Source: an optimization exercise on an open RTL-to-GDS flow (aim: small area, a short achievable clock period and few clock cycles per item). Production flows keep margins and buffers that such runs may drop.
Where RTL was checked, it was by simulation tests only, not by an equivalence proof against the original.
Not every run is shown, and edits may drop behaviour that the tests do not exercise.
The RTL of runs 2 and 9 was laid out without a check of its function.

File: flow/run.sh
#!/bin/bash
# synth_recipe.tcl (not shown) runs the flow's synth.tcl, then flattens the netlist and writes it again
# the make line also repeats each setting of config.mk as NAME=value (left out here)
make -C /OpenROAD-flow-scripts/flow DESIGN_CONFIG=/design/flow/config.mk WORK_HOME=/design/flow/orfs CLKGATE_MAP_FILE= SYNTH_SCRIPT=/design/flow/synth_recipe.tcl finish
File: flow/config.mk
export PLATFORM = sky130hd
export DESIGN_NAME = md5
export DESIGN_NICKNAME = md5
export VERILOG_FILES = /design/flow/design.v
export SDC_FILE = /design/flow/constraint.sdc
export NUM_CORES = 4
export LEC_CHECK = 0
export CAP_MARGIN = 20
export CORE_MARGIN = 2
export CORE_UTILIZATION = 40
export PLACE_DENSITY = 0.6
export SLEW_MARGIN = 20
File: flow/constraint.sdc
create_clock -name core_clock -period 10.0 [get_ports {clk}]
set_input_delay 2.0000 -clock core_clock [delete_from_list [all_inputs] [get_ports {clk}]]
set_output_delay 2.0000 -clock core_clock [all_outputs]
set_load 0.01 [all_outputs]
File: flow/design.v
module md5(
    input clk,
    input reset,
    input [0:8*8-1] input_num,
    input input_valid,
    output [0:128-1] output_hash,
    output output_valid
);
localparam [31:0] H0 = 32'h67452301;
localparam [31:0] H1 = 32'hefcdab89;
localparam [31:0] H2 = 32'h98badcfe;
localparam [31:0] H3 = 32'h10325476;
reg idle;        
reg run;         
reg done;        
reg [5:0] i;     
reg [31:0] b, c, d, x;
reg [31:0] w0, w1;   
wire [31:0] in_w0 = {input_num[24:31], input_num[16:23], input_num[8:15], input_num[0:7]};
wire [31:0] in_w1 = {input_num[56:63], input_num[48:55], input_num[40:47], input_num[32:39]};
wire last = (i == 6'd63);
always @(posedge clk) begin
    if (reset) begin
        idle <= 1'b1;
        run <= 1'b0;
        done <= 1'b0;
    end else begin
        if (idle && input_valid) begin
            idle <= 1'b0;
            run <= 1'b1;
        end
        if (run && last) begin
            run <= 1'b0;
            done <= 1'b1;
        end
    end
end
reg [31:0] knext;
always @(*) begin
    case (i)
      6'd0: knext = 32'he8c7b756;
      6'd1: knext = 32'h2420715b;
      6'd2: knext = 32'hc1bdceee;
      6'd3: knext = 32'hf57c0faf;
      6'd4: knext = 32'h4787c62a;
      6'd5: knext = 32'ha8304613;
      6'd6: knext = 32'hfd469501;
      6'd7: knext = 32'h698098d8;
      6'd8: knext = 32'h8b44f7af;
      6'd9: knext = 32'hffff5bb1;
      6'd10: knext = 32'h895cd7be;
      6'd11: knext = 32'h6b901122;
      6'd12: knext = 32'hfd987193;
      6'd13: knext = 32'ha67943ce;
      6'd14: knext = 32'h49b40821;
      6'd15: knext = 32'hf61e2562;
      6'd16: knext = 32'hc040b340;
      6'd17: knext = 32'h265e5a51;
      6'd18: knext = 32'he9b6c7aa;
      6'd19: knext = 32'hd62f105d;
      6'd20: knext = 32'h02441453;
      6'd21: knext = 32'hd8a1e681;
      6'd22: knext = 32'he7d3fbc8;
      6'd23: knext = 32'h21e1cde6;
      6'd24: knext = 32'hc3370816;
      6'd25: knext = 32'hf4d50d87;
      6'd26: knext = 32'h455a14ed;
      6'd27: knext = 32'ha9e3e905;
      6'd28: knext = 32'hfcefa478;
      6'd29: knext = 32'h676f02d9;
      6'd30: knext = 32'h8d2a4c8a;
      6'd31: knext = 32'hfffa3942;
      6'd32: knext = 32'h8771f681;
      6'd33: knext = 32'h6d9d6122;
      6'd34: knext = 32'hfde5384c;
      6'd35: knext = 32'ha4beea44;
      6'd36: knext = 32'h4bdecfa9;
      6'd37: knext = 32'hf6bb4b60;
      6'd38: knext = 32'hbebfbc70;
      6'd39: knext = 32'h289b7ec6;
      6'd40: knext = 32'heaa127fa;
      6'd41: knext = 32'hd4ef3085;
      6'd42: knext = 32'h04881d05;
      6'd43: knext = 32'hd9d4d039;
      6'd44: knext = 32'he6db99e5;
      6'd45: knext = 32'h1fa27cf8;
      6'd46: knext = 32'hc4ac56e5;
      6'd47: knext = 32'hf4292244;
      6'd48: knext = 32'h432aff97;
      6'd49: knext = 32'hab9423e7;
      6'd50: knext = 32'hfc93a039;
      6'd51: knext = 32'h655b59c3;
      6'd52: knext = 32'h8f0ccc92;
      6'd53: knext = 32'hffeff47d;
      6'd54: knext = 32'h85845dd1;
      6'd55: knext = 32'h6fa87e4f;
      6'd56: knext = 32'hfe2ce6e0;
      6'd57: knext = 32'ha3014314;
      6'd58: knext = 32'h4e0811a1;
      6'd59: knext = 32'hf7537e82;
      6'd60: knext = 32'hbd3af235;
      6'd61: knext = 32'h2ad7d33b;
      6'd62: knext = 32'heb86d391;
      6'd63: knext = 32'h67452301;
      default: knext = 32'h0;
    endcase
end
wire sel_w0 = i == 6'd18 || i == 6'd40 || i == 6'd47;
wire sel_w1 = i == 6'd0 || i == 6'd15 || i == 6'd35 || i == 6'd54;
wire [31:0] wnext = ({32{sel_w0}} & w0) | ({32{sel_w1}} & w1);
wire [31:0] x_a = idle ? H0 : d;
wire [31:0] x_k = idle ? 32'hd76aa478 : knext;
wire [31:0] x_m = idle ? in_w0 : wnext;
wire [31:0] x_next = x_a + x_k + x_m;
wire [1:0] grp = i[5:4];
reg [31:0] f;
always @(*) begin
    case (grp)
        2'd0: f = (b & c) | (~b & d);
        2'd1: f = (d & b) | (~d & c);
        2'd2: f = b ^ c ^ d;
        default: f = c ^ (b | ~d);
    endcase
end
wire [31:0] t = f + x;
reg [31:0] t1;
always @(*) begin
    case (i[1:0])
        2'd0: t1 = {t[27:0], t[31:28]};    
        2'd1: t1 = {t[22:0], t[31:23]};    
        2'd2: t1 = {t[17:0], t[31:18]};    
        default: t1 = {t[11:0], t[31:12]};  
    endcase
end
reg [1:0] fine;
always @(*) begin
    case ({grp, i[1:0]})
        4'd0, 4'd1, 4'd2: fine = 2'd3;
        4'd3: fine = 2'd2;
        4'd4: fine = 2'd1;
        4'd5, 4'd6, 4'd7: fine = 2'd0;
        4'd8: fine = 2'd0;
        4'd9, 4'd10: fine = 2'd2;
        4'd11: fine = 2'd3;
        4'd12: fine = 2'd2;
        default: fine = 2'd1;
    endcase
end
reg [31:0] t2;
always @(*) begin
    case (fine)
        2'd0: t2 = t1;
        2'd1: t2 = {t1[30:0], t1[31]};
        2'd2: t2 = {t1[29:0], t1[31:30]};
        default: t2 = {t1[28:0], t1[31:29]};
    endcase
end
wire [31:0] b_next = b + t2;
always @(posedge clk) begin
    if (idle) begin
        b <= H1;
        c <= H2;
        d <= H3;
        x <= x_next;
        w0 <= in_w0;
        w1 <= in_w1;
        i <= 6'd0;
    end else if (run) begin
        b <= b_next;
        c <= b;
        d <= c;
        x <= x_next;
        i <= i + 6'd1;
    end
end
wire [31:0] o0 = x;
wire [31:0] o1 = H1 + b;
wire [31:0] o2 = H2 + c;
wire [31:0] o3 = H3 + d;
assign output_valid = done;
assign output_hash = {o0[7:0], o0[15:8], o0[23:16], o0[31:24],
                      o1[7:0], o1[15:8], o1[23:16], o1[31:24],
                      o2[7:0], o2[15:8], o2[23:16], o2[31:24],
                      o3[7:0], o3[15:8], o3[23:16], o3[31:24]};
endmodule
**Run 1: clock tree after CTS**

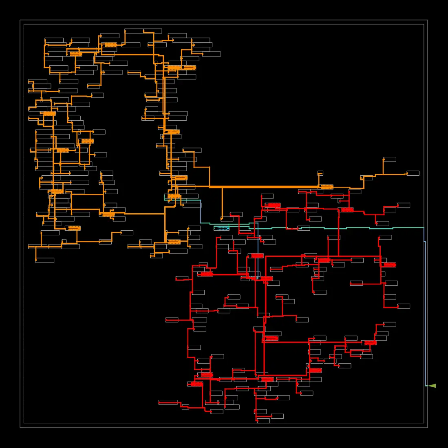
root buffer cell: clkbuf_16
# clock sinks: 235
number of sequential cells: 235
total CTS buffers: 29
H-tree lvl count: 1

**Run 1: drive-strength map**

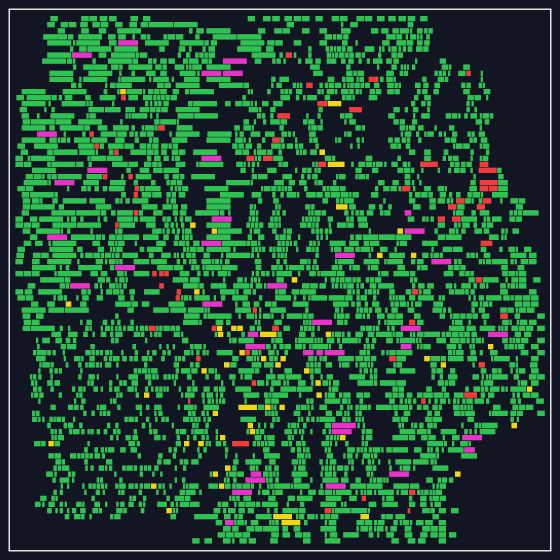
Key: magenta = drive 6 and up [cells 39]; green = drive 1 or less [cells 2813]; red = drive 2 [cells 63]; yellow = drive 3 to 4 [cells 54]

**Run 1: metal 2**

The bar under the picture is 50 µm long.
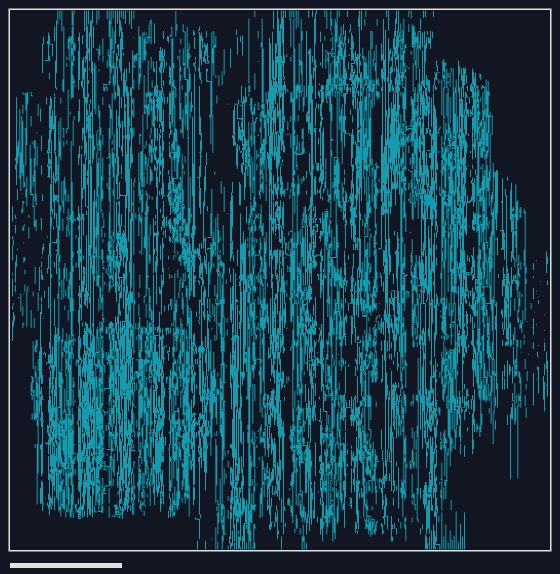
The wires run mostly vertical. The layer carries 41.5 mm of wire.

==> out/summary.txt, run 1 <==
Status = timing/DRC/antenna clean
Filler-free cell count of the finished design = 3726
Simple-gate share of the synthesized area = 0.184
Top sig layer = met4
Number of routed nets with antenna violations = 0
Crit path required time = 10.53 ns
Util after Layout = 0.459
Critical path type = flop to flop
Die width = 242 µm
Reg2reg setup slack = 1.40 ns
Crit Path Max Fanout = 87
CP bufs+invs = 1
Most common cell after layout, fill and taps aside = nand2_1
First DRT Iteration DRCs = 2562
Reg-to-reg endpoint = b[31]
Count of cell types in the netlist = 92
Vias in the first global route = 21600
Largest cells by area after synthesis = edfxtp_1, dfxtp_1, ha_1, a21oi_1, nand2_1
Hold WC Path Type = flop to flop
Fin. Hold Viols = 0
Syn_area_per_cell = 7.67 µm²
Vias = 23100
Worst slew pin tran = 1.08 ns
Placement Setup Slack = 1.56 ns
Post-CTS Repair Setup Buffers = 0
Antenna cell count = 1
Fmax = 116 MHz
Clock buf count = 43
Clock Path Buffers = 3
Layout area overhead = 13.9%
Compound-gate portion of the synthesized area = 0.283
Largest cell class by area = multi-input gates
Resize count post-CTS = 0
Core area = 56200 µm²
DIE AREA = 58500 µm²
Port Buffer Count = 195
Final WS setup = 1.40 ns
R2R cell count = 28
Testbench counts for the RTL of run 1, summed over its fixed seeds: cycles 25,720, hashes 384.
**Run 1: metal layers overlaid**

Two of the layers only.
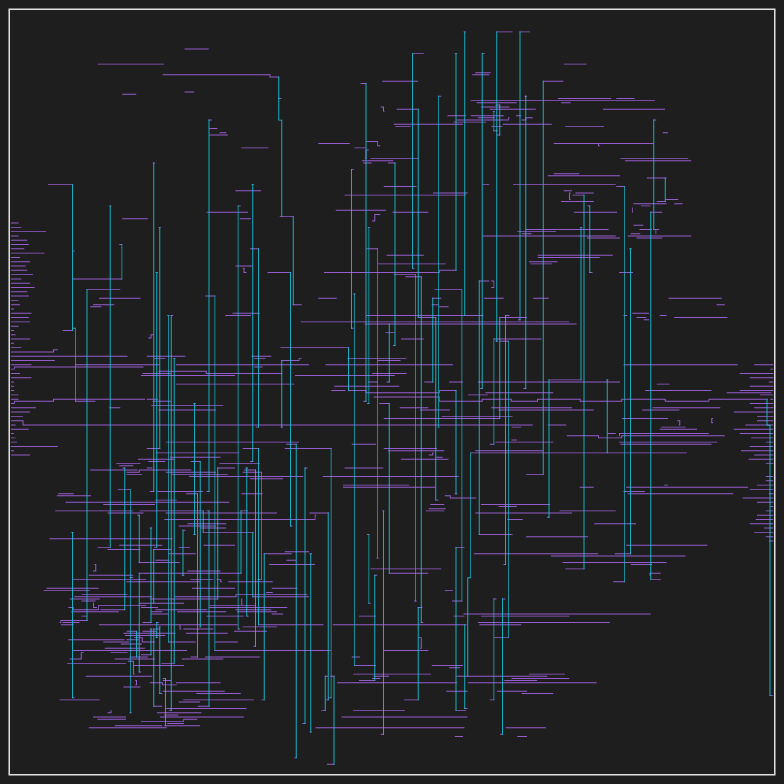

## Run 2: files that changed since run 1, shown whole
==> flow/design.v <==
`timescale 1ns / 1ps
module md5(
    input clk,
    input reset,
    input [0:8*8-1] input_num,
    input input_valid,
    output  [0:128-1] output_hash,
    output  output_valid
);
localparam [2:0] S_WAIT = 3'b000, S_CAL_F = 3'b001, S_ROTATE = 3'b010,S_ADD = 3'b011, S_DONE = 3'b100;   
localparam [0:32*64 -1] r ={
    32'd7, 32'd12, 32'd17, 32'd22, 32'd7, 32'd12, 32'd17, 32'd22, 32'd7, 32'd12, 32'd17, 32'd22, 32'd7, 32'd12, 32'd17, 32'd22,
    32'd5, 32'd9  , 32'd14, 32'd20, 32'd5,  32'd9 , 32'd14, 32'd20, 32'd5, 32'd9  , 32'd14, 32'd20, 32'd5,  32'd9 , 32'd14, 32'd20,
    32'd4, 32'd11, 32'd16, 32'd23, 32'd4, 32'd11, 32'd16, 32'd23, 32'd4, 32'd11, 32'd16, 32'd23, 32'd4, 32'd11, 32'd16, 32'd23,
    32'd6, 32'd10, 32'd15, 32'd21, 32'd6, 32'd10, 32'd15, 32'd21, 32'd6, 32'd10, 32'd15, 32'd21, 32'd6, 32'd10, 32'd15, 32'd21
};
localparam [0:32*64-1]k = {
    32'hd76aa478, 32'he8c7b756, 32'h242070db, 32'hc1bdceee,
    32'hf57c0faf, 32'h4787c62a, 32'ha8304613, 32'hfd469501,
    32'h698098d8, 32'h8b44f7af, 32'hffff5bb1, 32'h895cd7be,
    32'h6b901122, 32'hfd987193, 32'ha679438e, 32'h49b40821,
    32'hf61e2562, 32'hc040b340, 32'h265e5a51, 32'he9b6c7aa,
    32'hd62f105d, 32'h02441453, 32'hd8a1e681, 32'he7d3fbc8,
    32'h21e1cde6, 32'hc33707d6, 32'hf4d50d87, 32'h455a14ed,
    32'ha9e3e905, 32'hfcefa3f8, 32'h676f02d9, 32'h8d2a4c8a,
    32'hfffa3942, 32'h8771f681, 32'h6d9d6122, 32'hfde5380c,
    32'ha4beea44, 32'h4bdecfa9, 32'hf6bb4b60, 32'hbebfbc70,
    32'h289b7ec6, 32'heaa127fa, 32'hd4ef3085, 32'h04881d05,
    32'hd9d4d039, 32'he6db99e5, 32'h1fa27cf8, 32'hc4ac5665,
    32'hf4292244, 32'h432aff97, 32'hab9423a7, 32'hfc93a039,
    32'h655b59c3, 32'h8f0ccc92, 32'hffeff47d, 32'h85845dd1,
    32'h6fa87e4f, 32'hfe2ce6e0, 32'ha3014314, 32'h4e0811a1,
    32'hf7537e82, 32'hbd3af235, 32'h2ad7d2bb, 32'heb86d391
};
localparam [31:0] h0 = 32'h67452301;
localparam [31:0] h1 = 32'hefcdab89;
localparam [31:0] h2 = 32'h98badcfe;
localparam [31:0] h3 = 32'h10325476;
reg [31:0] a, b, c, d, f, g, temp, temp2,temp3;
reg cal_done, cal_start;
reg [0:512-1] msg;
integer shift_amt, idx;
reg [2:0] P, P_next;
wire finished;
reg [0:128-1]  output_temp;
assign output_valid = cal_done;
assign output_hash = {output_temp[24+:8], output_temp[16+:8], output_temp[8+:8], output_temp[0+:8],
                                      output_temp[56+:8], output_temp[48+:8], output_temp[40+:8], output_temp[32+:8],
                                      output_temp[88+:8], output_temp[80+:8], output_temp[72+:8], output_temp[64+:8],
                                      output_temp[120+:8], output_temp[112+:8], output_temp[104+:8], output_temp[96+:8]};
assign finished = (idx >= 64);
always @(posedge clk) begin
  if (reset) output_temp <=0;  
  else output_temp <= {h0+a, h1+b, h2+c, h3+d};
end
always @(posedge clk) begin
    if (reset)begin
        cal_start <= 0;
        msg <= 0;
    end 
    else if (input_valid == 1)begin
        msg[0:(8*8)-1] <= {input_num[8*3+:8],input_num[8*2+:8],input_num[8*1+:8],input_num[8*0+:8], 
                                        input_num[8*7+:8],input_num[8*6+:8],input_num[8*5+:8],input_num[8*4+:8]};
        msg[(32*2)+:32] <= 32'd128;
        msg[(32*14)+:32] <= 32'd64;  
        cal_start <=1;
    end
    else if (P == S_DONE)begin
        cal_start <=0;
    end
end
always @(posedge clk) begin
    if (reset)begin
        f <=0;
        g<=0;
    end
    else if(P == S_CAL_F && !finished) begin
        shift_amt <= r[(idx*32)+:32];
        if(idx<16)begin
            f  <= (b & c) | ((~b) & d);  
            g <= idx;
        end
        else if (idx<32)begin
            f <= (d & b) | ((~d) & c);
            g <= (5*idx + 1) % 16;
        end
        else if (idx<48)begin
            f <= b ^ c ^ d;
            g <= (3*idx + 5) % 16;  
        end
        else if (idx<64)begin
            f <= c ^ (b | (~d));
            g <= (7*idx) % 16;
        end
    end
end
reg [63:0] sum;
always @(posedge clk) begin
    if (reset)begin
        temp <= 0;
    end
    else if(P == S_ROTATE && !finished)begin
        temp <=  a+ f+  k[(idx*32)+:32]+ msg[(g*32)+:32];
    end
end
reg [31:0] d_temp;
always @(posedge clk) begin
    if (reset)begin
        idx <= 0;
        a <= h0;
        b <= h1;
        c <= h2;
        d <= h3;
    end
    else if(P == S_ADD&& !finished) begin
        d<=c;
        c<=b;
        b<= b + (   (temp<<shift_amt) | (temp>>(32-shift_amt) )  );  
        a<= d;
        idx <=idx +1;
    end
end
always @(posedge clk) begin
    if (reset) cal_done <= 0;
    else if(idx >= 64) cal_done <= 1;
end
always @(posedge clk) begin
  if (reset) P <= S_WAIT;  
  else P <= P_next;
end
always @(*) begin  
    case (P)
        S_WAIT:  
            if(cal_start) P_next = S_CAL_F;
            else P_next = S_WAIT;
        S_CAL_F:
            P_next = S_ROTATE;
        S_ROTATE:
            P_next = S_ADD;
        S_ADD:
            if (idx <= 64) P_next = S_CAL_F;
            else P_next = S_DONE;
        S_DONE:
            P_next = S_WAIT;
        default:
            P_next = S_WAIT;
    endcase
end
endmodule
**Run 2: metal layers overlaid**

Two of the layers only.
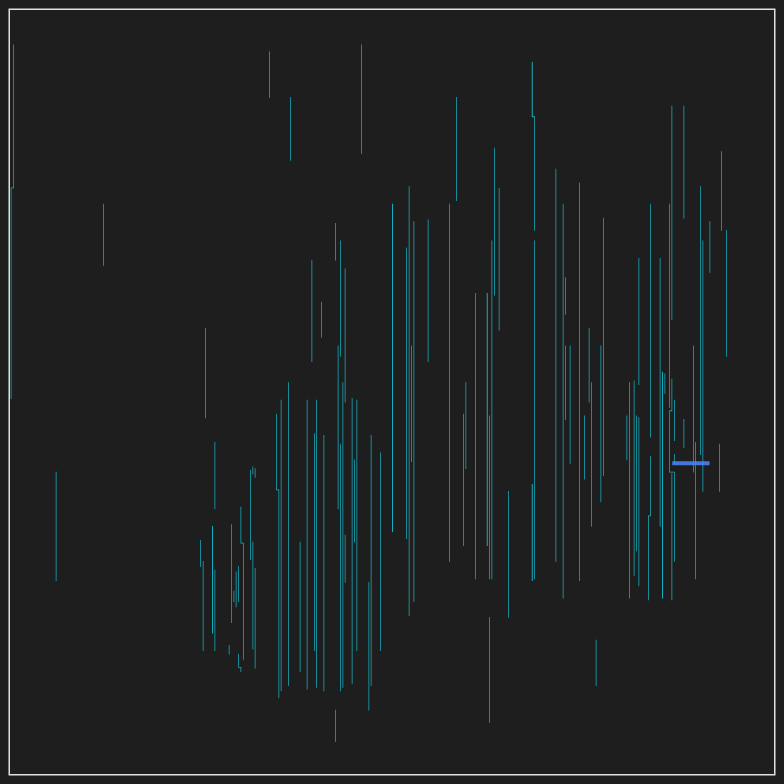
Key: cyan = met4 [wire length 6520 µm]; blue = met5 [wire length 12.9 µm]
final wirelength: 121000 µm
WL per Instance: 21.9 µm
Total GRT Usage: 0.264

**Run 2: metal 2**

The bar under the picture is 100 µm long.
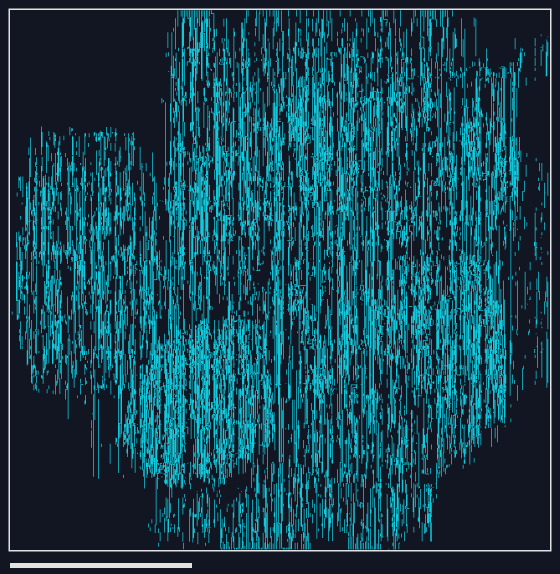
The layer holds 46% of the routed length. The longest straight run is 181 µm. 3811 nets have wire on it. The wires run mostly vertical.
Vias: 32100
M2 GR Usage: 0.428

==> out/summary.txt, run 2 <==
Util after Layout = 0.456 (was 0.459)
Largest cell class by area = multi-input gates (unchanged)
Simple-gate share of the synthesized area = 0.172 (was 0.184)
Layout area overhead = 13.0% (was 13.9%)
Multi-input logic portion of the cell area = 0.605 (was 0.607)
Die Y = 297 µm (was 242 µm)
I/O pin cnt = 196 (unchanged)
Final WS setup = 2.95 ns (was 1.40 ns)
CTS tree = built (unchanged)
Dpl hpwl = 88600 µm (was 70100 µm)
Worst slew pin tran = 1.06 ns (was 1.08 ns)
Largest cells by area after synthesis = dfxtp_1, ha_1, a21oi_1, nand2_1, fa_1 (was edfxtp_1, dfxtp_1, ha_1, a21oi_1, nand2_1)
Largest family of logic cells by synthesized area = compound AO/OA/AOI/OAI gates (unchanged)
First DRT Iteration DRCs = 3191 (was 2562)
Hold_sp = a[11] (was done)
Register area = 8730 µm² (was 5680 µm²)
Met3 usage in global routing = 0.0366 (was 0.0374)
Synthesized flop and latch total = 433 (was 235)
Clock buf count = 63 (was 43)
Sequential fraction of total cell area = 0.225 (was 0.220)
Port Buffer Count = 195 (unchanged)
Share of cells above drive strength 1 = 0.0704 (was 0.0525)
Placement Setup Slack = 3.08 ns (was 1.56 ns)
Status = timing/DRC/antenna clean (unchanged)
Critical path startpoint category = flop (unchanged)
Crit share post-route = 0.705 (was 0.860)
Die width = 297 µm (was 242 µm)
Dpl cell area = 36900 µm² (was 24800 µm²)
Most frequent cells in the layout = nand2_1, a21oi_1, nor2_1, dfxtp_1, ha_1 (was nand2_1, nor2_1, a21oi_1, o21ai_0, clkdlybuf4s50_1)
Final setup vio count = 0 (unchanged)
Hold WC Path Type = flop to flop (unchanged)
CP bufs+invs = 3 (was 1)
Unrepaired setup endpoints after global routing = false (unchanged)
Mux contribution to synthesized area = 0.0849 (was 0.0486)
First-pass detailed-route iteration total = 6 (unchanged)
Final slew viol count = 0 (unchanged)
Antenna cell count = 2 (was 1)
Top sig layer = met5 (was met4)
Non-clock buffer count = 245 (was 238)
Compound-gate portion of the synthesized area = 0.211 (was 0.283)
Nets = 4770 (was 3171)
DR WL met3 = 8130 µm (was 6630 µm)
Terminating pin of the worst hold path = a[11] (was done)
Core area = 85000 µm² (was 56200 µm²)
Crit path required time = 10.49 ns (was 10.53 ns)
Critical Path Sink = b[30] (was b[31])
First-pass GRT wire length = 183000 µm (was 138000 µm)
Top-count cell post-synth = nand2_1 (unchanged)
Non-clock buffer share = 0.0606 (was 0.0882)
Post-CTS Repair Setup Buffers = 0 (unchanged)
Syn_area_per_cell = 7.87 µm² (was 7.67 µm²)
# Max-Cap Violations = 0 (unchanged)
Reg2reg setup slack = 2.95 ns (was 1.40 ns)
R2R cell count = 21 (was 28)
Hold Slack = 0.460 ns (was 0.476 ns)
Fmax = 142 MHz (was 116 MHz)
Reg-to-reg endpoint = b[30] (was b[31])
# DRC = 0 (unchanged)
Critical path type = flop to flop (unchanged)
Synth warnings = 1 (unchanged)
Clock-cell share of area = 0.0482 (was 0.0369)
Crit-path max cell delay = 1.03 ns (was 1.01 ns)
Row count = 107 (was 87)
Fin. Hold Viols = 0 (unchanged)
Crit Path Max Fanout = 30 (was 87)
Main synth FF type = dfxtp_1 (unchanged)
Headroom to the max-slew limit = 0.292 (was 0.277)
Clock Path Buffers = 3 (unchanged)
Most frequent cell on the critical path = a21oi_1
DIE AREA = 88100 µm² (was 58500 µm²)
Ys async rst share = 0 (unchanged)
Later-pin clock latency in the skew report = 0.64 ns (was 0.59 ns)
Number of routed nets with antenna violations = 0 (unchanged)
Post-Synth Adder-Cell Area = 0.160 (was 0.0986)
Resize count post-CTS = 0 (unchanged)
Crit path cell chain = buf_4 -> clkinv_1 -> ha_1 -> buf_4 -> mux4_2 -> a21oi_1 -> a21oi_1 -> a21oi_1 -> o22ai_1 -> ha_1 -> fa_1 -> a211oi_1 -> o21ai_0 -> a41o_1 -> a32o_1 -> o32ai_2 -> o21bai_1 -> a21oi_1 -> a22oi_1 -> xnor2_1 -> o21ai_1
Hold Path Stages = 2 (unchanged)
Met1 GRT Util = 0.343 (was 0.404)
Root buffer cell = clkbuf_16 (unchanged)
Filler-free cell count of the finished design = 5524 (was 3726)
Clock transition at path regs = 0.06 ns (was 0.08 ns)
Largest net degree at the start of global routing = 185 (was 88)
Critical path depth = 21 (was 28)
Syn_nets = 4795 (was 3174)
Multi-input logic area = 23400 µm² (was 15600 µm²)
Post-synth EDFFs = 5 (was 96)
Mapped Area = 34300 µm² (was 22600 µm²)
DP Cell Count = 5424 (was 3671)
TNS Setup = 0 ns (unchanged)
Post-synthesis cell count = 4359 (was 2949)
Vias/cell = 5.81 (was 6.21)
Count of cell types in the netlist = 93 (was 92)
Start point of the critical path = shift_amt[0] (was i[4])
Initial antenna violation count = 2 (was 0)
Vias in the first global route = 30300 (was 21600)
Most common cell after layout, fill and taps aside = nand2_1 (unchanged)
Tmin final = 7.05 ns (was 8.60 ns)
**Run 2: clock tree after CTS**

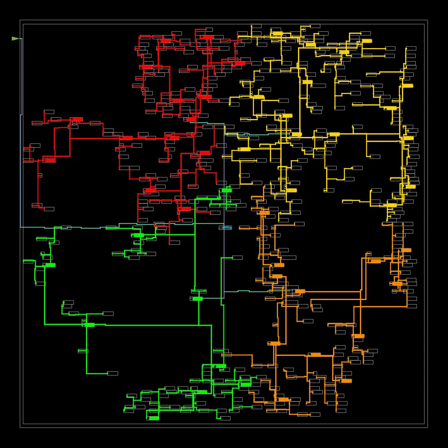
total CTS buffers: 52
# clock sinks: 433
H-tree lvl count: 2
number of sequential cells: 433

**Run 2: drive-strength map**

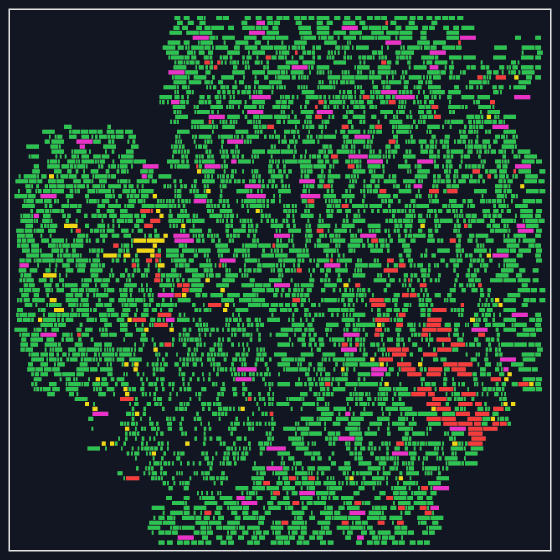

## Run 3: files that changed since run 2, shown whole
==> flow/design.v <==
module md5(
    input clk,
    input reset,
    input [0:8*8-1] input_num,
    input input_valid,
    output [0:128-1] output_hash,
    output output_valid
);
localparam [31:0] H0 = 32'h67452301;
localparam [31:0] H1 = 32'hefcdab89;
localparam [31:0] H2 = 32'h98badcfe;
localparam [31:0] H3 = 32'h10325476;
reg idle;        
reg rnd;         
reg fin;         
reg done;        
reg [6:0] i;     
reg [31:0] b, c, d, x;
reg [31:0] w0, w1;   
wire [31:0] in_w0 = {input_num[24:31], input_num[16:23], input_num[8:15], input_num[0:7]};
wire [31:0] in_w1 = {input_num[56:63], input_num[48:55], input_num[40:47], input_num[32:39]};
always @(posedge clk) begin
    if (reset) begin
        idle <= 1'b1;
        rnd <= 1'b0;
        fin <= 1'b0;
        done <= 1'b0;
    end else begin
        if (idle && input_valid) begin
            idle <= 1'b0;
            rnd <= 1'b1;
        end
        if (rnd && i[5:0] == 6'd63) begin
            rnd <= 1'b0;
            fin <= 1'b1;
        end
        if (fin && i[1:0] == 2'd2) begin
            fin <= 1'b0;
            done <= 1'b1;
        end
    end
end
wire step = rnd || fin;
wire [6:0] i_next = idle ? 7'd0 : i + 7'd1;
always @(posedge clk) begin
    if (idle || step)
        i <= i_next;
end
reg [3:0] fs, rc, rf;
reg [3:0] fs_n, rc_n, rf_n;
always @(*) begin
    fs_n = 4'd0;
    fs_n[i_next[5:4]] = 1'b1;
    rc_n = 4'd0;
    rc_n[i_next[1:0]] = 1'b1;
    rf_n = 4'd0;
    case ({i_next[5:4], i_next[1:0]})
        4'd0, 4'd1, 4'd2: rf_n[3] = 1'b1;
        4'd3: rf_n[2] = 1'b1;
        4'd4: rf_n[1] = 1'b1;
        4'd5, 4'd6, 4'd7: rf_n[0] = 1'b1;
        4'd8: rf_n[0] = 1'b1;
        4'd9, 4'd10: rf_n[2] = 1'b1;
        4'd11: rf_n[3] = 1'b1;
        4'd12: rf_n[2] = 1'b1;
        default: rf_n[1] = 1'b1;
    endcase
end
always @(posedge clk) begin
    if (idle || step) begin
        fs <= fs_n;
        rc <= rc_n;
        rf <= rf_n;
    end
end
reg [31:0] knext;
always @(*) begin
    case (i)
        7'd0: knext = 32'he8c7b756;
        7'd1: knext = 32'h2420715b;
        7'd2: knext = 32'hc1bdceee;
        7'd3: knext = 32'hf57c0faf;
        7'd4: knext = 32'h4787c62a;
        7'd5: knext = 32'ha8304613;
        7'd6: knext = 32'hfd469501;
        7'd7: knext = 32'h698098d8;
        7'd8: knext = 32'h8b44f7af;
        7'd9: knext = 32'hffff5bb1;
        7'd10: knext = 32'h895cd7be;
        7'd11: knext = 32'h6b901122;
        7'd12: knext = 32'hfd987193;
        7'd13: knext = 32'ha67943ce;
        7'd14: knext = 32'h49b40821;
        7'd15: knext = 32'hf61e2562;
        7'd16: knext = 32'hc040b340;
        7'd17: knext = 32'h265e5a51;
        7'd18: knext = 32'he9b6c7aa;
        7'd19: knext = 32'hd62f105d;
        7'd20: knext = 32'h02441453;
        7'd21: knext = 32'hd8a1e681;
        7'd22: knext = 32'he7d3fbc8;
        7'd23: knext = 32'h21e1cde6;
        7'd24: knext = 32'hc3370816;
        7'd25: knext = 32'hf4d50d87;
        7'd26: knext = 32'h455a14ed;
        7'd27: knext = 32'ha9e3e905;
        7'd28: knext = 32'hfcefa478;
        7'd29: knext = 32'h676f02d9;
        7'd30: knext = 32'h8d2a4c8a;
        7'd31: knext = 32'hfffa3942;
        7'd32: knext = 32'h8771f681;
        7'd33: knext = 32'h6d9d6122;
        7'd34: knext = 32'hfde5384c;
        7'd35: knext = 32'ha4beea44;
        7'd36: knext = 32'h4bdecfa9;
        7'd37: knext = 32'hf6bb4b60;
        7'd38: knext = 32'hbebfbc70;
        7'd39: knext = 32'h289b7ec6;
        7'd40: knext = 32'heaa127fa;
        7'd41: knext = 32'hd4ef3085;
        7'd42: knext = 32'h04881d05;
        7'd43: knext = 32'hd9d4d039;
        7'd44: knext = 32'he6db99e5;
        7'd45: knext = 32'h1fa27cf8;
        7'd46: knext = 32'hc4ac56e5;
        7'd47: knext = 32'hf4292244;
        7'd48: knext = 32'h432aff97;
        7'd49: knext = 32'hab9423e7;
        7'd50: knext = 32'hfc93a039;
        7'd51: knext = 32'h655b59c3;
        7'd52: knext = 32'h8f0ccc92;
        7'd53: knext = 32'hffeff47d;
        7'd54: knext = 32'h85845dd1;
        7'd55: knext = 32'h6fa87e4f;
        7'd56: knext = 32'hfe2ce6e0;
        7'd57: knext = 32'ha3014314;
        7'd58: knext = 32'h4e0811a1;
        7'd59: knext = 32'hf7537e82;
        7'd60: knext = 32'hbd3af235;
        7'd61: knext = 32'h2ad7d33b;
        7'd62: knext = 32'heb86d391;
        7'd63: knext = 32'h67452301;
        7'd64: knext = 32'h10325476;
        7'd65: knext = 32'h98badcfe;
        7'd66: knext = 32'hefcdab89;
        default: knext = 32'h0;
    endcase
end
wire sel_w0 = i == 7'd18 || i == 7'd40 || i == 7'd47;
wire sel_w1 = i == 7'd0 || i == 7'd15 || i == 7'd35 || i == 7'd54;
wire [31:0] wnext = ({32{sel_w0}} & w0) | ({32{sel_w1}} & w1);
wire [31:0] x_a = idle ? H0 : d;
wire [31:0] x_k = idle ? 32'hd76aa478 : knext;
wire [31:0] x_m = idle ? in_w0 : wnext;
wire [31:0] x_next = x_a + x_k + x_m;
wire [31:0] f = ({32{fs[0]}} & ((b & c) | (~b & d)))
              | ({32{fs[1]}} & ((d & b) | (~d & c)))
              | ({32{fs[2]}} & (b ^ c ^ d))
              | ({32{fs[3]}} & (c ^ (b | ~d)));
wire [31:0] t = f + x;
wire [31:0] t1 = ({32{rc[0]}} & {t[27:0], t[31:28]})
               | ({32{rc[1]}} & {t[22:0], t[31:23]})
               | ({32{rc[2]}} & {t[17:0], t[31:18]})
               | ({32{rc[3]}} & {t[11:0], t[31:12]});
wire [31:0] t2 = ({32{rf[0]}} & t1)
               | ({32{rf[1]}} & {t1[30:0], t1[31]})
               | ({32{rf[2]}} & {t1[29:0], t1[31:30]})
               | ({32{rf[3]}} & {t1[28:0], t1[31:29]});
wire [31:0] b_next = b + t2;
always @(posedge clk) begin
    if (rnd)
        b <= b_next;
    else if (fin)
        b <= x;
    else if (idle)
        b <= H1;
end
always @(posedge clk) begin
    if (idle) begin
        c <= H2;
        d <= H3;
        w0 <= in_w0;
        w1 <= in_w1;
    end else if (step) begin
        c <= b;
        d <= c;
    end
end
always @(posedge clk) begin
    if (idle || step)
        x <= x_next;
end
assign output_valid = done;
assign output_hash = {d[7:0], d[15:8], d[23:16], d[31:24],
                      x[7:0], x[15:8], x[23:16], x[31:24],
                      b[7:0], b[15:8], b[23:16], b[31:24],
                      c[7:0], c[15:8], c[23:16], c[31:24]};
endmodule
**Run 3: drive-strength map**

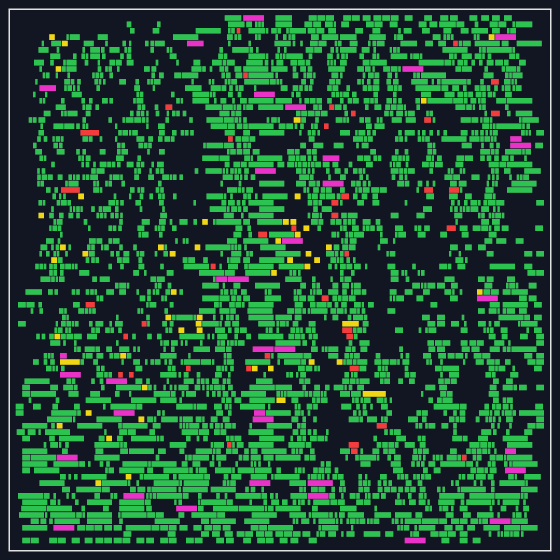
Key: yellow = drive 3 to 4 [cells 51]; red = drive 2 [cells 40]; magenta = drive 6 and up [cells 35]; green = drive 1 or less [cells 2578]

**Run 3: clock tree after CTS**

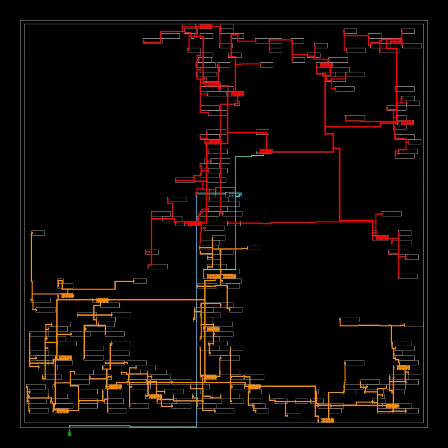
# clock sinks: 215
H-tree lvl count: 1
number of sequential cells: 215
total CTS buffers: 25

**Run 3: metal 2**

The bar under the picture is 50 µm long.
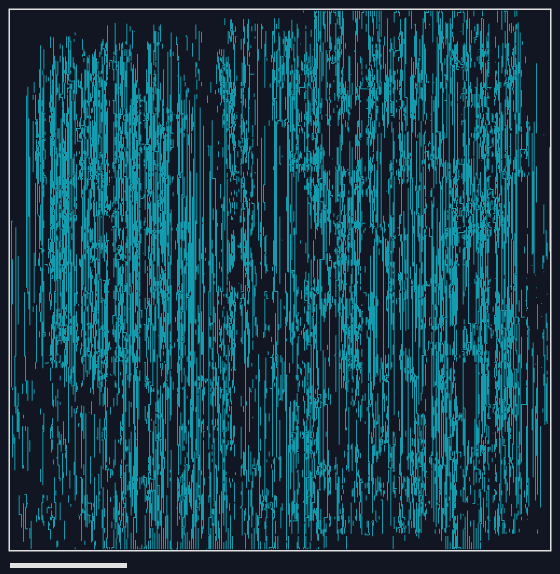
Vias: 21200
final wirelength: 89500 µm
M2 GR Usage: 0.562

==> out/summary.txt, run 3 <==
Hold Slack = 0.493 ns (was 0.460 ns)
Register area = 5780 µm² (was 8730 µm²)
Non-clock buffer share = 0.0971 (was 0.0606)
Die width = 231 µm (was 297 µm)
Count of cell types in the netlist = 81 (was 93)
Critical path type = flop to flop (unchanged)
Ys async rst share = 0 (unchanged)
TNS Setup = 0 ns (unchanged)
Non-clock buffer count = 241 (was 245)
Post-CTS Repair Setup Buffers = 0 (unchanged)
Vias in the first global route = 20100 (was 30300)
Final WS setup = 1.30 ns (was 2.95 ns)
Post-synth EDFFs = 147 (was 5)
Post-synthesis cell count = 2587 (was 4359)
Placement Setup Slack = 1.43 ns (was 3.08 ns)
Synth warnings = 1 (unchanged)
Number of routed nets with antenna violations = 0 (unchanged)
Start point of the critical path = fs[0] (was shift_amt[0])
Core area = 51000 µm² (was 85000 µm²)
Critical path depth = 30 (was 21)
Row count = 83 (was 107)
Port Buffer Count = 195 (unchanged)
Syn_area_per_cell = 7.94 µm² (was 7.87 µm²)
First-pass GRT wire length = 131000 µm (was 183000 µm)
Met3 usage in global routing = 0.0338 (was 0.0366)
WL per Instance = 26.4 µm (was 21.9 µm)
Clock-cell share of area = 0.0346 (was 0.0482)
Top sig layer = met4 (was met5)
R2R cell count = 30 (was 21)
Status = timing/DRC/antenna clean (unchanged)
Most common cell after layout, fill and taps aside = nand2_1 (unchanged)
Final slew viol count = 0 (unchanged)
Mux contribution to synthesized area = 0.00774 (was 0.0849)
Reg-to-reg endpoint = b[26] (was b[30])
Hold WC Path Type = flop to flop (unchanged)
Util after Layout = 0.469 (was 0.456)
DIE AREA = 53100 µm² (was 88100 µm²)
# DRC = 0 (unchanged)
First DRT Iteration DRCs = 2708 (was 3191)
Largest cells by area after synthesis = edfxtp_1, ha_1, a21oi_1, nand2_1, dfxtp_1 (was dfxtp_1, ha_1, a21oi_1, nand2_1, fa_1)
Terminating pin of the worst hold path = done (was a[11])
Multi-input logic area = 13800 µm² (was 23400 µm²)
Vias/cell = 6.25 (was 5.81)
Fin. Hold Viols = 0 (unchanged)
Largest net degree at the start of global routing = 154 (was 185)
Die Y = 231 µm (was 297 µm)
Most frequent cells in the layout = nand2_1, a21oi_1, clkdlybuf4s50_1, o21ai_0, nor2_1 (was nand2_1, a21oi_1, nor2_1, dfxtp_1, ha_1)
Total GRT Usage = 0.326 (was 0.264)
Simple-gate share of the synthesized area = 0.195 (was 0.172)
First-pass detailed-route iteration total = 7 (was 6)
Share of cells above drive strength 1 = 0.0466 (was 0.0704)
Clock Path Buffers = 3 (unchanged)
Clock buf count = 37 (was 63)
Post-Synth Adder-Cell Area = 0.112 (was 0.160)
Testbench counts for the RTL of run 3, summed over its fixed seeds: cycles 26,872, hashes 384.
**Run 3: metal layers overlaid**

Two of the layers only.
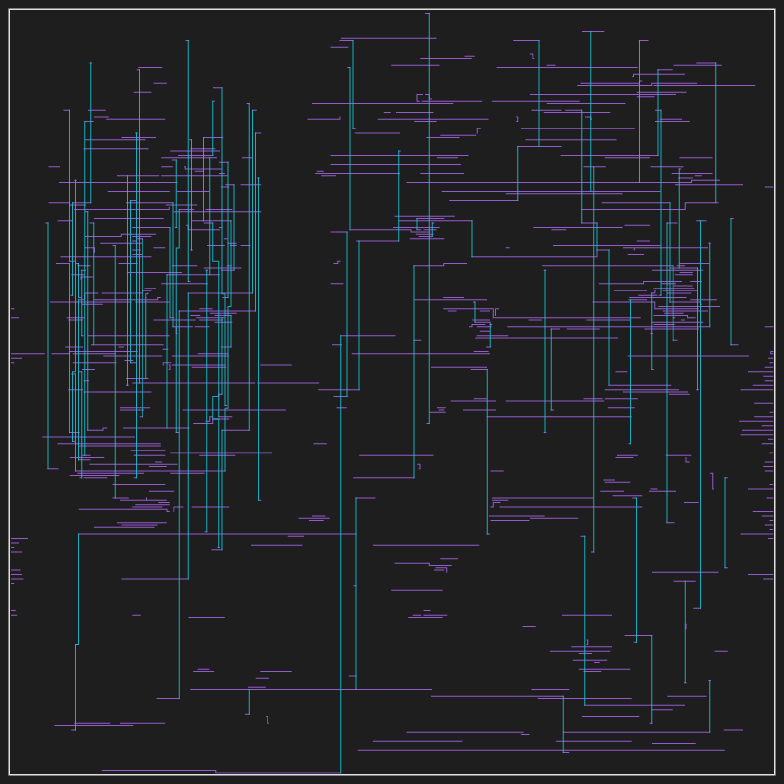

==> run 4: changes to the inputs <==
--- a/flow/config.mk
+++ b/flow/config.mk
@@ -9,4 +9,5 @@
 export CORE_MARGIN = 2
 export CORE_UTILIZATION = 40
 export PLACE_DENSITY = 0.6
+export SETUP_SLACK_MARGIN = 4
 export SLEW_MARGIN = 20
**Run 4: metal layers overlaid**

Two of the layers only.
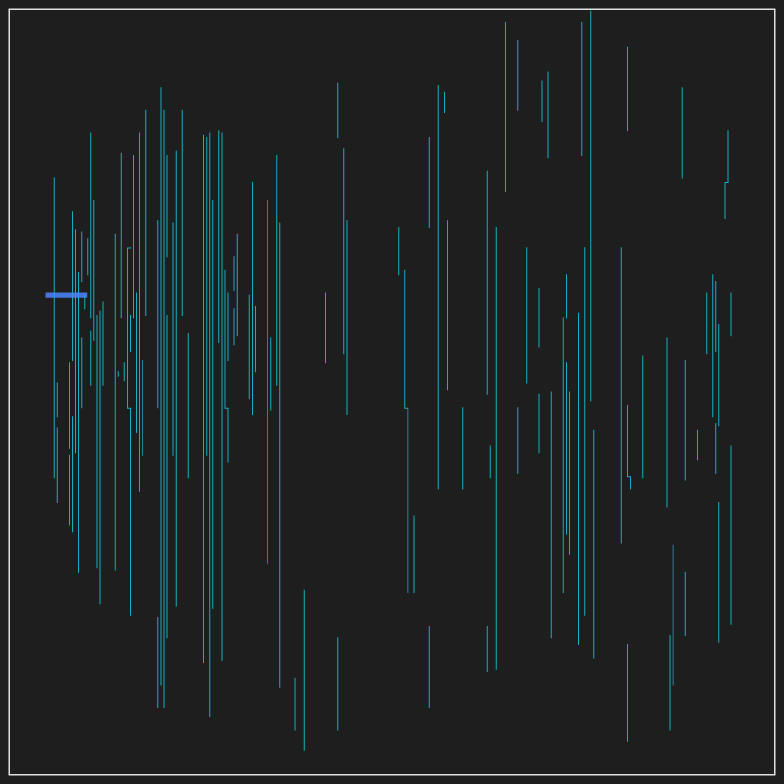
Key: blue = met5 [wire length 11.0 µm]; cyan = met4 [wire length 6050 µm]

**Run 4: clock tree after CTS**

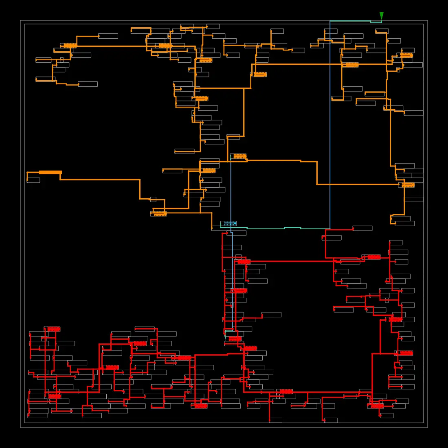
total CTS buffers: 27

==> out/summary.txt, run 4 <==
Critical path depth = 32 (was 30)
Nets = 3039 (was 2916)
Antenna cell count = 0 (was 1)
Hold Path Stages = 2 (unchanged)
First DRT Iteration DRCs = 2579 (was 2708)
Clock transition at path regs = 0.07 ns (was 0.06 ns)
Final WS setup = 3.08 ns (was 1.30 ns)
Post-CTS Repair Setup Buffers = 73 (was 0)
Non-clock buffer share = 0.131 (was 0.0971)
Met3 usage in global routing = 0.0408 (was 0.0338)
Critical path type = flop to flop (unchanged)
Most common cell after layout, fill and taps aside = nand2_1 (unchanged)
Largest net degree at the start of global routing = 203 (was 154)
Simple-gate share of the synthesized area = 0.195 (unchanged)
Compound-gate portion of the synthesized area = 0.290 (unchanged)
Number of routed nets with antenna violations = 0 (unchanged)
Most frequent cell on the critical path = a21o_1 (was o21ai_0)
Top-count cell post-synth = nand2_1 (unchanged)
First-pass GRT wire length = 135000 µm (was 131000 µm)
Final slew viol count = 0 (unchanged)
Terminating pin of the worst hold path = done (unchanged)
Start point of the critical path = fs[1] (was fs[0])
Crit Path Max Fanout = 13 (was 33)
Synth warnings = 1 (unchanged)
Syn_nets = 2818 (unchanged)
Top sig layer = met5 (was met4)
WL per Instance = 26.5 µm (was 26.4 µm)
Mapped Area = 20500 µm² (unchanged)
CP bufs+invs = 4 (was 2)
Post-synth EDFFs = 147 (unchanged)
Syn_area_per_cell = 7.94 µm² (unchanged)
Root buffer cell = clkbuf_16 (unchanged)
Clock-cell share of area = 0.0329 (was 0.0346)
Fmax = 144 MHz (was 115 MHz)
Worst slew pin tran = 1.27 ns (was 1.08 ns)
Sequential fraction of total cell area = 0.219 (was 0.242)
Share of cells above drive strength 1 = 0.153 (was 0.0466)
Post-Synth Adder-Cell Area = 0.112 (unchanged)
Reg2reg setup slack = 3.08 ns (was 1.30 ns)
Crit path required time = 10.32 ns (was 10.29 ns)
DR WL met3 = 6040 µm (was 5600 µm)
Hold_sp = done (unchanged)
I/O pin cnt = 196 (unchanged)
Util after Layout = 0.517 (was 0.469)
Register area = 5780 µm² (unchanged)
Die Y = 231 µm (unchanged)
Post-synthesis cell count = 2587 (unchanged)
Largest cells by area after synthesis = edfxtp_1, ha_1, a21oi_1, nand2_1, dfxtp_1 (unchanged)
Largest cell class by area = multi-input gates (unchanged)
Clock Path Buffers = 3 (unchanged)
Tmin final = 6.92 ns (was 8.70 ns)
Crit share post-route = 0.692 (was 0.870)
Headroom to the max-slew limit = 0.144 (was 0.274)
DP Cell Count = 3337 (was 3338)
Dpl hpwl = 66800 µm (was 67000 µm)
Multi-input logic area = 15000 µm² (was 13800 µm²)
# Max-Cap Violations = 0 (unchanged)
Main synth FF type = edfxtp_1 (unchanged)
Row count = 83 (unchanged)
Unrepaired setup endpoints after global routing = true (was false)
Largest family of logic cells by synthesized area = compound AO/OA/AOI/OAI gates (unchanged)
R2R cell count = 32 (was 30)
H-tree lvl count = 1 (unchanged)
Critical Path AT = 7.24 ns (was 8.99 ns)
Dpl cell area = 23400 µm² (was 23100 µm²)
Reg-to-reg endpoint = b[30] (was b[26])
Vias/cell = 6.24 (was 6.25)
Vias in the first global route = 20700 (was 20100)
Non-clock buffer count = 362 (was 241)
Count of cell types in the netlist = 81 (unchanged)
Met1 GRT Util = 0.427 (was 0.411)
Fin. Hold Viols = 0 (unchanged)
Total GRT Usage = 0.336 (was 0.326)
Hold Slack = 0.487 ns (was 0.493 ns)
Critical path startpoint category = flop (unchanged)
Number of sequential cells = 215 (unchanged)
Core area = 51000 µm² (unchanged)
Status = timing/DRC/antenna clean (unchanged)
TNS Setup = 0 ns (unchanged)
Die width = 231 µm (unchanged)
Filler-free cell count of the finished design = 3507 (was 3385)
Crit-path max cell delay = 0.43 ns (was 0.82 ns)
# DRC = 0 (unchanged)
Placement Setup Slack = 2.45 ns (was 1.43 ns)
Multi-input logic portion of the cell area = 0.569 (was 0.575)
Later-pin clock latency in the skew report = 0.59 ns (was 0.57 ns)
# clock sinks = 215 (unchanged)
Final setup vio count = 0 (unchanged)
Port Buffer Count = 195 (unchanged)
First-pass detailed-route iteration total = 11 (was 7)
Initial antenna violation count = 1 (was 0)
Synthesized flop and latch total = 215 (unchanged)
Layout area overhead = 28.5% (was 16.5%)
Hold WC Path Type = flop to flop (unchanged)
Critical Path Sink = b[30] (was b[26])
**Run 4: metal 2**

The bar under the picture is 50 µm long.
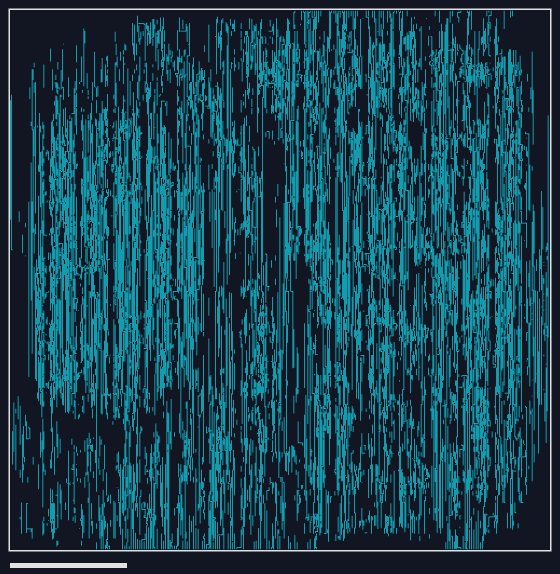
final wirelength: 92800 µm
Vias: 21900
M2 GR Usage: 0.552

**Run 4: cell area per tile**

The bar under the picture is 50 µm long. The die is cut into 23 by 23 equal tiles; black is low, pale yellow is high, 0 to 100% covered.
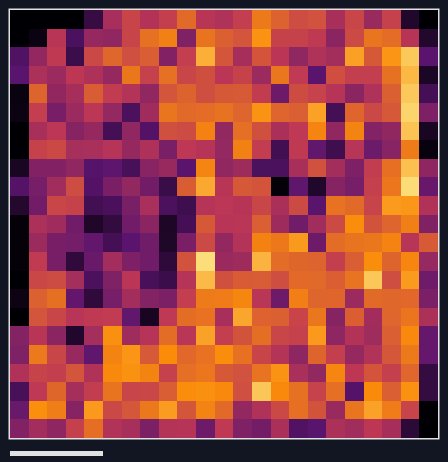

==> run 5: changes to the inputs <==
--- a/flow/config.mk
+++ b/flow/config.mk
@@ -5,9 +5,10 @@
 export SDC_FILE = /design/flow/constraint.sdc
 export NUM_CORES = 4
 export LEC_CHECK = 0
+export ABC_AREA = 1
 export CAP_MARGIN = 20
 export CORE_MARGIN = 2
 export CORE_UTILIZATION = 40
 export PLACE_DENSITY = 0.6
-export SETUP_SLACK_MARGIN = 4
+export SETUP_SLACK_MARGIN = 4.5
 export SLEW_MARGIN = 20
**Run 5: cell area per tile**

The bar under the picture is 50 µm long. The die is cut into 23 by 23 equal tiles; black is low, pale yellow is high, 0 to 100% covered.
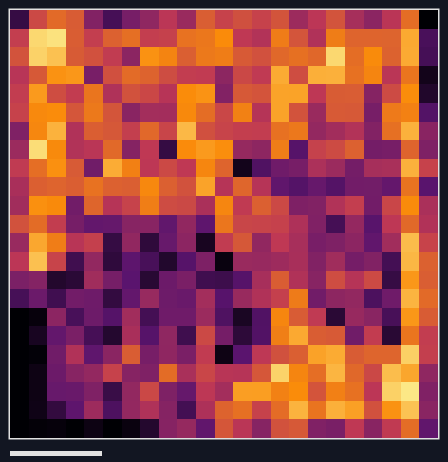
The emptiest ninth of the die: lower left. The fullest tile reaches 95%. 2.6% of the tiles are nearly empty. 11% of the tiles are over 75% full. The mean over all tiles is 48%.
core area: 52300 µm²
Util after Layout: 0.515
Initial Utilization: 0.403

**Run 5: metal 2**

The bar under the picture is 50 µm long.
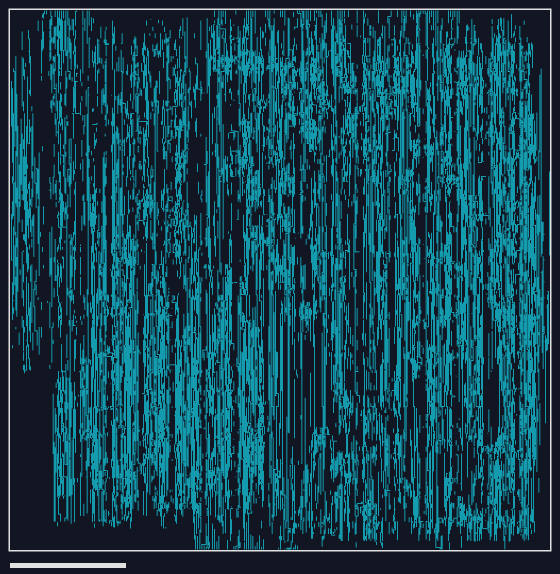
The wires run mostly vertical. The layer carries 46.8 mm of wire. 3009 nets have wire on it.

**Run 5: metal layers overlaid**

Two of the layers only.
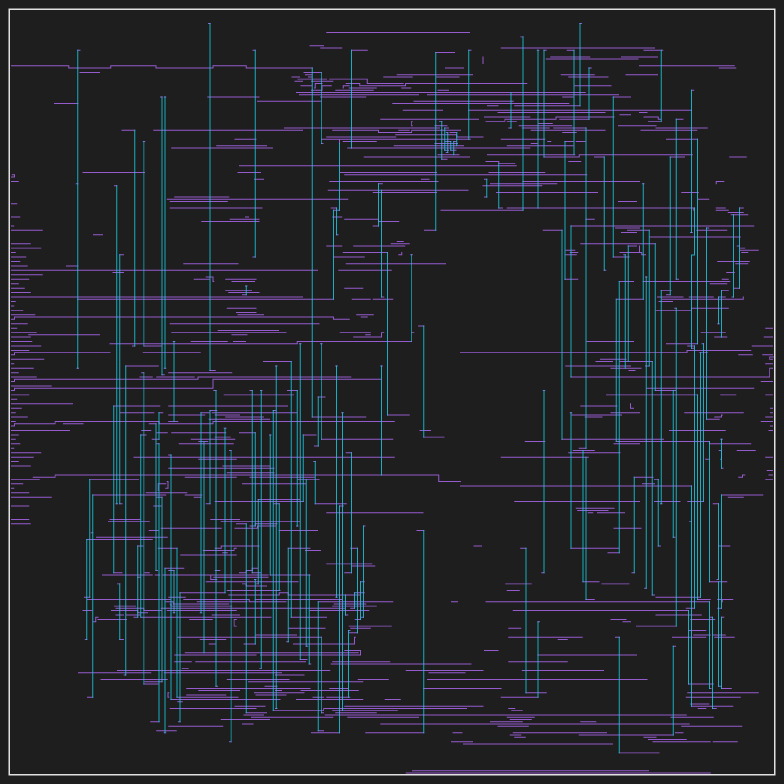
Total GRT Usage: 0.366
final wirelength: 104000 µm
Vias: 24300
WL per Instance: 25.5 µm

==> out/summary.txt, run 5 <==
Status = timing/DRC/antenna clean (unchanged)
Total CTS buffers = 28 (was 27)
DIE AREA = 54600 µm² (was 53100 µm²)
Hold WC Path Type = flop to flop (unchanged)
Most frequent cell on the critical path = inv_1 (was a21o_1)
Simple-gate share of the synthesized area = 0.269 (was 0.195)
Number of sequential cells = 215 (unchanged)
Syn_area_per_cell = 6.76 µm² (was 7.94 µm²)
Initial antenna violation count = 2 (was 1)
Compound-gate portion of the synthesized area = 0.224 (was 0.290)
Dpl hpwl = 79200 µm (was 66800 µm)
I/O pin cnt = 196 (unchanged)
Met1 GRT Util = 0.458 (was 0.427)
Post-synthesis cell count = 3119 (was 2587)
Hold_sp = done (unchanged)
Multi-input logic portion of the cell area = 0.543 (was 0.569)
Post-CTS Repair Setup Buffers = 31 (was 73)
Reg2reg setup slack = 4.62 ns (was 3.08 ns)
First-pass detailed-route iteration total = 7 (was 11)
# DRC = 0 (unchanged)
Clock transition at path regs = 0.06 ns (was 0.07 ns)
Fmax = 186 MHz (was 144 MHz)
Root buffer cell = clkbuf_16 (unchanged)
Most frequent cells in the layout = nand2_1, inv_1, o21ai_0, nor2_1, a21oi_1 (was nand2_1, a21oi_1, clkdlybuf4s50_1, nor2_1, edfxtp_1)
M2 GR Usage = 0.582 (was 0.552)
Hold Slack = 0.507 ns (was 0.487 ns)
Start point of the critical path = i[1] (was fs[1])
Largest cells by area after synthesis = edfxtp_1, nand2_1, ha_1, inv_1, o21ai_0 (was edfxtp_1, ha_1, a21oi_1, nand2_1, dfxtp_1)
Crit Path Max Fanout = 9 (was 13)
Share of cells above drive strength 1 = 0.149 (was 0.153)
# Max-Cap Violations = 0 (unchanged)
Multi-input logic area = 14600 µm² (was 15000 µm²)
DR WL met3 = 9240 µm (was 6040 µm)
CTS tree = built (unchanged)
Most common cell after layout, fill and taps aside = nand2_1 (unchanged)
Critical path depth = 18 (was 32)
First-pass GRT wire length = 147000 µm (was 135000 µm)
Non-clock buffer share = 0.114 (was 0.131)
Area leader, netlist = edfxtp_1 (unchanged)
Die width = 234 µm (was 231 µm)
Final setup vio count = 0 (unchanged)
Post-Synth Adder-Cell Area = 0.109 (was 0.112)
Largest family of logic cells by synthesized area = simple AND/OR/NAND/NOR gates (was compound AO/OA/AOI/OAI gates)
Reg-to-reg endpoint = x[30] (was b[30])
Vias in the first global route = 23100 (was 20700)
Main synth FF type = edfxtp_1 (unchanged)
Terminating pin of the worst hold path = done (unchanged)
Crit share post-route = 0.538 (was 0.692)
Die Y = 234 µm (was 231 µm)
Critical Path Sink = x[30] (was b[30])
H-tree lvl count = 1 (unchanged)
Met3 usage in global routing = 0.0792 (was 0.0408)
Register area = 5820 µm² (was 5780 µm²)
First DRT Iteration DRCs = 2571 (was 2579)
Row count = 84 (was 83)
Post-synth EDFFs = 147 (unchanged)
Hold Path Stages = 2 (unchanged)
Crit path cell chain = inv_1 -> ha_2 -> inv_1 -> ha_1 -> nor2_1 -> a21oi_1 -> o211ai_1 -> nand2_1 -> nand2_1 -> fa_1 -> inv_1 -> ha_1 -> inv_1 -> nor3_1 -> nor3b_1 -> nand3_1 -> o21ai_0 -> xor2_1
Clock Path Buffers = 3 (unchanged)
Clock-cell share of area = 0.0366 (was 0.0329)
Crit-path max cell delay = 0.59 ns (was 0.43 ns)
Syn_nets = 3350 (was 2818)
Synth warnings = 1 (unchanged)
Layout area overhead = 27.7% (was 28.5%)
Crit path required time = 10.34 ns (was 10.32 ns)
Vias/cell = 5.95 (was 6.24)
Non-clock buffer count = 335 (was 362)
Number of routed nets with antenna violations = 0 (unchanged)
R2R cell count = 18 (was 32)
Ys async rst share = 0 (unchanged)
Final WS setup = 4.62 ns (was 3.08 ns)
Filler-free cell count of the finished design = 4079 (was 3507)
Port Buffer Count = 195 (unchanged)
Top-count cell post-synth = nand2_1 (unchanged)
Dpl cell area = 23800 µm² (was 23400 µm²)
Tmin final = 5.38 ns (was 6.92 ns)
Top sig layer = met4 (was met5)
# clock sinks = 215 (unchanged)
CP bufs+invs = 4 (unchanged)
Largest net degree at the start of global routing = 71 (was 203)
Clock buf count = 29 (was 30)
Resize count post-CTS = 84 (was 160)
DP Cell Count = 3920 (was 3337)
Sequential fraction of total cell area = 0.216 (was 0.219)
Synthesized flop and latch total = 215 (unchanged)
TNS Setup = 0 ns (unchanged)
Headroom to the max-slew limit = 0.276 (was 0.144)
**Run 5: drive-strength map**

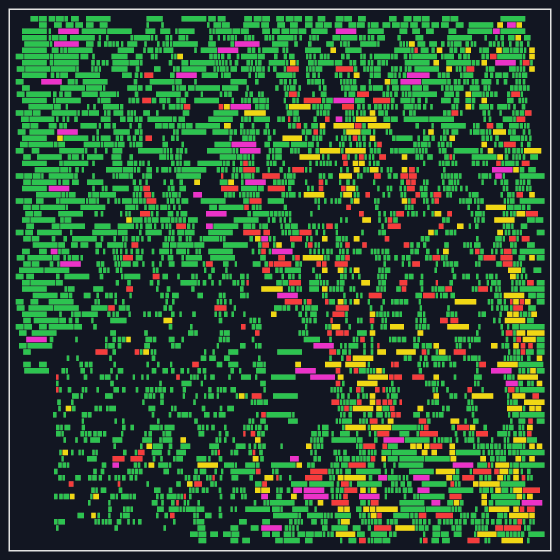

==> run 6: changes to the inputs <==
--- a/flow/config.mk
+++ b/flow/config.mk
@@ -7,6 +7,7 @@
 export LEC_CHECK = 0
 export ABC_AREA = 1
 export CAP_MARGIN = 20
+export CELL_PAD_IN_SITES_DETAIL_PLACEMENT = 1
 export CORE_MARGIN = 2
 export CORE_UTILIZATION = 40
 export PLACE_DENSITY = 0.6
**Run 6: drive-strength map**

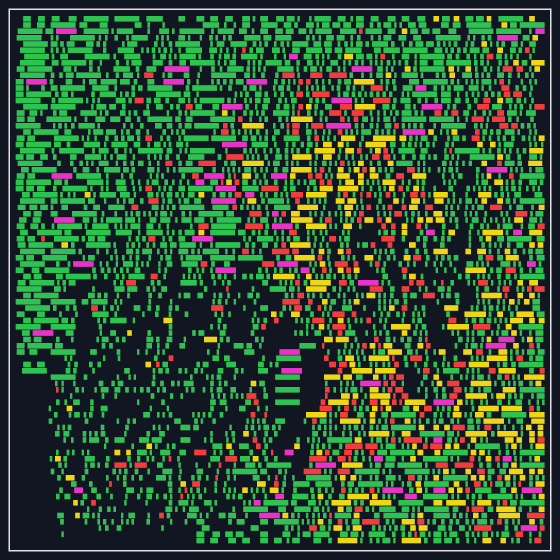
Key: magenta = drive 6 and up [cells 57]; green = drive 1 or less [cells 2774]; yellow = drive 3 to 4 [cells 309]; red = drive 2 [cells 288]

**Run 6: cell area per tile**

The bar under the picture is 50 µm long. The die is cut into 23 by 23 equal tiles; black is low, pale yellow is high, 0 to 100% covered.
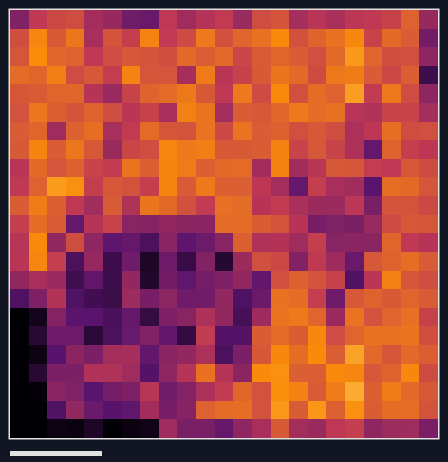
2.1% of the tiles are nearly empty. 2.1% of the tiles are over 75% full. The mean over all tiles is 50%. The emptiest ninth of the die: lower left.

**Run 6: metal layers overlaid**

Two of the layers only.
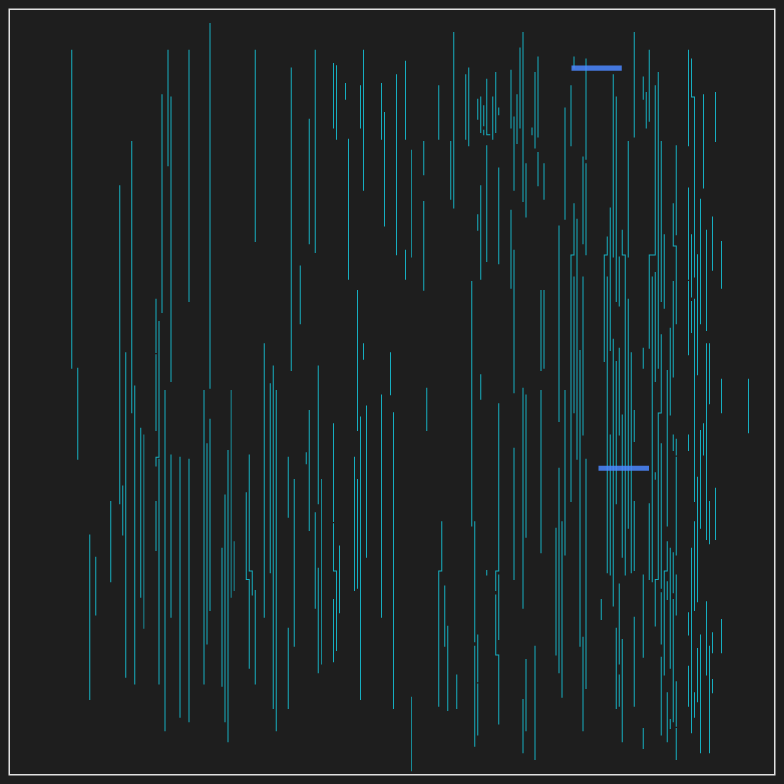
Key: cyan = met4 [wire length 9120 µm]; blue = met5 [wire length 27.6 µm]

==> out/summary.txt, run 6 <==
R2R cell count = 34 (was 18)
Crit Path Max Fanout = 5 (was 9)
Hold WC Path Type = flop to flop (unchanged)
Headroom to the max-slew limit = 0.0967 (was 0.276)
Number of routed nets with antenna violations = 0 (unchanged)
Most common cell after layout, fill and taps aside = nand2_1 (unchanged)
Status = timing/DRC/antenna clean (unchanged)
Top-count cell post-synth = nand2_1 (unchanged)
Post-Synth Adder-Cell Area = 0.109 (unchanged)
Filler-free cell count of the finished design = 4119 (was 4079)
Simple-gate share of the synthesized area = 0.269 (unchanged)
Vias in the first global route = 25800 (was 23100)
Hold Path Stages = 2 (unchanged)
Final WS setup = 3.42 ns (was 4.62 ns)
Syn_nets = 3350 (unchanged)
CP bufs+invs = 3 (was 4)
Unrepaired setup endpoints after global routing = true (unchanged)
Most frequent cells in the layout = nand2_1, inv_1, o21ai_0, nor2_1, a21oi_1 (unchanged)
Clock Path Buffers = 3 (unchanged)
Core area = 52300 µm² (unchanged)
M2 GR Usage = 0.644 (was 0.582)
I/O pin cnt = 196 (unchanged)
Top sig layer = met5 (was met4)
Post-synth EDFFs = 147 (unchanged)
Synthesized flop and latch total = 215 (unchanged)
Reg2reg setup slack = 3.42 ns (was 4.62 ns)
Start point of the critical path = b[5] (was i[1])
Critical path depth = 34 (was 18)
Terminating pin of the worst hold path = done (unchanged)
Number of sequential cells = 215 (unchanged)
Vias/cell = 6.37 (was 5.95)
TNS Setup = 0 ns (unchanged)
Share of cells above drive strength 1 = 0.191 (was 0.149)
Port Buffer Count = 195 (unchanged)
DP Cell Count = 3920 (unchanged)
Crit-path max cell delay = 0.70 ns (was 0.59 ns)
Multi-input logic portion of the cell area = 0.548 (was 0.543)
Total CTS buffers = 28 (unchanged)
Clock transition at path regs = 0.08 ns (was 0.06 ns)
Post-synthesis cell count = 3119 (unchanged)
Fin. Hold Viols = 0 (unchanged)
**Run 6: metal 2**

The bar under the picture is 50 µm long.
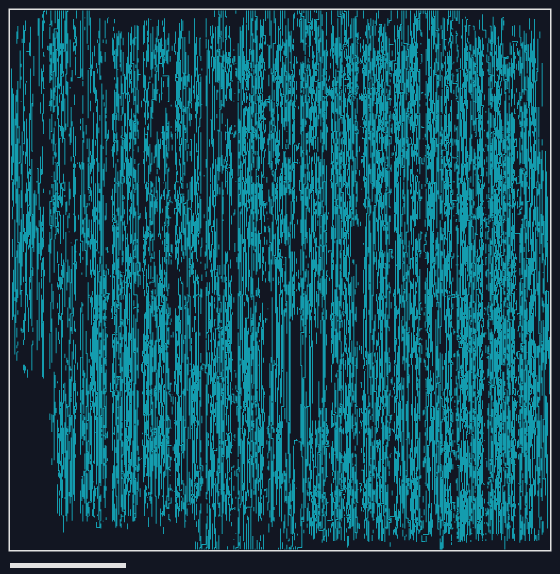

==> run 7: changes to the inputs <==
==> flow/flow/run.sh (new file) <==
#!/bin/bash
set -euo pipefail
export BUFFER_PORTS_ARGS="-buffer_cell sky130_fd_sc_hd__buf_1"
bash standard.sh > standard.log 2>&1
==> flow/standard.sh (new file) <==
#!/bin/bash
# synth_recipe.tcl (not shown) runs the flow's synth.tcl, then flattens the netlist and writes it again
# the make line also repeats each setting of config.mk as NAME=value (left out here)
make -C /OpenROAD-flow-scripts/flow DESIGN_CONFIG=/design/flow/config.mk WORK_HOME=/design/flow/orfs CLKGATE_MAP_FILE= SYNTH_SCRIPT=/design/flow/synth_recipe.tcl "${@:-finish}"
--- a/flow/config.mk
+++ b/flow/config.mk
@@ -7,7 +7,6 @@
 export LEC_CHECK = 0
 export ABC_AREA = 1
 export CAP_MARGIN = 20
-export CELL_PAD_IN_SITES_DETAIL_PLACEMENT = 1
 export CORE_MARGIN = 2
 export CORE_UTILIZATION = 40
 export PLACE_DENSITY = 0.6
removed: flow/run.sh
**Run 7: metal 2**

The bar under the picture is 50 µm long.
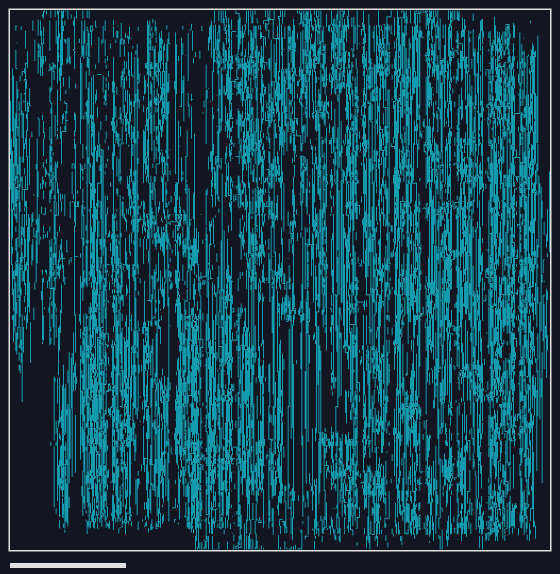
3003 nets have wire on it. The wires run mostly vertical.
final wirelength: 102000 µm
M2 GR Usage: 0.573
Vias: 24000

**Run 7: metal layers overlaid**

Two of the layers only.
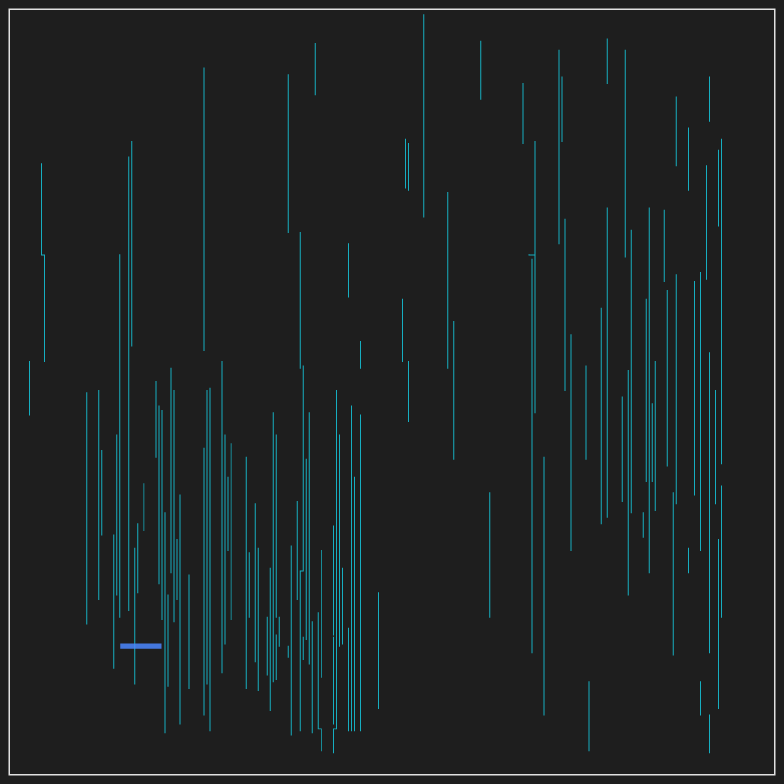
Key: blue = met5 [wire length 11.0 µm]; cyan = met4 [wire length 5700 µm]

==> out/summary.txt, run 7 <==
Status = timing/DRC/antenna clean (unchanged)
DR WL met3 = 8620 µm (was 12300 µm)
# clock sinks = 215 (unchanged)
Met1 GRT Util = 0.457 (was 0.491)
Share of cells above drive strength 1 = 0.151 (was 0.191)
Largest net degree at the start of global routing = 81 (was 71)
Mux contribution to synthesized area = 0 (unchanged)
Die Y = 234 µm (unchanged)
CTS tree = built (unchanged)
Layout area overhead = 21.7% (was 32.9%)
Mapped Area = 21100 µm² (unchanged)
DIE AREA = 54600 µm² (unchanged)
Post-Synth Adder-Cell Area = 0.109 (unchanged)
Register area = 5820 µm² (about the same)
Clock transition at path regs = 0.07 ns (was 0.08 ns)
Total GRT Usage = 0.359 (was 0.401)
First DRT Iteration DRCs = 2545 (was 2554)
Top sig layer = met5 (unchanged)
Crit path cell chain = buf_4 -> clkinvlp_4 -> buf_4 -> ha_1 -> nor2_1 -> nor2_1 -> inv_1 -> o21ai_0 -> nand2_1 -> o2111ai_2 -> nand2_1 -> nand2_1 -> fa_1 -> inv_1 -> ha_1 -> nand2_1 -> nor4_1 -> a21oi_2 -> o21bai_1 -> a21oi_2 -> o21bai_2 -> a21boi_2 -> o211ai_1 -> nand2_1
Critical path startpoint category = flop (unchanged)
Start point of the critical path = i[1] (was b[5])
Crit share post-route = 0.539 (was 0.658)
Ys async rst share = 0 (unchanged)
Most common cell after layout, fill and taps aside = nand2_1 (unchanged)
TNS Setup = 0 ns (unchanged)
Port Buffer Count = 195 (unchanged)
Vias/cell = 5.89 (was 6.37)
Worst slew pin tran = 1.10 ns (was 1.35 ns)
Synth warnings = 1 (unchanged)
Sequential fraction of total cell area = 0.227 (was 0.208)
CP Capture Type = flop (unchanged)
Critical Path AT = 5.71 ns (was 6.93 ns)
Largest cells by area after synthesis = edfxtp_1, nand2_1, ha_1, inv_1, o21ai_0 (unchanged)
Multi-input logic area = 14600 µm² (was 15400 µm²)
# Max-Cap Violations = 0 (unchanged)
Crit-path max cell delay = 0.52 ns (was 0.70 ns)
First-pass detailed-route iteration total = 6 (was 5)
Met3 usage in global routing = 0.0747 (was 0.0851)
First-pass GRT wire length = 144000 µm (was 163000 µm)
Final WS setup = 4.61 ns (was 3.42 ns)
Clock buf count = 37 (was 35)
Hold buffers post-CTS = 0 (unchanged)
Post-CTS Repair Setup Buffers = 27 (was 48)
WL per Instance = 25.1 µm (was 29.6 µm)
Initial Utilization = 0.403 (unchanged)
Reg-to-reg endpoint = x[29] (was b[21])
Number of routed nets with antenna violations = 0 (unchanged)
Resize count post-CTS = 60 (was 124)
Dpl cell area = 22500 µm² (was 23800 µm²)
Largest cell class by area = multi-input gates (unchanged)
Post-synth EDFFs = 147 (unchanged)
CP bufs+invs = 5 (was 3)
H-tree lvl count = 1 (unchanged)
Number of sequential cells = 215 (unchanged)
Final slew viol count = 0 (unchanged)
Tmin final = 5.39 ns (was 6.58 ns)
Clock-cell share of area = 0.0369 (was 0.0351)
Main synth FF type = edfxtp_1 (unchanged)
Area leader, netlist = edfxtp_1 (unchanged)
Hold WC Path Type = flop to flop (unchanged)
Core area = 52300 µm² (unchanged)
Most frequent cells in the layout = nand2_1, inv_1, o21ai_0, nor2_1, a21oi_1 (unchanged)
Hold Slack = 0.500 ns (was 0.505 ns)
Dpl hpwl = 78600 µm (was 85500 µm)
Critical path depth = 24 (was 34)
Final setup vio count = 0 (unchanged)
Hold Path Stages = 2 (unchanged)
Crit Path Max Fanout = 10 (was 5)
R2R cell count = 24 (was 34)
DP Cell Count = 3921 (was 3920)
Compound-gate portion of the synthesized area = 0.224 (unchanged)
Top-count cell post-synth = nand2_1 (unchanged)
Synthesized flop and latch total = 215 (unchanged)
Multi-input logic portion of the cell area = 0.569 (was 0.548)
Unrepaired setup endpoints after global routing = true (unchanged)
Hold_sp = done (unchanged)
Total CTS buffers = 28 (unchanged)
Filler-free cell count of the finished design = 4082 (was 4119)
Crit path required time = 10.32 ns (was 10.34 ns)
Placement Setup Slack = 3.76 ns (was 3.55 ns)
Clock Path Buffers = 3 (unchanged)
Count of cell types in the netlist = 64 (unchanged)
Largest family of logic cells by synthesized area = simple AND/OR/NAND/NOR gates (unchanged)
Vias in the first global route = 22600 (was 25800)
Nets = 3602 (was 3637)
Most frequent cell on the critical path = nand2_1 (unchanged)
Antenna cell count = 1 (was 3)
Fin. Hold Viols = 0 (unchanged)
Syn_area_per_cell = 6.76 µm² (unchanged)
Die width = 234 µm (unchanged)
Syn_nets = 3350 (unchanged)
Reg2reg setup slack = 4.61 ns (was 3.42 ns)
**Run 7: cell area per tile**

The bar under the picture is 50 µm long. The die is cut into 23 by 23 equal tiles; black is low, pale yellow is high, 0 to 100% covered.
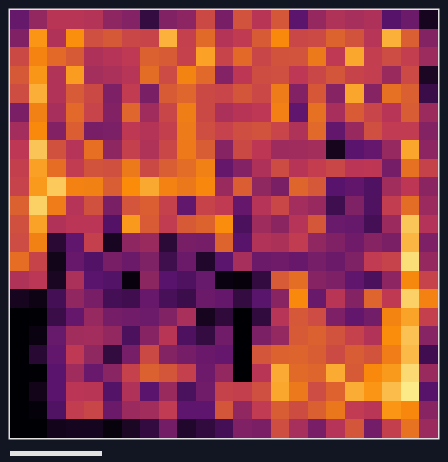
3.0% of the tiles are nearly empty. The mean over all tiles is 45%. The emptiest ninth of the die: lower left.
Util after Layout: 0.490

**Run 7: drive-strength map**

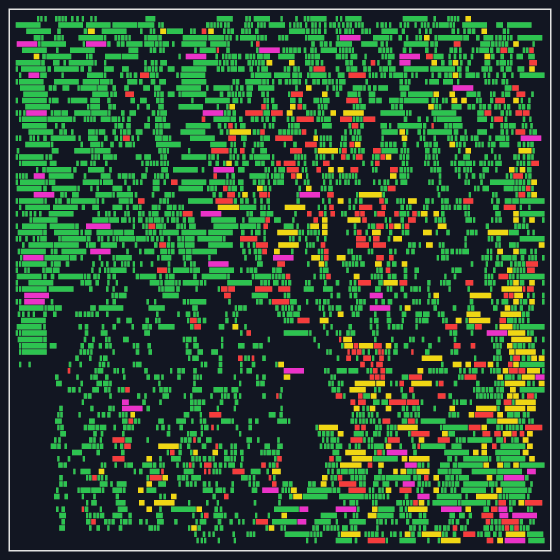

==> run 8: changes to the inputs <==
--- a/flow/config.mk
+++ b/flow/config.mk
@@ -10,5 +10,5 @@
 export CORE_MARGIN = 2
 export CORE_UTILIZATION = 40
 export PLACE_DENSITY = 0.6
-export SETUP_SLACK_MARGIN = 4.5
+export SETUP_SLACK_MARGIN = 5
 export SLEW_MARGIN = 20
**Run 8: drive-strength map**

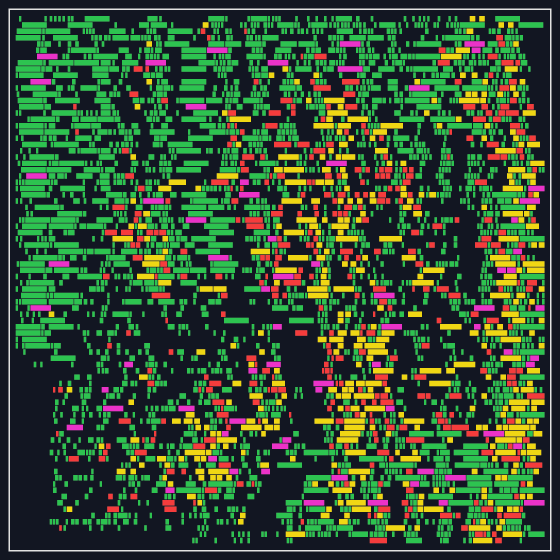
non-clock buffer count: 437
final instance area: 27900 µm²
Layout area overhead: 32.1%

**Run 8: metal 2**

The bar under the picture is 50 µm long.
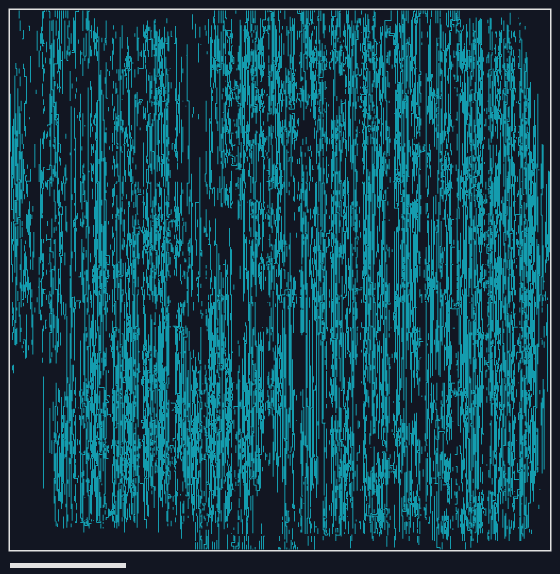
The layer holds 45% of the routed length. The wires run mostly vertical. The layer carries 47.3 mm of wire. The longest straight run is 109 µm. 3085 nets have wire on it.
final wirelength: 106000 µm
Vias: 24700
M2 GR Usage: 0.584

**Run 8: metal layers overlaid**

Two of the layers only.
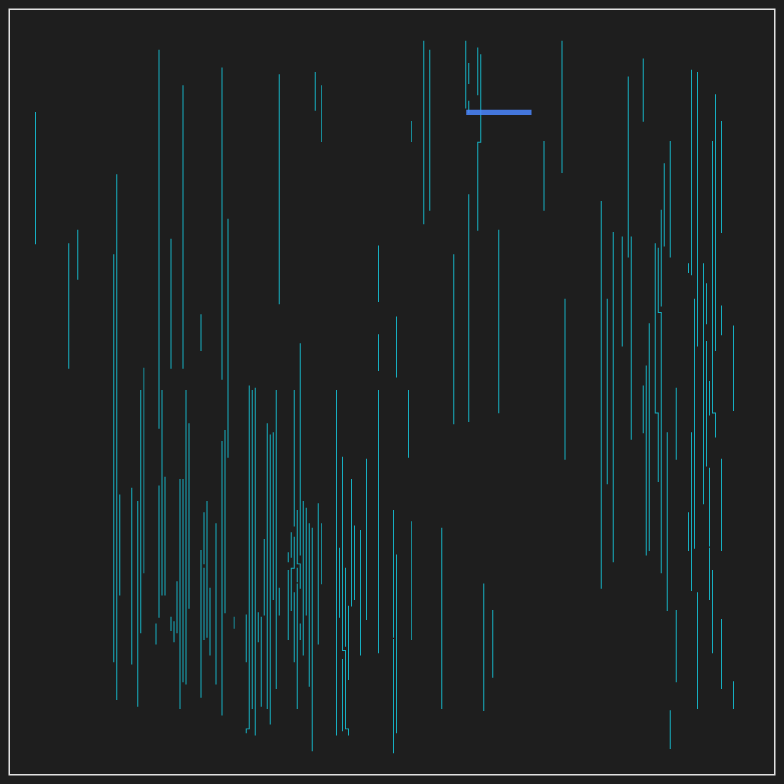
Key: cyan = met4 [wire length 6310 µm]; blue = met5 [wire length 18.4 µm]
Total GRT Usage: 0.366
WL per Instance: 25.2 µm

==> out/summary.txt, run 8 <==
Vias/cell = 5.91 (was 5.89)
Post-Synth Adder-Cell Area = 0.109 (unchanged)
Initial Utilization = 0.403 (unchanged)
Critical Path Sink = b[18] (was x[29])
Terminating pin of the worst hold path = done (unchanged)
Core area = 52300 µm² (unchanged)
DIE AREA = 54600 µm² (unchanged)
Fmax = 188 MHz (was 185 MHz)
Unrepaired setup endpoints after global routing = true (unchanged)
Main synth FF type = edfxtp_1 (unchanged)
Dpl hpwl = 77800 µm (was 78600 µm)
First DRT Iteration DRCs = 2506 (was 2545)
Hold Slack = 0.480 ns (was 0.500 ns)
Sequential fraction of total cell area = 0.209 (was 0.227)
Syn_nets = 3350 (unchanged)
Simple-gate share of the synthesized area = 0.269 (unchanged)
Ys async rst share = 0 (unchanged)
Multi-input logic area = 15900 µm² (was 14600 µm²)
Final WS setup = 4.67 ns (was 4.61 ns)
Most common cell after layout, fill and taps aside = nand2_1 (unchanged)
First-pass GRT wire length = 147000 µm (was 144000 µm)
Status = timing/DRC/antenna clean (unchanged)
Clock-cell share of area = 0.0317 (was 0.0369)
Share of cells above drive strength 1 = 0.237 (was 0.151)
Compound-gate portion of the synthesized area = 0.224 (unchanged)
Top-count cell post-synth = nand2_1 (unchanged)
Reg-to-reg endpoint = b[18] (was x[29])
Crit-path max cell delay = 0.52 ns (about the same)
Hold Path Stages = 2 (unchanged)
Final slew viol count = 0 (unchanged)
Die Y = 234 µm (unchanged)
Total CTS buffers = 28 (unchanged)
DR WL met3 = 9020 µm (was 8620 µm)
Area leader, netlist = edfxtp_1 (unchanged)
Largest cell class by area = multi-input gates (unchanged)
Crit path required time = 10.36 ns (was 10.32 ns)
Met1 GRT Util = 0.472 (was 0.457)
I/O pin cnt = 196 (unchanged)
Reg2reg setup slack = 4.67 ns (was 4.61 ns)
Largest cells by area after synthesis = edfxtp_1, nand2_1, ha_1, inv_1, o21ai_0 (unchanged)
Number of routed nets with antenna violations = 0 (unchanged)
Clock Path Buffers = 3 (unchanged)
First-pass detailed-route iteration total = 6 (unchanged)
Tmin final = 5.33 ns (was 5.39 ns)
CTS tree = built (unchanged)
Mux contribution to synthesized area = 0 (unchanged)
Most frequent cells in the layout = nand2_1, inv_1, o21ai_0, buf_4, nor2_1 (was nand2_1, inv_1, o21ai_0, nor2_1, a21oi_1)
Worst slew pin tran = 1.11 ns (was 1.10 ns)
H-tree lvl count = 1 (unchanged)
Met3 usage in global routing = 0.0701 (was 0.0747)
Crit Path Max Fanout = 4 (was 10)
Critical Path AT = 5.69 ns (was 5.71 ns)
Non-clock buffer share = 0.0978 (was 0.0726)
Row count = 84 (unchanged)
CP Capture Type = flop (unchanged)
Largest net degree at the start of global routing = 76 (was 81)
Die width = 234 µm (unchanged)
Mapped Area = 21100 µm² (unchanged)
Final setup vio count = 0 (unchanged)
Hold buffers post-CTS = 0 (unchanged)
Synthesized flop and latch total = 215 (unchanged)
Number of sequential cells = 215 (unchanged)
Count of cell types in the netlist = 64 (unchanged)
Antenna cell count = 0 (was 1)
Multi-input logic portion of the cell area = 0.572 (was 0.569)
Post-synth EDFFs = 147 (unchanged)
Top sig layer = met5 (unchanged)
Root buffer cell = clkbuf_16 (unchanged)
Post-synthesis cell count = 3119 (unchanged)
# Max-Cap Violations = 0 (unchanged)
DP Cell Count = 3920 (was 3921)
**Run 8: cell area per tile**

The bar under the picture is 50 µm long. The die is cut into 23 by 23 equal tiles; black is low, pale yellow is high, 0 to 100% covered.
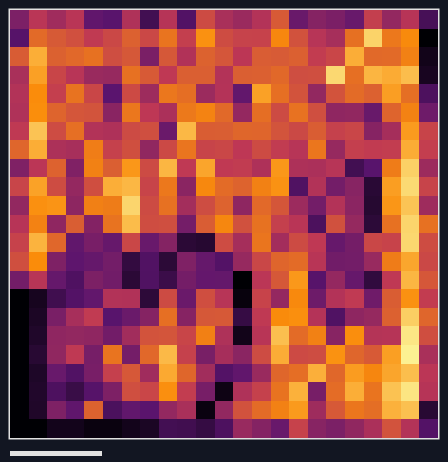

## Run 9: files that changed since run 8, shown whole
==> flow/design.v <==
module md5(
    input clk,
    input reset,
    input [0:8*8-1] input_num,
    input input_valid,
    output [0:128-1] output_hash,
    output output_valid
);
localparam [31:0] H0 = 32'h67452301;
localparam [31:0] H1 = 32'hefcdab89;
localparam [31:0] H2 = 32'h98badcfe;
localparam [31:0] H3 = 32'h10325476;
reg idle;        
reg rnd;         
reg fin;         
reg done;        
reg [6:0] i;     
reg [31:0] b, c, d, x;
reg [31:0] w0, w1;   
wire [31:0] in_w0 = {input_num[24:31], input_num[16:23], input_num[8:15], input_num[0:7]};
wire [31:0] in_w1 = {input_num[56:63], input_num[48:55], input_num[40:47], input_num[32:39]};
always @(posedge clk) begin
    if (reset) begin
        idle <= 1'b1;
        rnd <= 1'b0;
        fin <= 1'b0;
        done <= 1'b0;
    end else begin
        if (idle && input_valid) begin
            idle <= 1'b0;
            rnd <= 1'b1;
        end
        if (rnd && i[5:0] == 6'd63) begin
            rnd <= 1'b0;
            fin <= 1'b1;
        end
        if (fin && i[1:0] == 2'd2) begin
            fin <= 1'b0;
            done <= 1'b1;
        end
    end
end
wire step = rnd || fin;
wire [6:0] i_next = idle ? 7'd0 : i + 7'd1;
always @(posedge clk)
    i <= i_next;
reg [3:0] fs, rc, rf;
reg [3:0] fs_n, rc_n, rf_n;
always @(*) begin
    fs_n = 4'd0;
    fs_n[i_next[5:4]] = 1'b1;
    rc_n = 4'd0;
    rc_n[i_next[1:0]] = 1'b1;
    rf_n = 4'd0;
    case ({i_next[5:4], i_next[1:0]})
        4'd0, 4'd1, 4'd2: rf_n[3] = 1'b1;
        4'd3: rf_n[2] = 1'b1;
        4'd4: rf_n[1] = 1'b1;
        4'd5, 4'd6, 4'd7: rf_n[0] = 1'b1;
        4'd8: rf_n[0] = 1'b1;
        4'd9, 4'd10: rf_n[2] = 1'b1;
        4'd11: rf_n[3] = 1'b1;
        4'd12: rf_n[2] = 1'b1;
        default: rf_n[1] = 1'b1;
    endcase
end
always @(posedge clk) begin
    fs <= fs_n;
    rc <= rc_n;
    rf <= rf_n;
end
reg [31:0] knext;
reg sel_w0, sel_w1;
always @(posedge clk) begin
    case (i_next)
        7'd0: knext <= 32'he8c7b756;
        7'd1: knext <= 32'h2420715b;
        7'd2: knext <= 32'hc1bdceee;
        7'd3: knext <= 32'hf57c0faf;
        7'd4: knext <= 32'h4787c62a;
        7'd5: knext <= 32'ha8304613;
        7'd6: knext <= 32'hfd469501;
        7'd7: knext <= 32'h698098d8;
        7'd8: knext <= 32'h8b44f7af;
        7'd9: knext <= 32'hffff5bb1;
        7'd10: knext <= 32'h895cd7be;
        7'd11: knext <= 32'h6b901122;
        7'd12: knext <= 32'hfd987193;
        7'd13: knext <= 32'ha67943ce;
        7'd14: knext <= 32'h49b40821;
        7'd15: knext <= 32'hf61e2562;
        7'd16: knext <= 32'hc040b340;
        7'd17: knext <= 32'h265e5a51;
        7'd18: knext <= 32'he9b6c7aa;
        7'd19: knext <= 32'hd62f105d;
        7'd20: knext <= 32'h02441453;
        7'd21: knext <= 32'hd8a1e681;
        7'd22: knext <= 32'he7d3fbc8;
        7'd23: knext <= 32'h21e1cde6;
        7'd24: knext <= 32'hc3370816;
        7'd25: knext <= 32'hf4d50d87;
        7'd26: knext <= 32'h455a14ed;
        7'd27: knext <= 32'ha9e3e905;
        7'd28: knext <= 32'hfcefa478;
        7'd29: knext <= 32'h676f02d9;
        7'd30: knext <= 32'h8d2a4c8a;
        7'd31: knext <= 32'hfffa3942;
        7'd32: knext <= 32'h8771f681;
        7'd33: knext <= 32'h6d9d6122;
        7'd34: knext <= 32'hfde5384c;
        7'd35: knext <= 32'ha4beea44;
        7'd36: knext <= 32'h4bdecfa9;
        7'd37: knext <= 32'hf6bb4b60;
        7'd38: knext <= 32'hbebfbc70;
        7'd39: knext <= 32'h289b7ec6;
        7'd40: knext <= 32'heaa127fa;
        7'd41: knext <= 32'hd4ef3085;
        7'd42: knext <= 32'h04881d05;
        7'd43: knext <= 32'hd9d4d039;
        7'd44: knext <= 32'he6db99e5;
        7'd45: knext <= 32'h1fa27cf8;
        7'd46: knext <= 32'hc4ac56e5;
        7'd47: knext <= 32'hf4292244;
        7'd48: knext <= 32'h432aff97;
        7'd49: knext <= 32'hab9423e7;
        7'd50: knext <= 32'hfc93a039;
        7'd51: knext <= 32'h655b59c3;
        7'd52: knext <= 32'h8f0ccc92;
        7'd53: knext <= 32'hffeff47d;
        7'd54: knext <= 32'h85845dd1;
        7'd55: knext <= 32'h6fa87e4f;
        7'd56: knext <= 32'hfe2ce6e0;
        7'd57: knext <= 32'ha3014314;
        7'd58: knext <= 32'h4e0811a1;
        7'd59: knext <= 32'hf7537e82;
        7'd60: knext <= 32'hbd3af235;
        7'd61: knext <= 32'h2ad7d33b;
        7'd62: knext <= 32'heb86d391;
        7'd63: knext <= 32'h67452301;
        7'd64: knext <= 32'h10325476;
        7'd65: knext <= 32'h98badcfe;
        7'd66: knext <= 32'hefcdab89;
        default: knext <= 32'h0;
    endcase
    sel_w0 <= i_next == 7'd18 || i_next == 7'd40 || i_next == 7'd47;
    sel_w1 <= i_next == 7'd0 || i_next == 7'd15 || i_next == 7'd35 || i_next == 7'd54;
end
wire [31:0] wnext = ({32{sel_w0}} & w0) | ({32{sel_w1}} & w1);
wire [31:0] x_a = idle ? H0 : d;
wire [31:0] x_k = idle ? 32'hd76aa478 : knext;
wire [31:0] x_m = idle ? in_w0 : wnext;
wire [31:0] x_next = x_a + x_k + x_m;
wire [31:0] f = ({32{fs[0]}} & ((b & c) | (~b & d)))
              | ({32{fs[1]}} & ((d & b) | (~d & c)))
              | ({32{fs[2]}} & (b ^ c ^ d))
              | ({32{fs[3]}} & (c ^ (b | ~d)));
wire [31:0] t = f + x;
wire [31:0] t1 = ({32{rc[0]}} & {t[27:0], t[31:28]})
               | ({32{rc[1]}} & {t[22:0], t[31:23]})
               | ({32{rc[2]}} & {t[17:0], t[31:18]})
               | ({32{rc[3]}} & {t[11:0], t[31:12]});
wire [31:0] t2 = ({32{rf[0]}} & t1)
               | ({32{rf[1]}} & {t1[30:0], t1[31]})
               | ({32{rf[2]}} & {t1[29:0], t1[31:30]})
               | ({32{rf[3]}} & {t1[28:0], t1[31:29]});
wire [31:0] b_next = b + t2;
always @(posedge clk) begin
    if (rnd)
        b <= b_next;
    else if (fin)
        b <= x;
    else if (idle)
        b <= H1;
end
always @(posedge clk) begin
    if (idle) begin
        c <= H2;
        d <= H3;
        w0 <= in_w0;
        w1 <= in_w1;
    end else if (step) begin
        c <= b;
        d <= c;
    end
end
always @(posedge clk) begin
    if (idle || step)
        x <= x_next;
end
assign output_valid = done;
assign output_hash = {d[7:0], d[15:8], d[23:16], d[31:24],
                      x[7:0], x[15:8], x[23:16], x[31:24],
                      b[7:0], b[15:8], b[23:16], b[31:24],
                      c[7:0], c[15:8], c[23:16], c[31:24]};
endmodule
==> flow/config.mk <==
export PLATFORM = sky130hd
export DESIGN_NAME = md5
export DESIGN_NICKNAME = md5
export VERILOG_FILES = /design/flow/design.v
export SDC_FILE = /design/flow/constraint.sdc
export NUM_CORES = 4
export LEC_CHECK = 0
export ABC_AREA = 1
export CAP_MARGIN = 20
export CORE_MARGIN = 2
export CORE_UTILIZATION = 40
export PLACE_DENSITY = 0.6
export SETUP_SLACK_MARGIN = 4.5
export SLEW_MARGIN = 20
**Run 9: cell area per tile**

The bar under the picture is 50 µm long. The die is cut into 24 by 24 equal tiles; black is low, pale yellow is high, 0 to 100% covered.
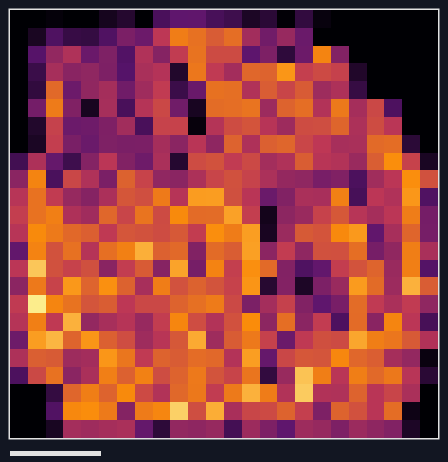
The fullest tile reaches 96%. 6.1% of the tiles are over 75% full. 9.5% of the tiles are nearly empty.
core area: 52800 µm²
Util after Layout: 0.483
Initial Utilization: 0.405

**Run 9: metal 2**

The bar under the picture is 50 µm long.
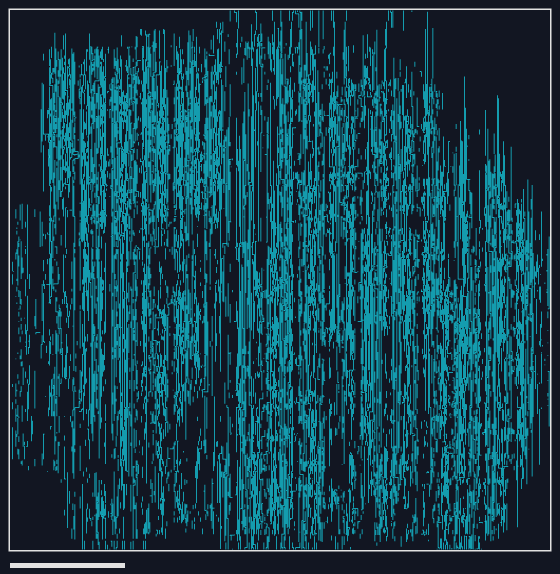
The layer carries 41.6 mm of wire. 2900 nets have wire on it.
Vias: 24000
final wirelength: 95900 µm

**Run 9: metal layers overlaid**

Two of the layers only.
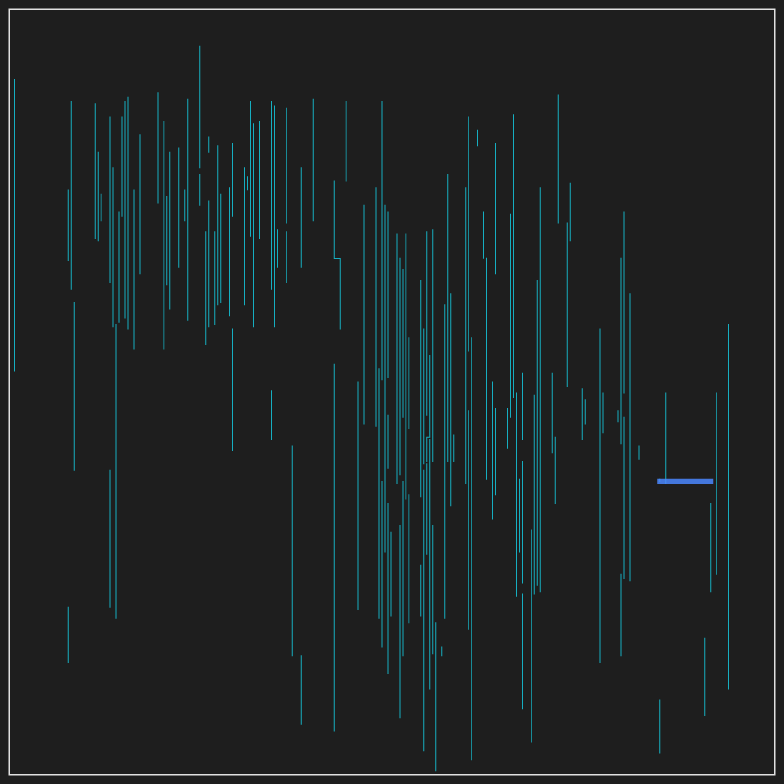
Key: cyan = met4 [wire length 6230 µm]; blue = met5 [wire length 15.6 µm]
WL per Instance: 23.4 µm
Total GRT Usage: 0.327

==> out/summary.txt, run 9 <==
Status = timing/DRC/antenna clean (unchanged)
Most common cell after layout, fill and taps aside = nand2_1 (unchanged)
DIE AREA = 55300 µm² (was 54600 µm²)
Compound-gate portion of the synthesized area = 0.221 (was 0.224)
Synth warnings = 1 (unchanged)
Post-Synth Adder-Cell Area = 0.0997 (was 0.109)
Area leader, netlist = edfxtp_1 (unchanged)
Largest family of logic cells by synthesized area = simple AND/OR/NAND/NOR gates (unchanged)
Critical path depth = 28 (was 34)
Worst slew pin tran = 1.13 ns (was 1.11 ns)
Met1 GRT Util = 0.443 (was 0.472)
Placement Setup Slack = 3.56 ns (was 3.64 ns)
Hold buffers post-CTS = 0 (unchanged)
Final WS setup = 4.64 ns (was 4.67 ns)
# Max-Cap Violations = 0 (unchanged)
Vias in the first global route = 21300 (was 23100)
CP Capture Type = flop (unchanged)
Crit share post-route = 0.536 (was 0.533)
Initial antenna violation count = 5 (was 2)
First DRT Iteration DRCs = 2540 (was 2506)
Count of cell types in the netlist = 54 (was 64)
Syn_area_per_cell = 6.79 µm² (was 6.76 µm²)
Later-pin clock latency in the skew report = 0.62 ns (was 0.61 ns)
Dpl hpwl = 72600 µm (was 77800 µm)
CP bufs+invs = 5 (unchanged)
Hold Slack = 0.503 ns (was 0.480 ns)
Register area = 6290 µm² (was 5830 µm²)
Ys async rst share = 0 (unchanged)
Layout area overhead = 19.2% (was 32.1%)
H-tree lvl count = 1 (unchanged)
Multi-input logic area = 14100 µm² (was 15900 µm²)
Final instance area = 25500 µm² (was 27900 µm²)
Critical Path Sink = b[25] (was b[18])
Non-clock buffer share = 0.0669 (was 0.0978)
First-pass detailed-route iteration total = 6 (unchanged)
DR WL met3 = 8510 µm (was 9020 µm)
Dpl cell area = 22800 µm² (was 22500 µm²)
Synthesized flop and latch total = 249 (was 215)
Hold_sp = done (unchanged)
Nets = 3609 (was 3704)
Clock transition at path regs = 0.06 ns (was 0.07 ns)
Final setup vio count = 0 (unchanged)
Main synth FF type = edfxtp_1 (unchanged)
Top-count cell post-synth = nand2_1 (unchanged)
Filler-free cell count of the finished design = 4106 (was 4182)
Number of routed nets with antenna violations = 0 (unchanged)
Critical path type = flop to flop (unchanged)
Simple-gate share of the synthesized area = 0.267 (was 0.269)
# clock sinks = 249 (was 215)
DP Cell Count = 3954 (was 3920)
Unrepaired setup endpoints after global routing = true (unchanged)
R2R cell count = 28 (was 34)
Post-synth EDFFs = 128 (was 147)
Syn_nets = 3369 (was 3350)
Largest cells by area after synthesis = edfxtp_1, nand2_1, dfxtp_1, o21ai_0, inv_1 (was edfxtp_1, nand2_1, ha_1, inv_1, o21ai_0)
Row count = 84 (unchanged)
Most frequent cells in the layout = nand2_1, inv_1, o21ai_0, nor2_1, buf_1 (was nand2_1, inv_1, o21ai_0, buf_4, nor2_1)
Reg-to-reg endpoint = b[25] (was b[18])
Critical Path AT = 5.71 ns (was 5.69 ns)
Share of cells above drive strength 1 = 0.118 (was 0.237)
Mapped Area = 21400 µm² (was 21100 µm²)
Largest cell class by area = multi-input gates (unchanged)
Total CTS buffers = 30 (was 28)
I/O pin cnt = 196 (unchanged)
Clock-cell share of area = 0.0383 (was 0.0317)
Sequential fraction of total cell area = 0.247 (was 0.209)
First-pass GRT wire length = 137000 µm (was 147000 µm)
Crit-path max cell delay = 0.52 ns (about the same)
Clock buf count = 35 (was 32)
Top sig layer = met5 (unchanged)
Met3 usage in global routing = 0.0489 (was 0.0701)
Fmax = 187 MHz (was 188 MHz)
Hold Path Stages = 2 (unchanged)
Multi-input logic portion of the cell area = 0.553 (was 0.572)
Final slew viol count = 0 (unchanged)
Post-synthesis cell count = 3152 (was 3119)
# DRC = 0 (unchanged)
Reg2reg setup slack = 4.64 ns (was 4.67 ns)
Fin. Hold Viols = 0 (unchanged)
Non-clock buffer count = 323 (was 437)
Start point of the critical path = b[18] (was b[7])
Port Buffer Count = 195 (unchanged)
Most frequent cell on the critical path = nand2_1
Clock Path Buffers = 3 (unchanged)
Post-CTS Repair Setup Buffers = 31 (was 119)
Antenna cell count = 2 (was 0)
Crit Path Max Fanout = 6 (was 4)
**Run 9: drive-strength map**

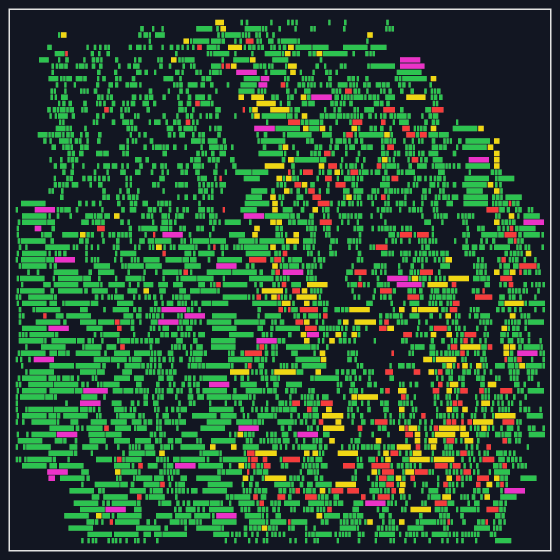

==> run 10: changes to the inputs <==
--- a/flow/design.v
+++ b/flow/design.v
@@ -19,26 +19,17 @@
 reg [31:0] w0, w1;   
 wire [31:0] in_w0 = {input_num[24:31], input_num[16:23], input_num[8:15], input_num[0:7]};
 wire [31:0] in_w1 = {input_num[56:63], input_num[48:55], input_num[40:47], input_num[32:39]};
+wire last_rnd = i[5:0] == 6'd63;
+wire last_fin = i[1:0] == 2'd2;
+wire idle_n = reset || (idle && !input_valid);
+wire rnd_n = !reset && ((idle && input_valid) || (rnd && !last_rnd));
+wire fin_n = !reset && ((rnd && last_rnd) || (fin && !last_fin));
+wire done_n = !reset && (done || (fin && last_fin));
 always @(posedge clk) begin
-    if (reset) begin
-        idle <= 1'b1;
-        rnd <= 1'b0;
-        fin <= 1'b0;
-        done <= 1'b0;
-    end else begin
-        if (idle && input_valid) begin
-            idle <= 1'b0;
-            rnd <= 1'b1;
-        end
-        if (rnd && i[5:0] == 6'd63) begin
-            rnd <= 1'b0;
-            fin <= 1'b1;
-        end
-        if (fin && i[1:0] == 2'd2) begin
-            fin <= 1'b0;
-            done <= 1'b1;
-        end
-    end
+    idle <= idle_n;
+    rnd <= rnd_n;
+    fin <= fin_n;
+    done <= done_n;
 end
 wire step = rnd || fin;
 wire [6:0] i_next = idle ? 7'd0 : i + 7'd1;
@@ -48,21 +39,26 @@
 reg [3:0] fs_n, rc_n, rf_n;
 always @(*) begin
     fs_n = 4'd0;
-    fs_n[i_next[5:4]] = 1'b1;
     rc_n = 4'd0;
-    rc_n[i_next[1:0]] = 1'b1;
     rf_n = 4'd0;
-    case ({i_next[5:4], i_next[1:0]})
-        4'd0, 4'd1, 4'd2: rf_n[3] = 1'b1;
-        4'd3: rf_n[2] = 1'b1;
-        4'd4: rf_n[1] = 1'b1;
-        4'd5, 4'd6, 4'd7: rf_n[0] = 1'b1;
-        4'd8: rf_n[0] = 1'b1;
-        4'd9, 4'd10: rf_n[2] = 1'b1;
-        4'd11: rf_n[3] = 1'b1;
-        4'd12: rf_n[2] = 1'b1;
-        default: rf_n[1] = 1'b1;
-    endcase
+    if (rnd_n) begin
+        fs_n[i_next[5:4]] = 1'b1;
+        rc_n[i_next[1:0]] = 1'b1;
+        case ({i_next[5:4], i_next[1:0]})
+            4'd0, 4'd1, 4'd2: rf_n[3] = 1'b1;
+            4'd3: rf_n[2] = 1'b1;
+            4'd4: rf_n[1] = 1'b1;
+            4'd5, 4'd6, 4'd7: rf_n[0] = 1'b1;
+            4'd8: rf_n[0] = 1'b1;
+            4'd9, 4'd10: rf_n[2] = 1'b1;
+            4'd11: rf_n[3] = 1'b1;
+            4'd12: rf_n[2] = 1'b1;
+            default: rf_n[1] = 1'b1;
+        endcase
+    end else if (fin_n) begin
+        rc_n[0] = 1'b1;
+        rf_n[0] = 1'b1;
+    end
 end
 always @(posedge clk) begin
     fs <= fs_n;
@@ -163,15 +159,9 @@
                | ({32{rf[1]}} & {t1[30:0], t1[31]})
                | ({32{rf[2]}} & {t1[29:0], t1[31:30]})
                | ({32{rf[3]}} & {t1[28:0], t1[31:29]});
-wire [31:0] b_next = b + t2;
-always @(posedge clk) begin
-    if (rnd)
-        b <= b_next;
-    else if (fin)
-        b <= x;
-    else if (idle)
-        b <= H1;
-end
+wire [31:0] bop = idle ? H1 : fin ? 32'd0 : b;
+always @(posedge clk)
+    b <= bop + t2;
 always @(posedge clk) begin
     if (idle) begin
         c <= H2;
@@ -187,9 +177,12 @@
     if (idle || step)
         x <= x_next;
 end
+wire [31:0] o0 = {d[3:0], d[31:4]};
+wire [31:0] o2 = {b[3:0], b[31:4]};
+wire [31:0] o3 = {c[3:0], c[31:4]};
 assign output_valid = done;
-assign output_hash = {d[7:0], d[15:8], d[23:16], d[31:24],
+assign output_hash = {o0[7:0], o0[15:8], o0[23:16], o0[31:24],
                       x[7:0], x[15:8], x[23:16], x[31:24],
-                      b[7:0], b[15:8], b[23:16], b[31:24],
-                      c[7:0], c[15:8], c[23:16], c[31:24]};
+                      o2[7:0], o2[15:8], o2[23:16], o2[31:24],
+                      o3[7:0], o3[15:8], o3[23:16], o3[31:24]};
 endmodule
--- a/flow/config.mk
+++ b/flow/config.mk
@@ -9,6 +9,8 @@
 export CAP_MARGIN = 20
 export CORE_MARGIN = 2
 export CORE_UTILIZATION = 40
+export CTS_CLUSTER_DIAMETER = 80
+export CTS_CLUSTER_SIZE = 25
 export PLACE_DENSITY = 0.6
-export SETUP_SLACK_MARGIN = 4.5
+export SETUP_SLACK_MARGIN = 5
 export SLEW_MARGIN = 20
**Run 10: drive-strength map**

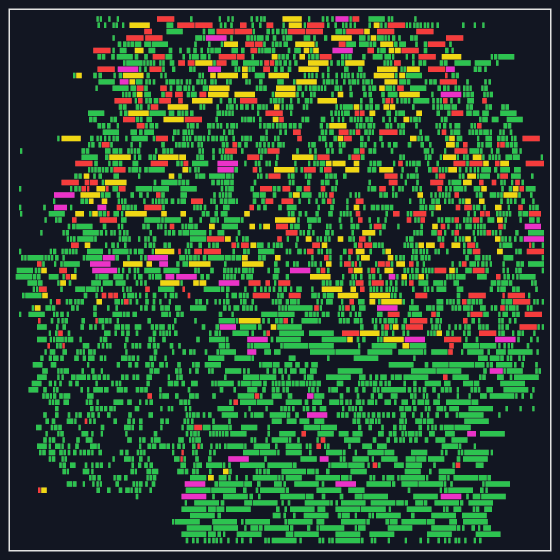
Final WS setup: 5.11 ns
Layout area overhead: 18.9%
non-clock buffer count: 286
final instance area: 25100 µm²

**Run 10: metal layers overlaid**

Two of the layers only.
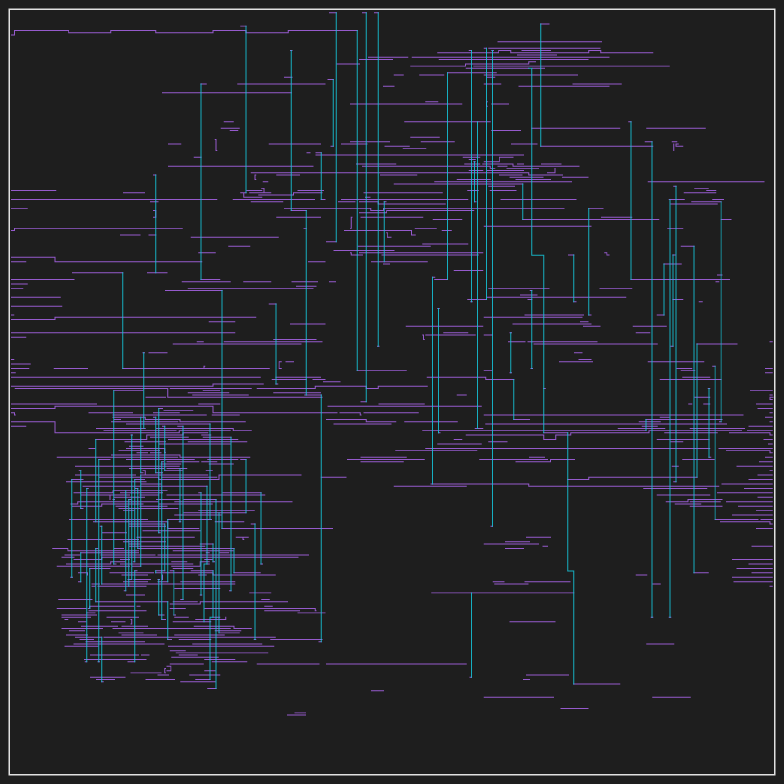
WL per Instance: 22.5 µm
final wirelength: 90500 µm
Total GRT Usage: 0.319

**Run 10: clock tree after CTS**

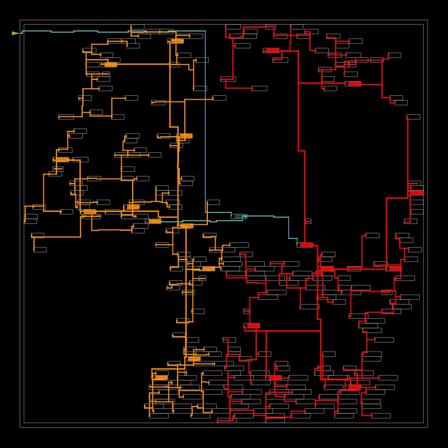
# clock sinks: 249
total CTS buffers: 21
number of sequential cells: 249

==> out/summary.txt, run 10 <==
Clock buf count = 23 (was 35)
TNS Setup = 0 ns (unchanged)
Later-pin clock latency in the skew report = 0.57 ns (was 0.62 ns)
Terminating pin of the worst hold path = done (unchanged)
Headroom to the max-slew limit = 0.429 (was 0.248)
Vias/cell = 5.76 (was 5.85)
Syn_area_per_cell = 6.75 µm² (was 6.79 µm²)
Met1 GRT Util = 0.433 (was 0.443)
Status = timing/DRC/antenna clean (unchanged)
Root buffer cell = clkbuf_16 (unchanged)
Reg2reg setup slack = 5.11 ns (was 4.64 ns)
Dpl hpwl = 69200 µm (was 72600 µm)
DR WL met3 = 8490 µm (was 8510 µm)
M2 GR Usage = 0.501 (was 0.506)
Fmax = 204 MHz (was 187 MHz)
Largest family of logic cells by synthesized area = simple AND/OR/NAND/NOR gates (unchanged)
Register area = 6050 µm² (was 6290 µm²)
Post-Synth Adder-Cell Area = 0.102 (was 0.0997)
Die width = 234 µm (was 235 µm)
Util after Layout = 0.480 (was 0.483)
First-pass GRT wire length = 132000 µm (was 137000 µm)
Worst slew pin tran = 0.854 ns (was 1.13 ns)
Initial Utilization = 0.403 (was 0.405)
Hold Slack = 0.483 ns (was 0.503 ns)
Post-synth EDFFs = 96 (was 128)
Largest cell class by area = multi-input gates (unchanged)
Share of cells above drive strength 1 = 0.142 (was 0.118)
Clock-cell share of area = 0.0310 (was 0.0383)
Critical path depth = 31 (was 28)
Syn_nets = 3346 (was 3369)
Number of routed nets with antenna violations = 0 (unchanged)
Crit path required time = 10.49 ns (was 10.35 ns)
Tmin final = 4.89 ns (was 5.36 ns)
Ys async rst share = 0 (unchanged)
Critical Path AT = 5.39 ns (was 5.71 ns)
Count of cell types in the netlist = 56 (was 54)
Largest net degree at the start of global routing = 79 (was 81)
Crit share post-route = 0.489 (was 0.536)
Hold Path Stages = 2 (unchanged)
Clock transition at path regs = 0.09 ns (was 0.06 ns)
First-pass detailed-route iteration total = 6 (unchanged)
Hold buffers post-CTS = 0 (unchanged)
Clock Path Buffers = 3 (unchanged)
Filler-free cell count of the finished design = 4022 (was 4106)
# Max-Cap Violations = 0 (unchanged)
DIE AREA = 54600 µm² (was 55300 µm²)
Row count = 84 (unchanged)
Final setup vio count = 0 (unchanged)
Most frequent cells in the layout = nand2_1, inv_1, o21ai_0, nor2_1, buf_1 (unchanged)
Mapped Area = 21100 µm² (was 21400 µm²)
Sequential fraction of total cell area = 0.241 (was 0.247)
Hold_sp = done (unchanged)
Top-count cell post-synth = nand2_1 (unchanged)
Critical path type = flop to flop (unchanged)
Multi-input logic portion of the cell area = 0.576 (was 0.553)
Crit Path Max Fanout = 5 (was 6)
Hold WC Path Type = flop to flop (unchanged)
Antenna cell count = 0 (was 2)
Simple-gate share of the synthesized area = 0.275 (was 0.267)
First DRT Iteration DRCs = 3032 (was 2540)
# DRC = 0 (unchanged)
Fin. Hold Viols = 0 (unchanged)
Post-synthesis cell count = 3128 (was 3152)
Placement Setup Slack = 3.58 ns (was 3.56 ns)
Testbench counts for the RTL of run 10, summed over its fixed seeds: cycles 26,872, hashes 384.

==> screenshots <==
Cell area per tile.
picture 1
The bar under the picture is 50 µm long. The die is cut into 23 by 23 equal tiles; black is low, pale yellow is high, 0 to 100% covered.
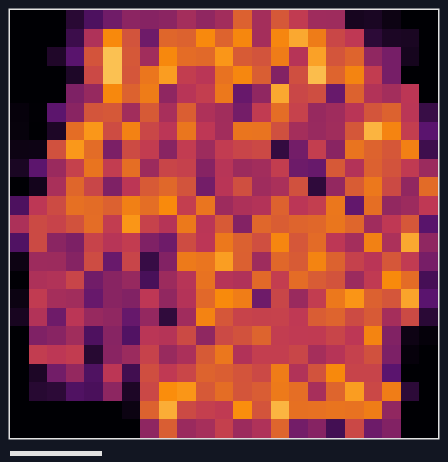
picture 2
The bar under the picture is 50 µm long. The die is cut into 24 by 24 equal tiles; black is low, pale yellow is high, 0 to 100% covered.
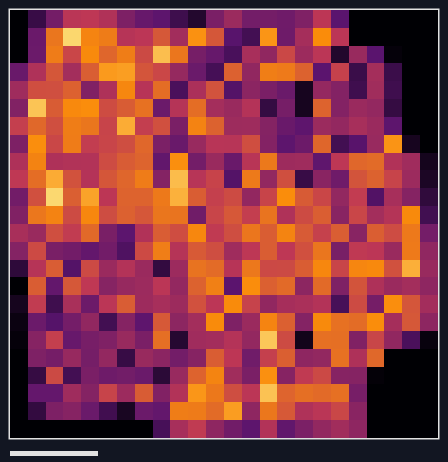
picture 3
The bar under the picture is 50 µm long. The die is cut into 23 by 23 equal tiles; black is low, pale yellow is high, 0 to 100% covered.
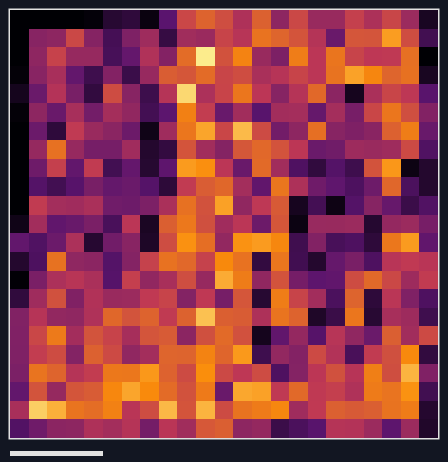
Picture 1 comes from run 10.
Picture 2 comes from run 1.
Picture 3 comes from run 3.

## port drivers added, routing unchanged
The flow's constraints put no driver on any port. The routed layouts listed below were extracted and timed again, unchanged, in two steps.
Step 1: set_driving_cell puts a clkbuf_16 on clk and a buf_2 on each other input, an assumption about the parent block.
Step 2 adds t to the input delays and takes it off the output delays; t is the mean of the earliest and latest rising clock arrival at the registers after step 1. Input paths then give back, and output paths get back, about the clock's delay inside the block.
Slacks: ideal ports / drivers / drivers and shift; pairs: ideal ports / drivers.
run | t (ns) | setup slack, ns | hold slack, ns | worst setup path at the end | clock arrival spread, ns
run 1 | 0.637 | 1.401 / 1.401 / 1.401 | 0.476 / 0.476 / 0.476 | register to register | 0.033 / 0.033
run 2 | 0.692 | 2.945 / 2.945 / 2.945 | 0.460 / 0.460 / 0.460 | register to register | 0.022 / 0.022
run 3 | 0.622 | 1.297 / 1.297 / 1.297 | 0.493 / 0.493 / 0.493 | register to register | 0.024 / 0.024
run 4 | 0.637 | 3.079 / 3.079 / 3.079 | 0.487 / 0.487 / 0.487 | register to register | 0.014 / 0.013
run 5 | 0.657 | 4.625 / 4.625 / 4.504 | 0.507 / 0.507 / 0.507 | input to register | 0.021 / 0.020
run 6 | 0.639 | 3.416 / 3.416 / 3.416 | 0.505 / 0.505 / 0.505 | register to register | 0.063 / 0.064
run 7 | 0.639 | 4.609 / 4.609 / 4.609 | 0.500 / 0.500 / 0.500 | register to register | 0.026 / 0.025
run 8 | 0.651 | 4.668 / 4.668 / 4.668 | 0.480 / 0.480 / 0.480 | register to register | 0.049 / 0.049
run 9 | 0.667 | 4.644 / 4.644 / 4.347 | 0.503 / 0.503 / 0.503 | input to register | 0.017 / 0.017
run 10 | 0.614 | 5.105 / 5.105 / 4.814 | 0.483 / 0.483 / 0.483 | input to register | 0.028 / 0.028
After both steps setup and hold are still met in every run listed. For run 9, which loses most, drivers alone change the setup slack by 0.000 ns; drivers and shift together by -0.297 ns.
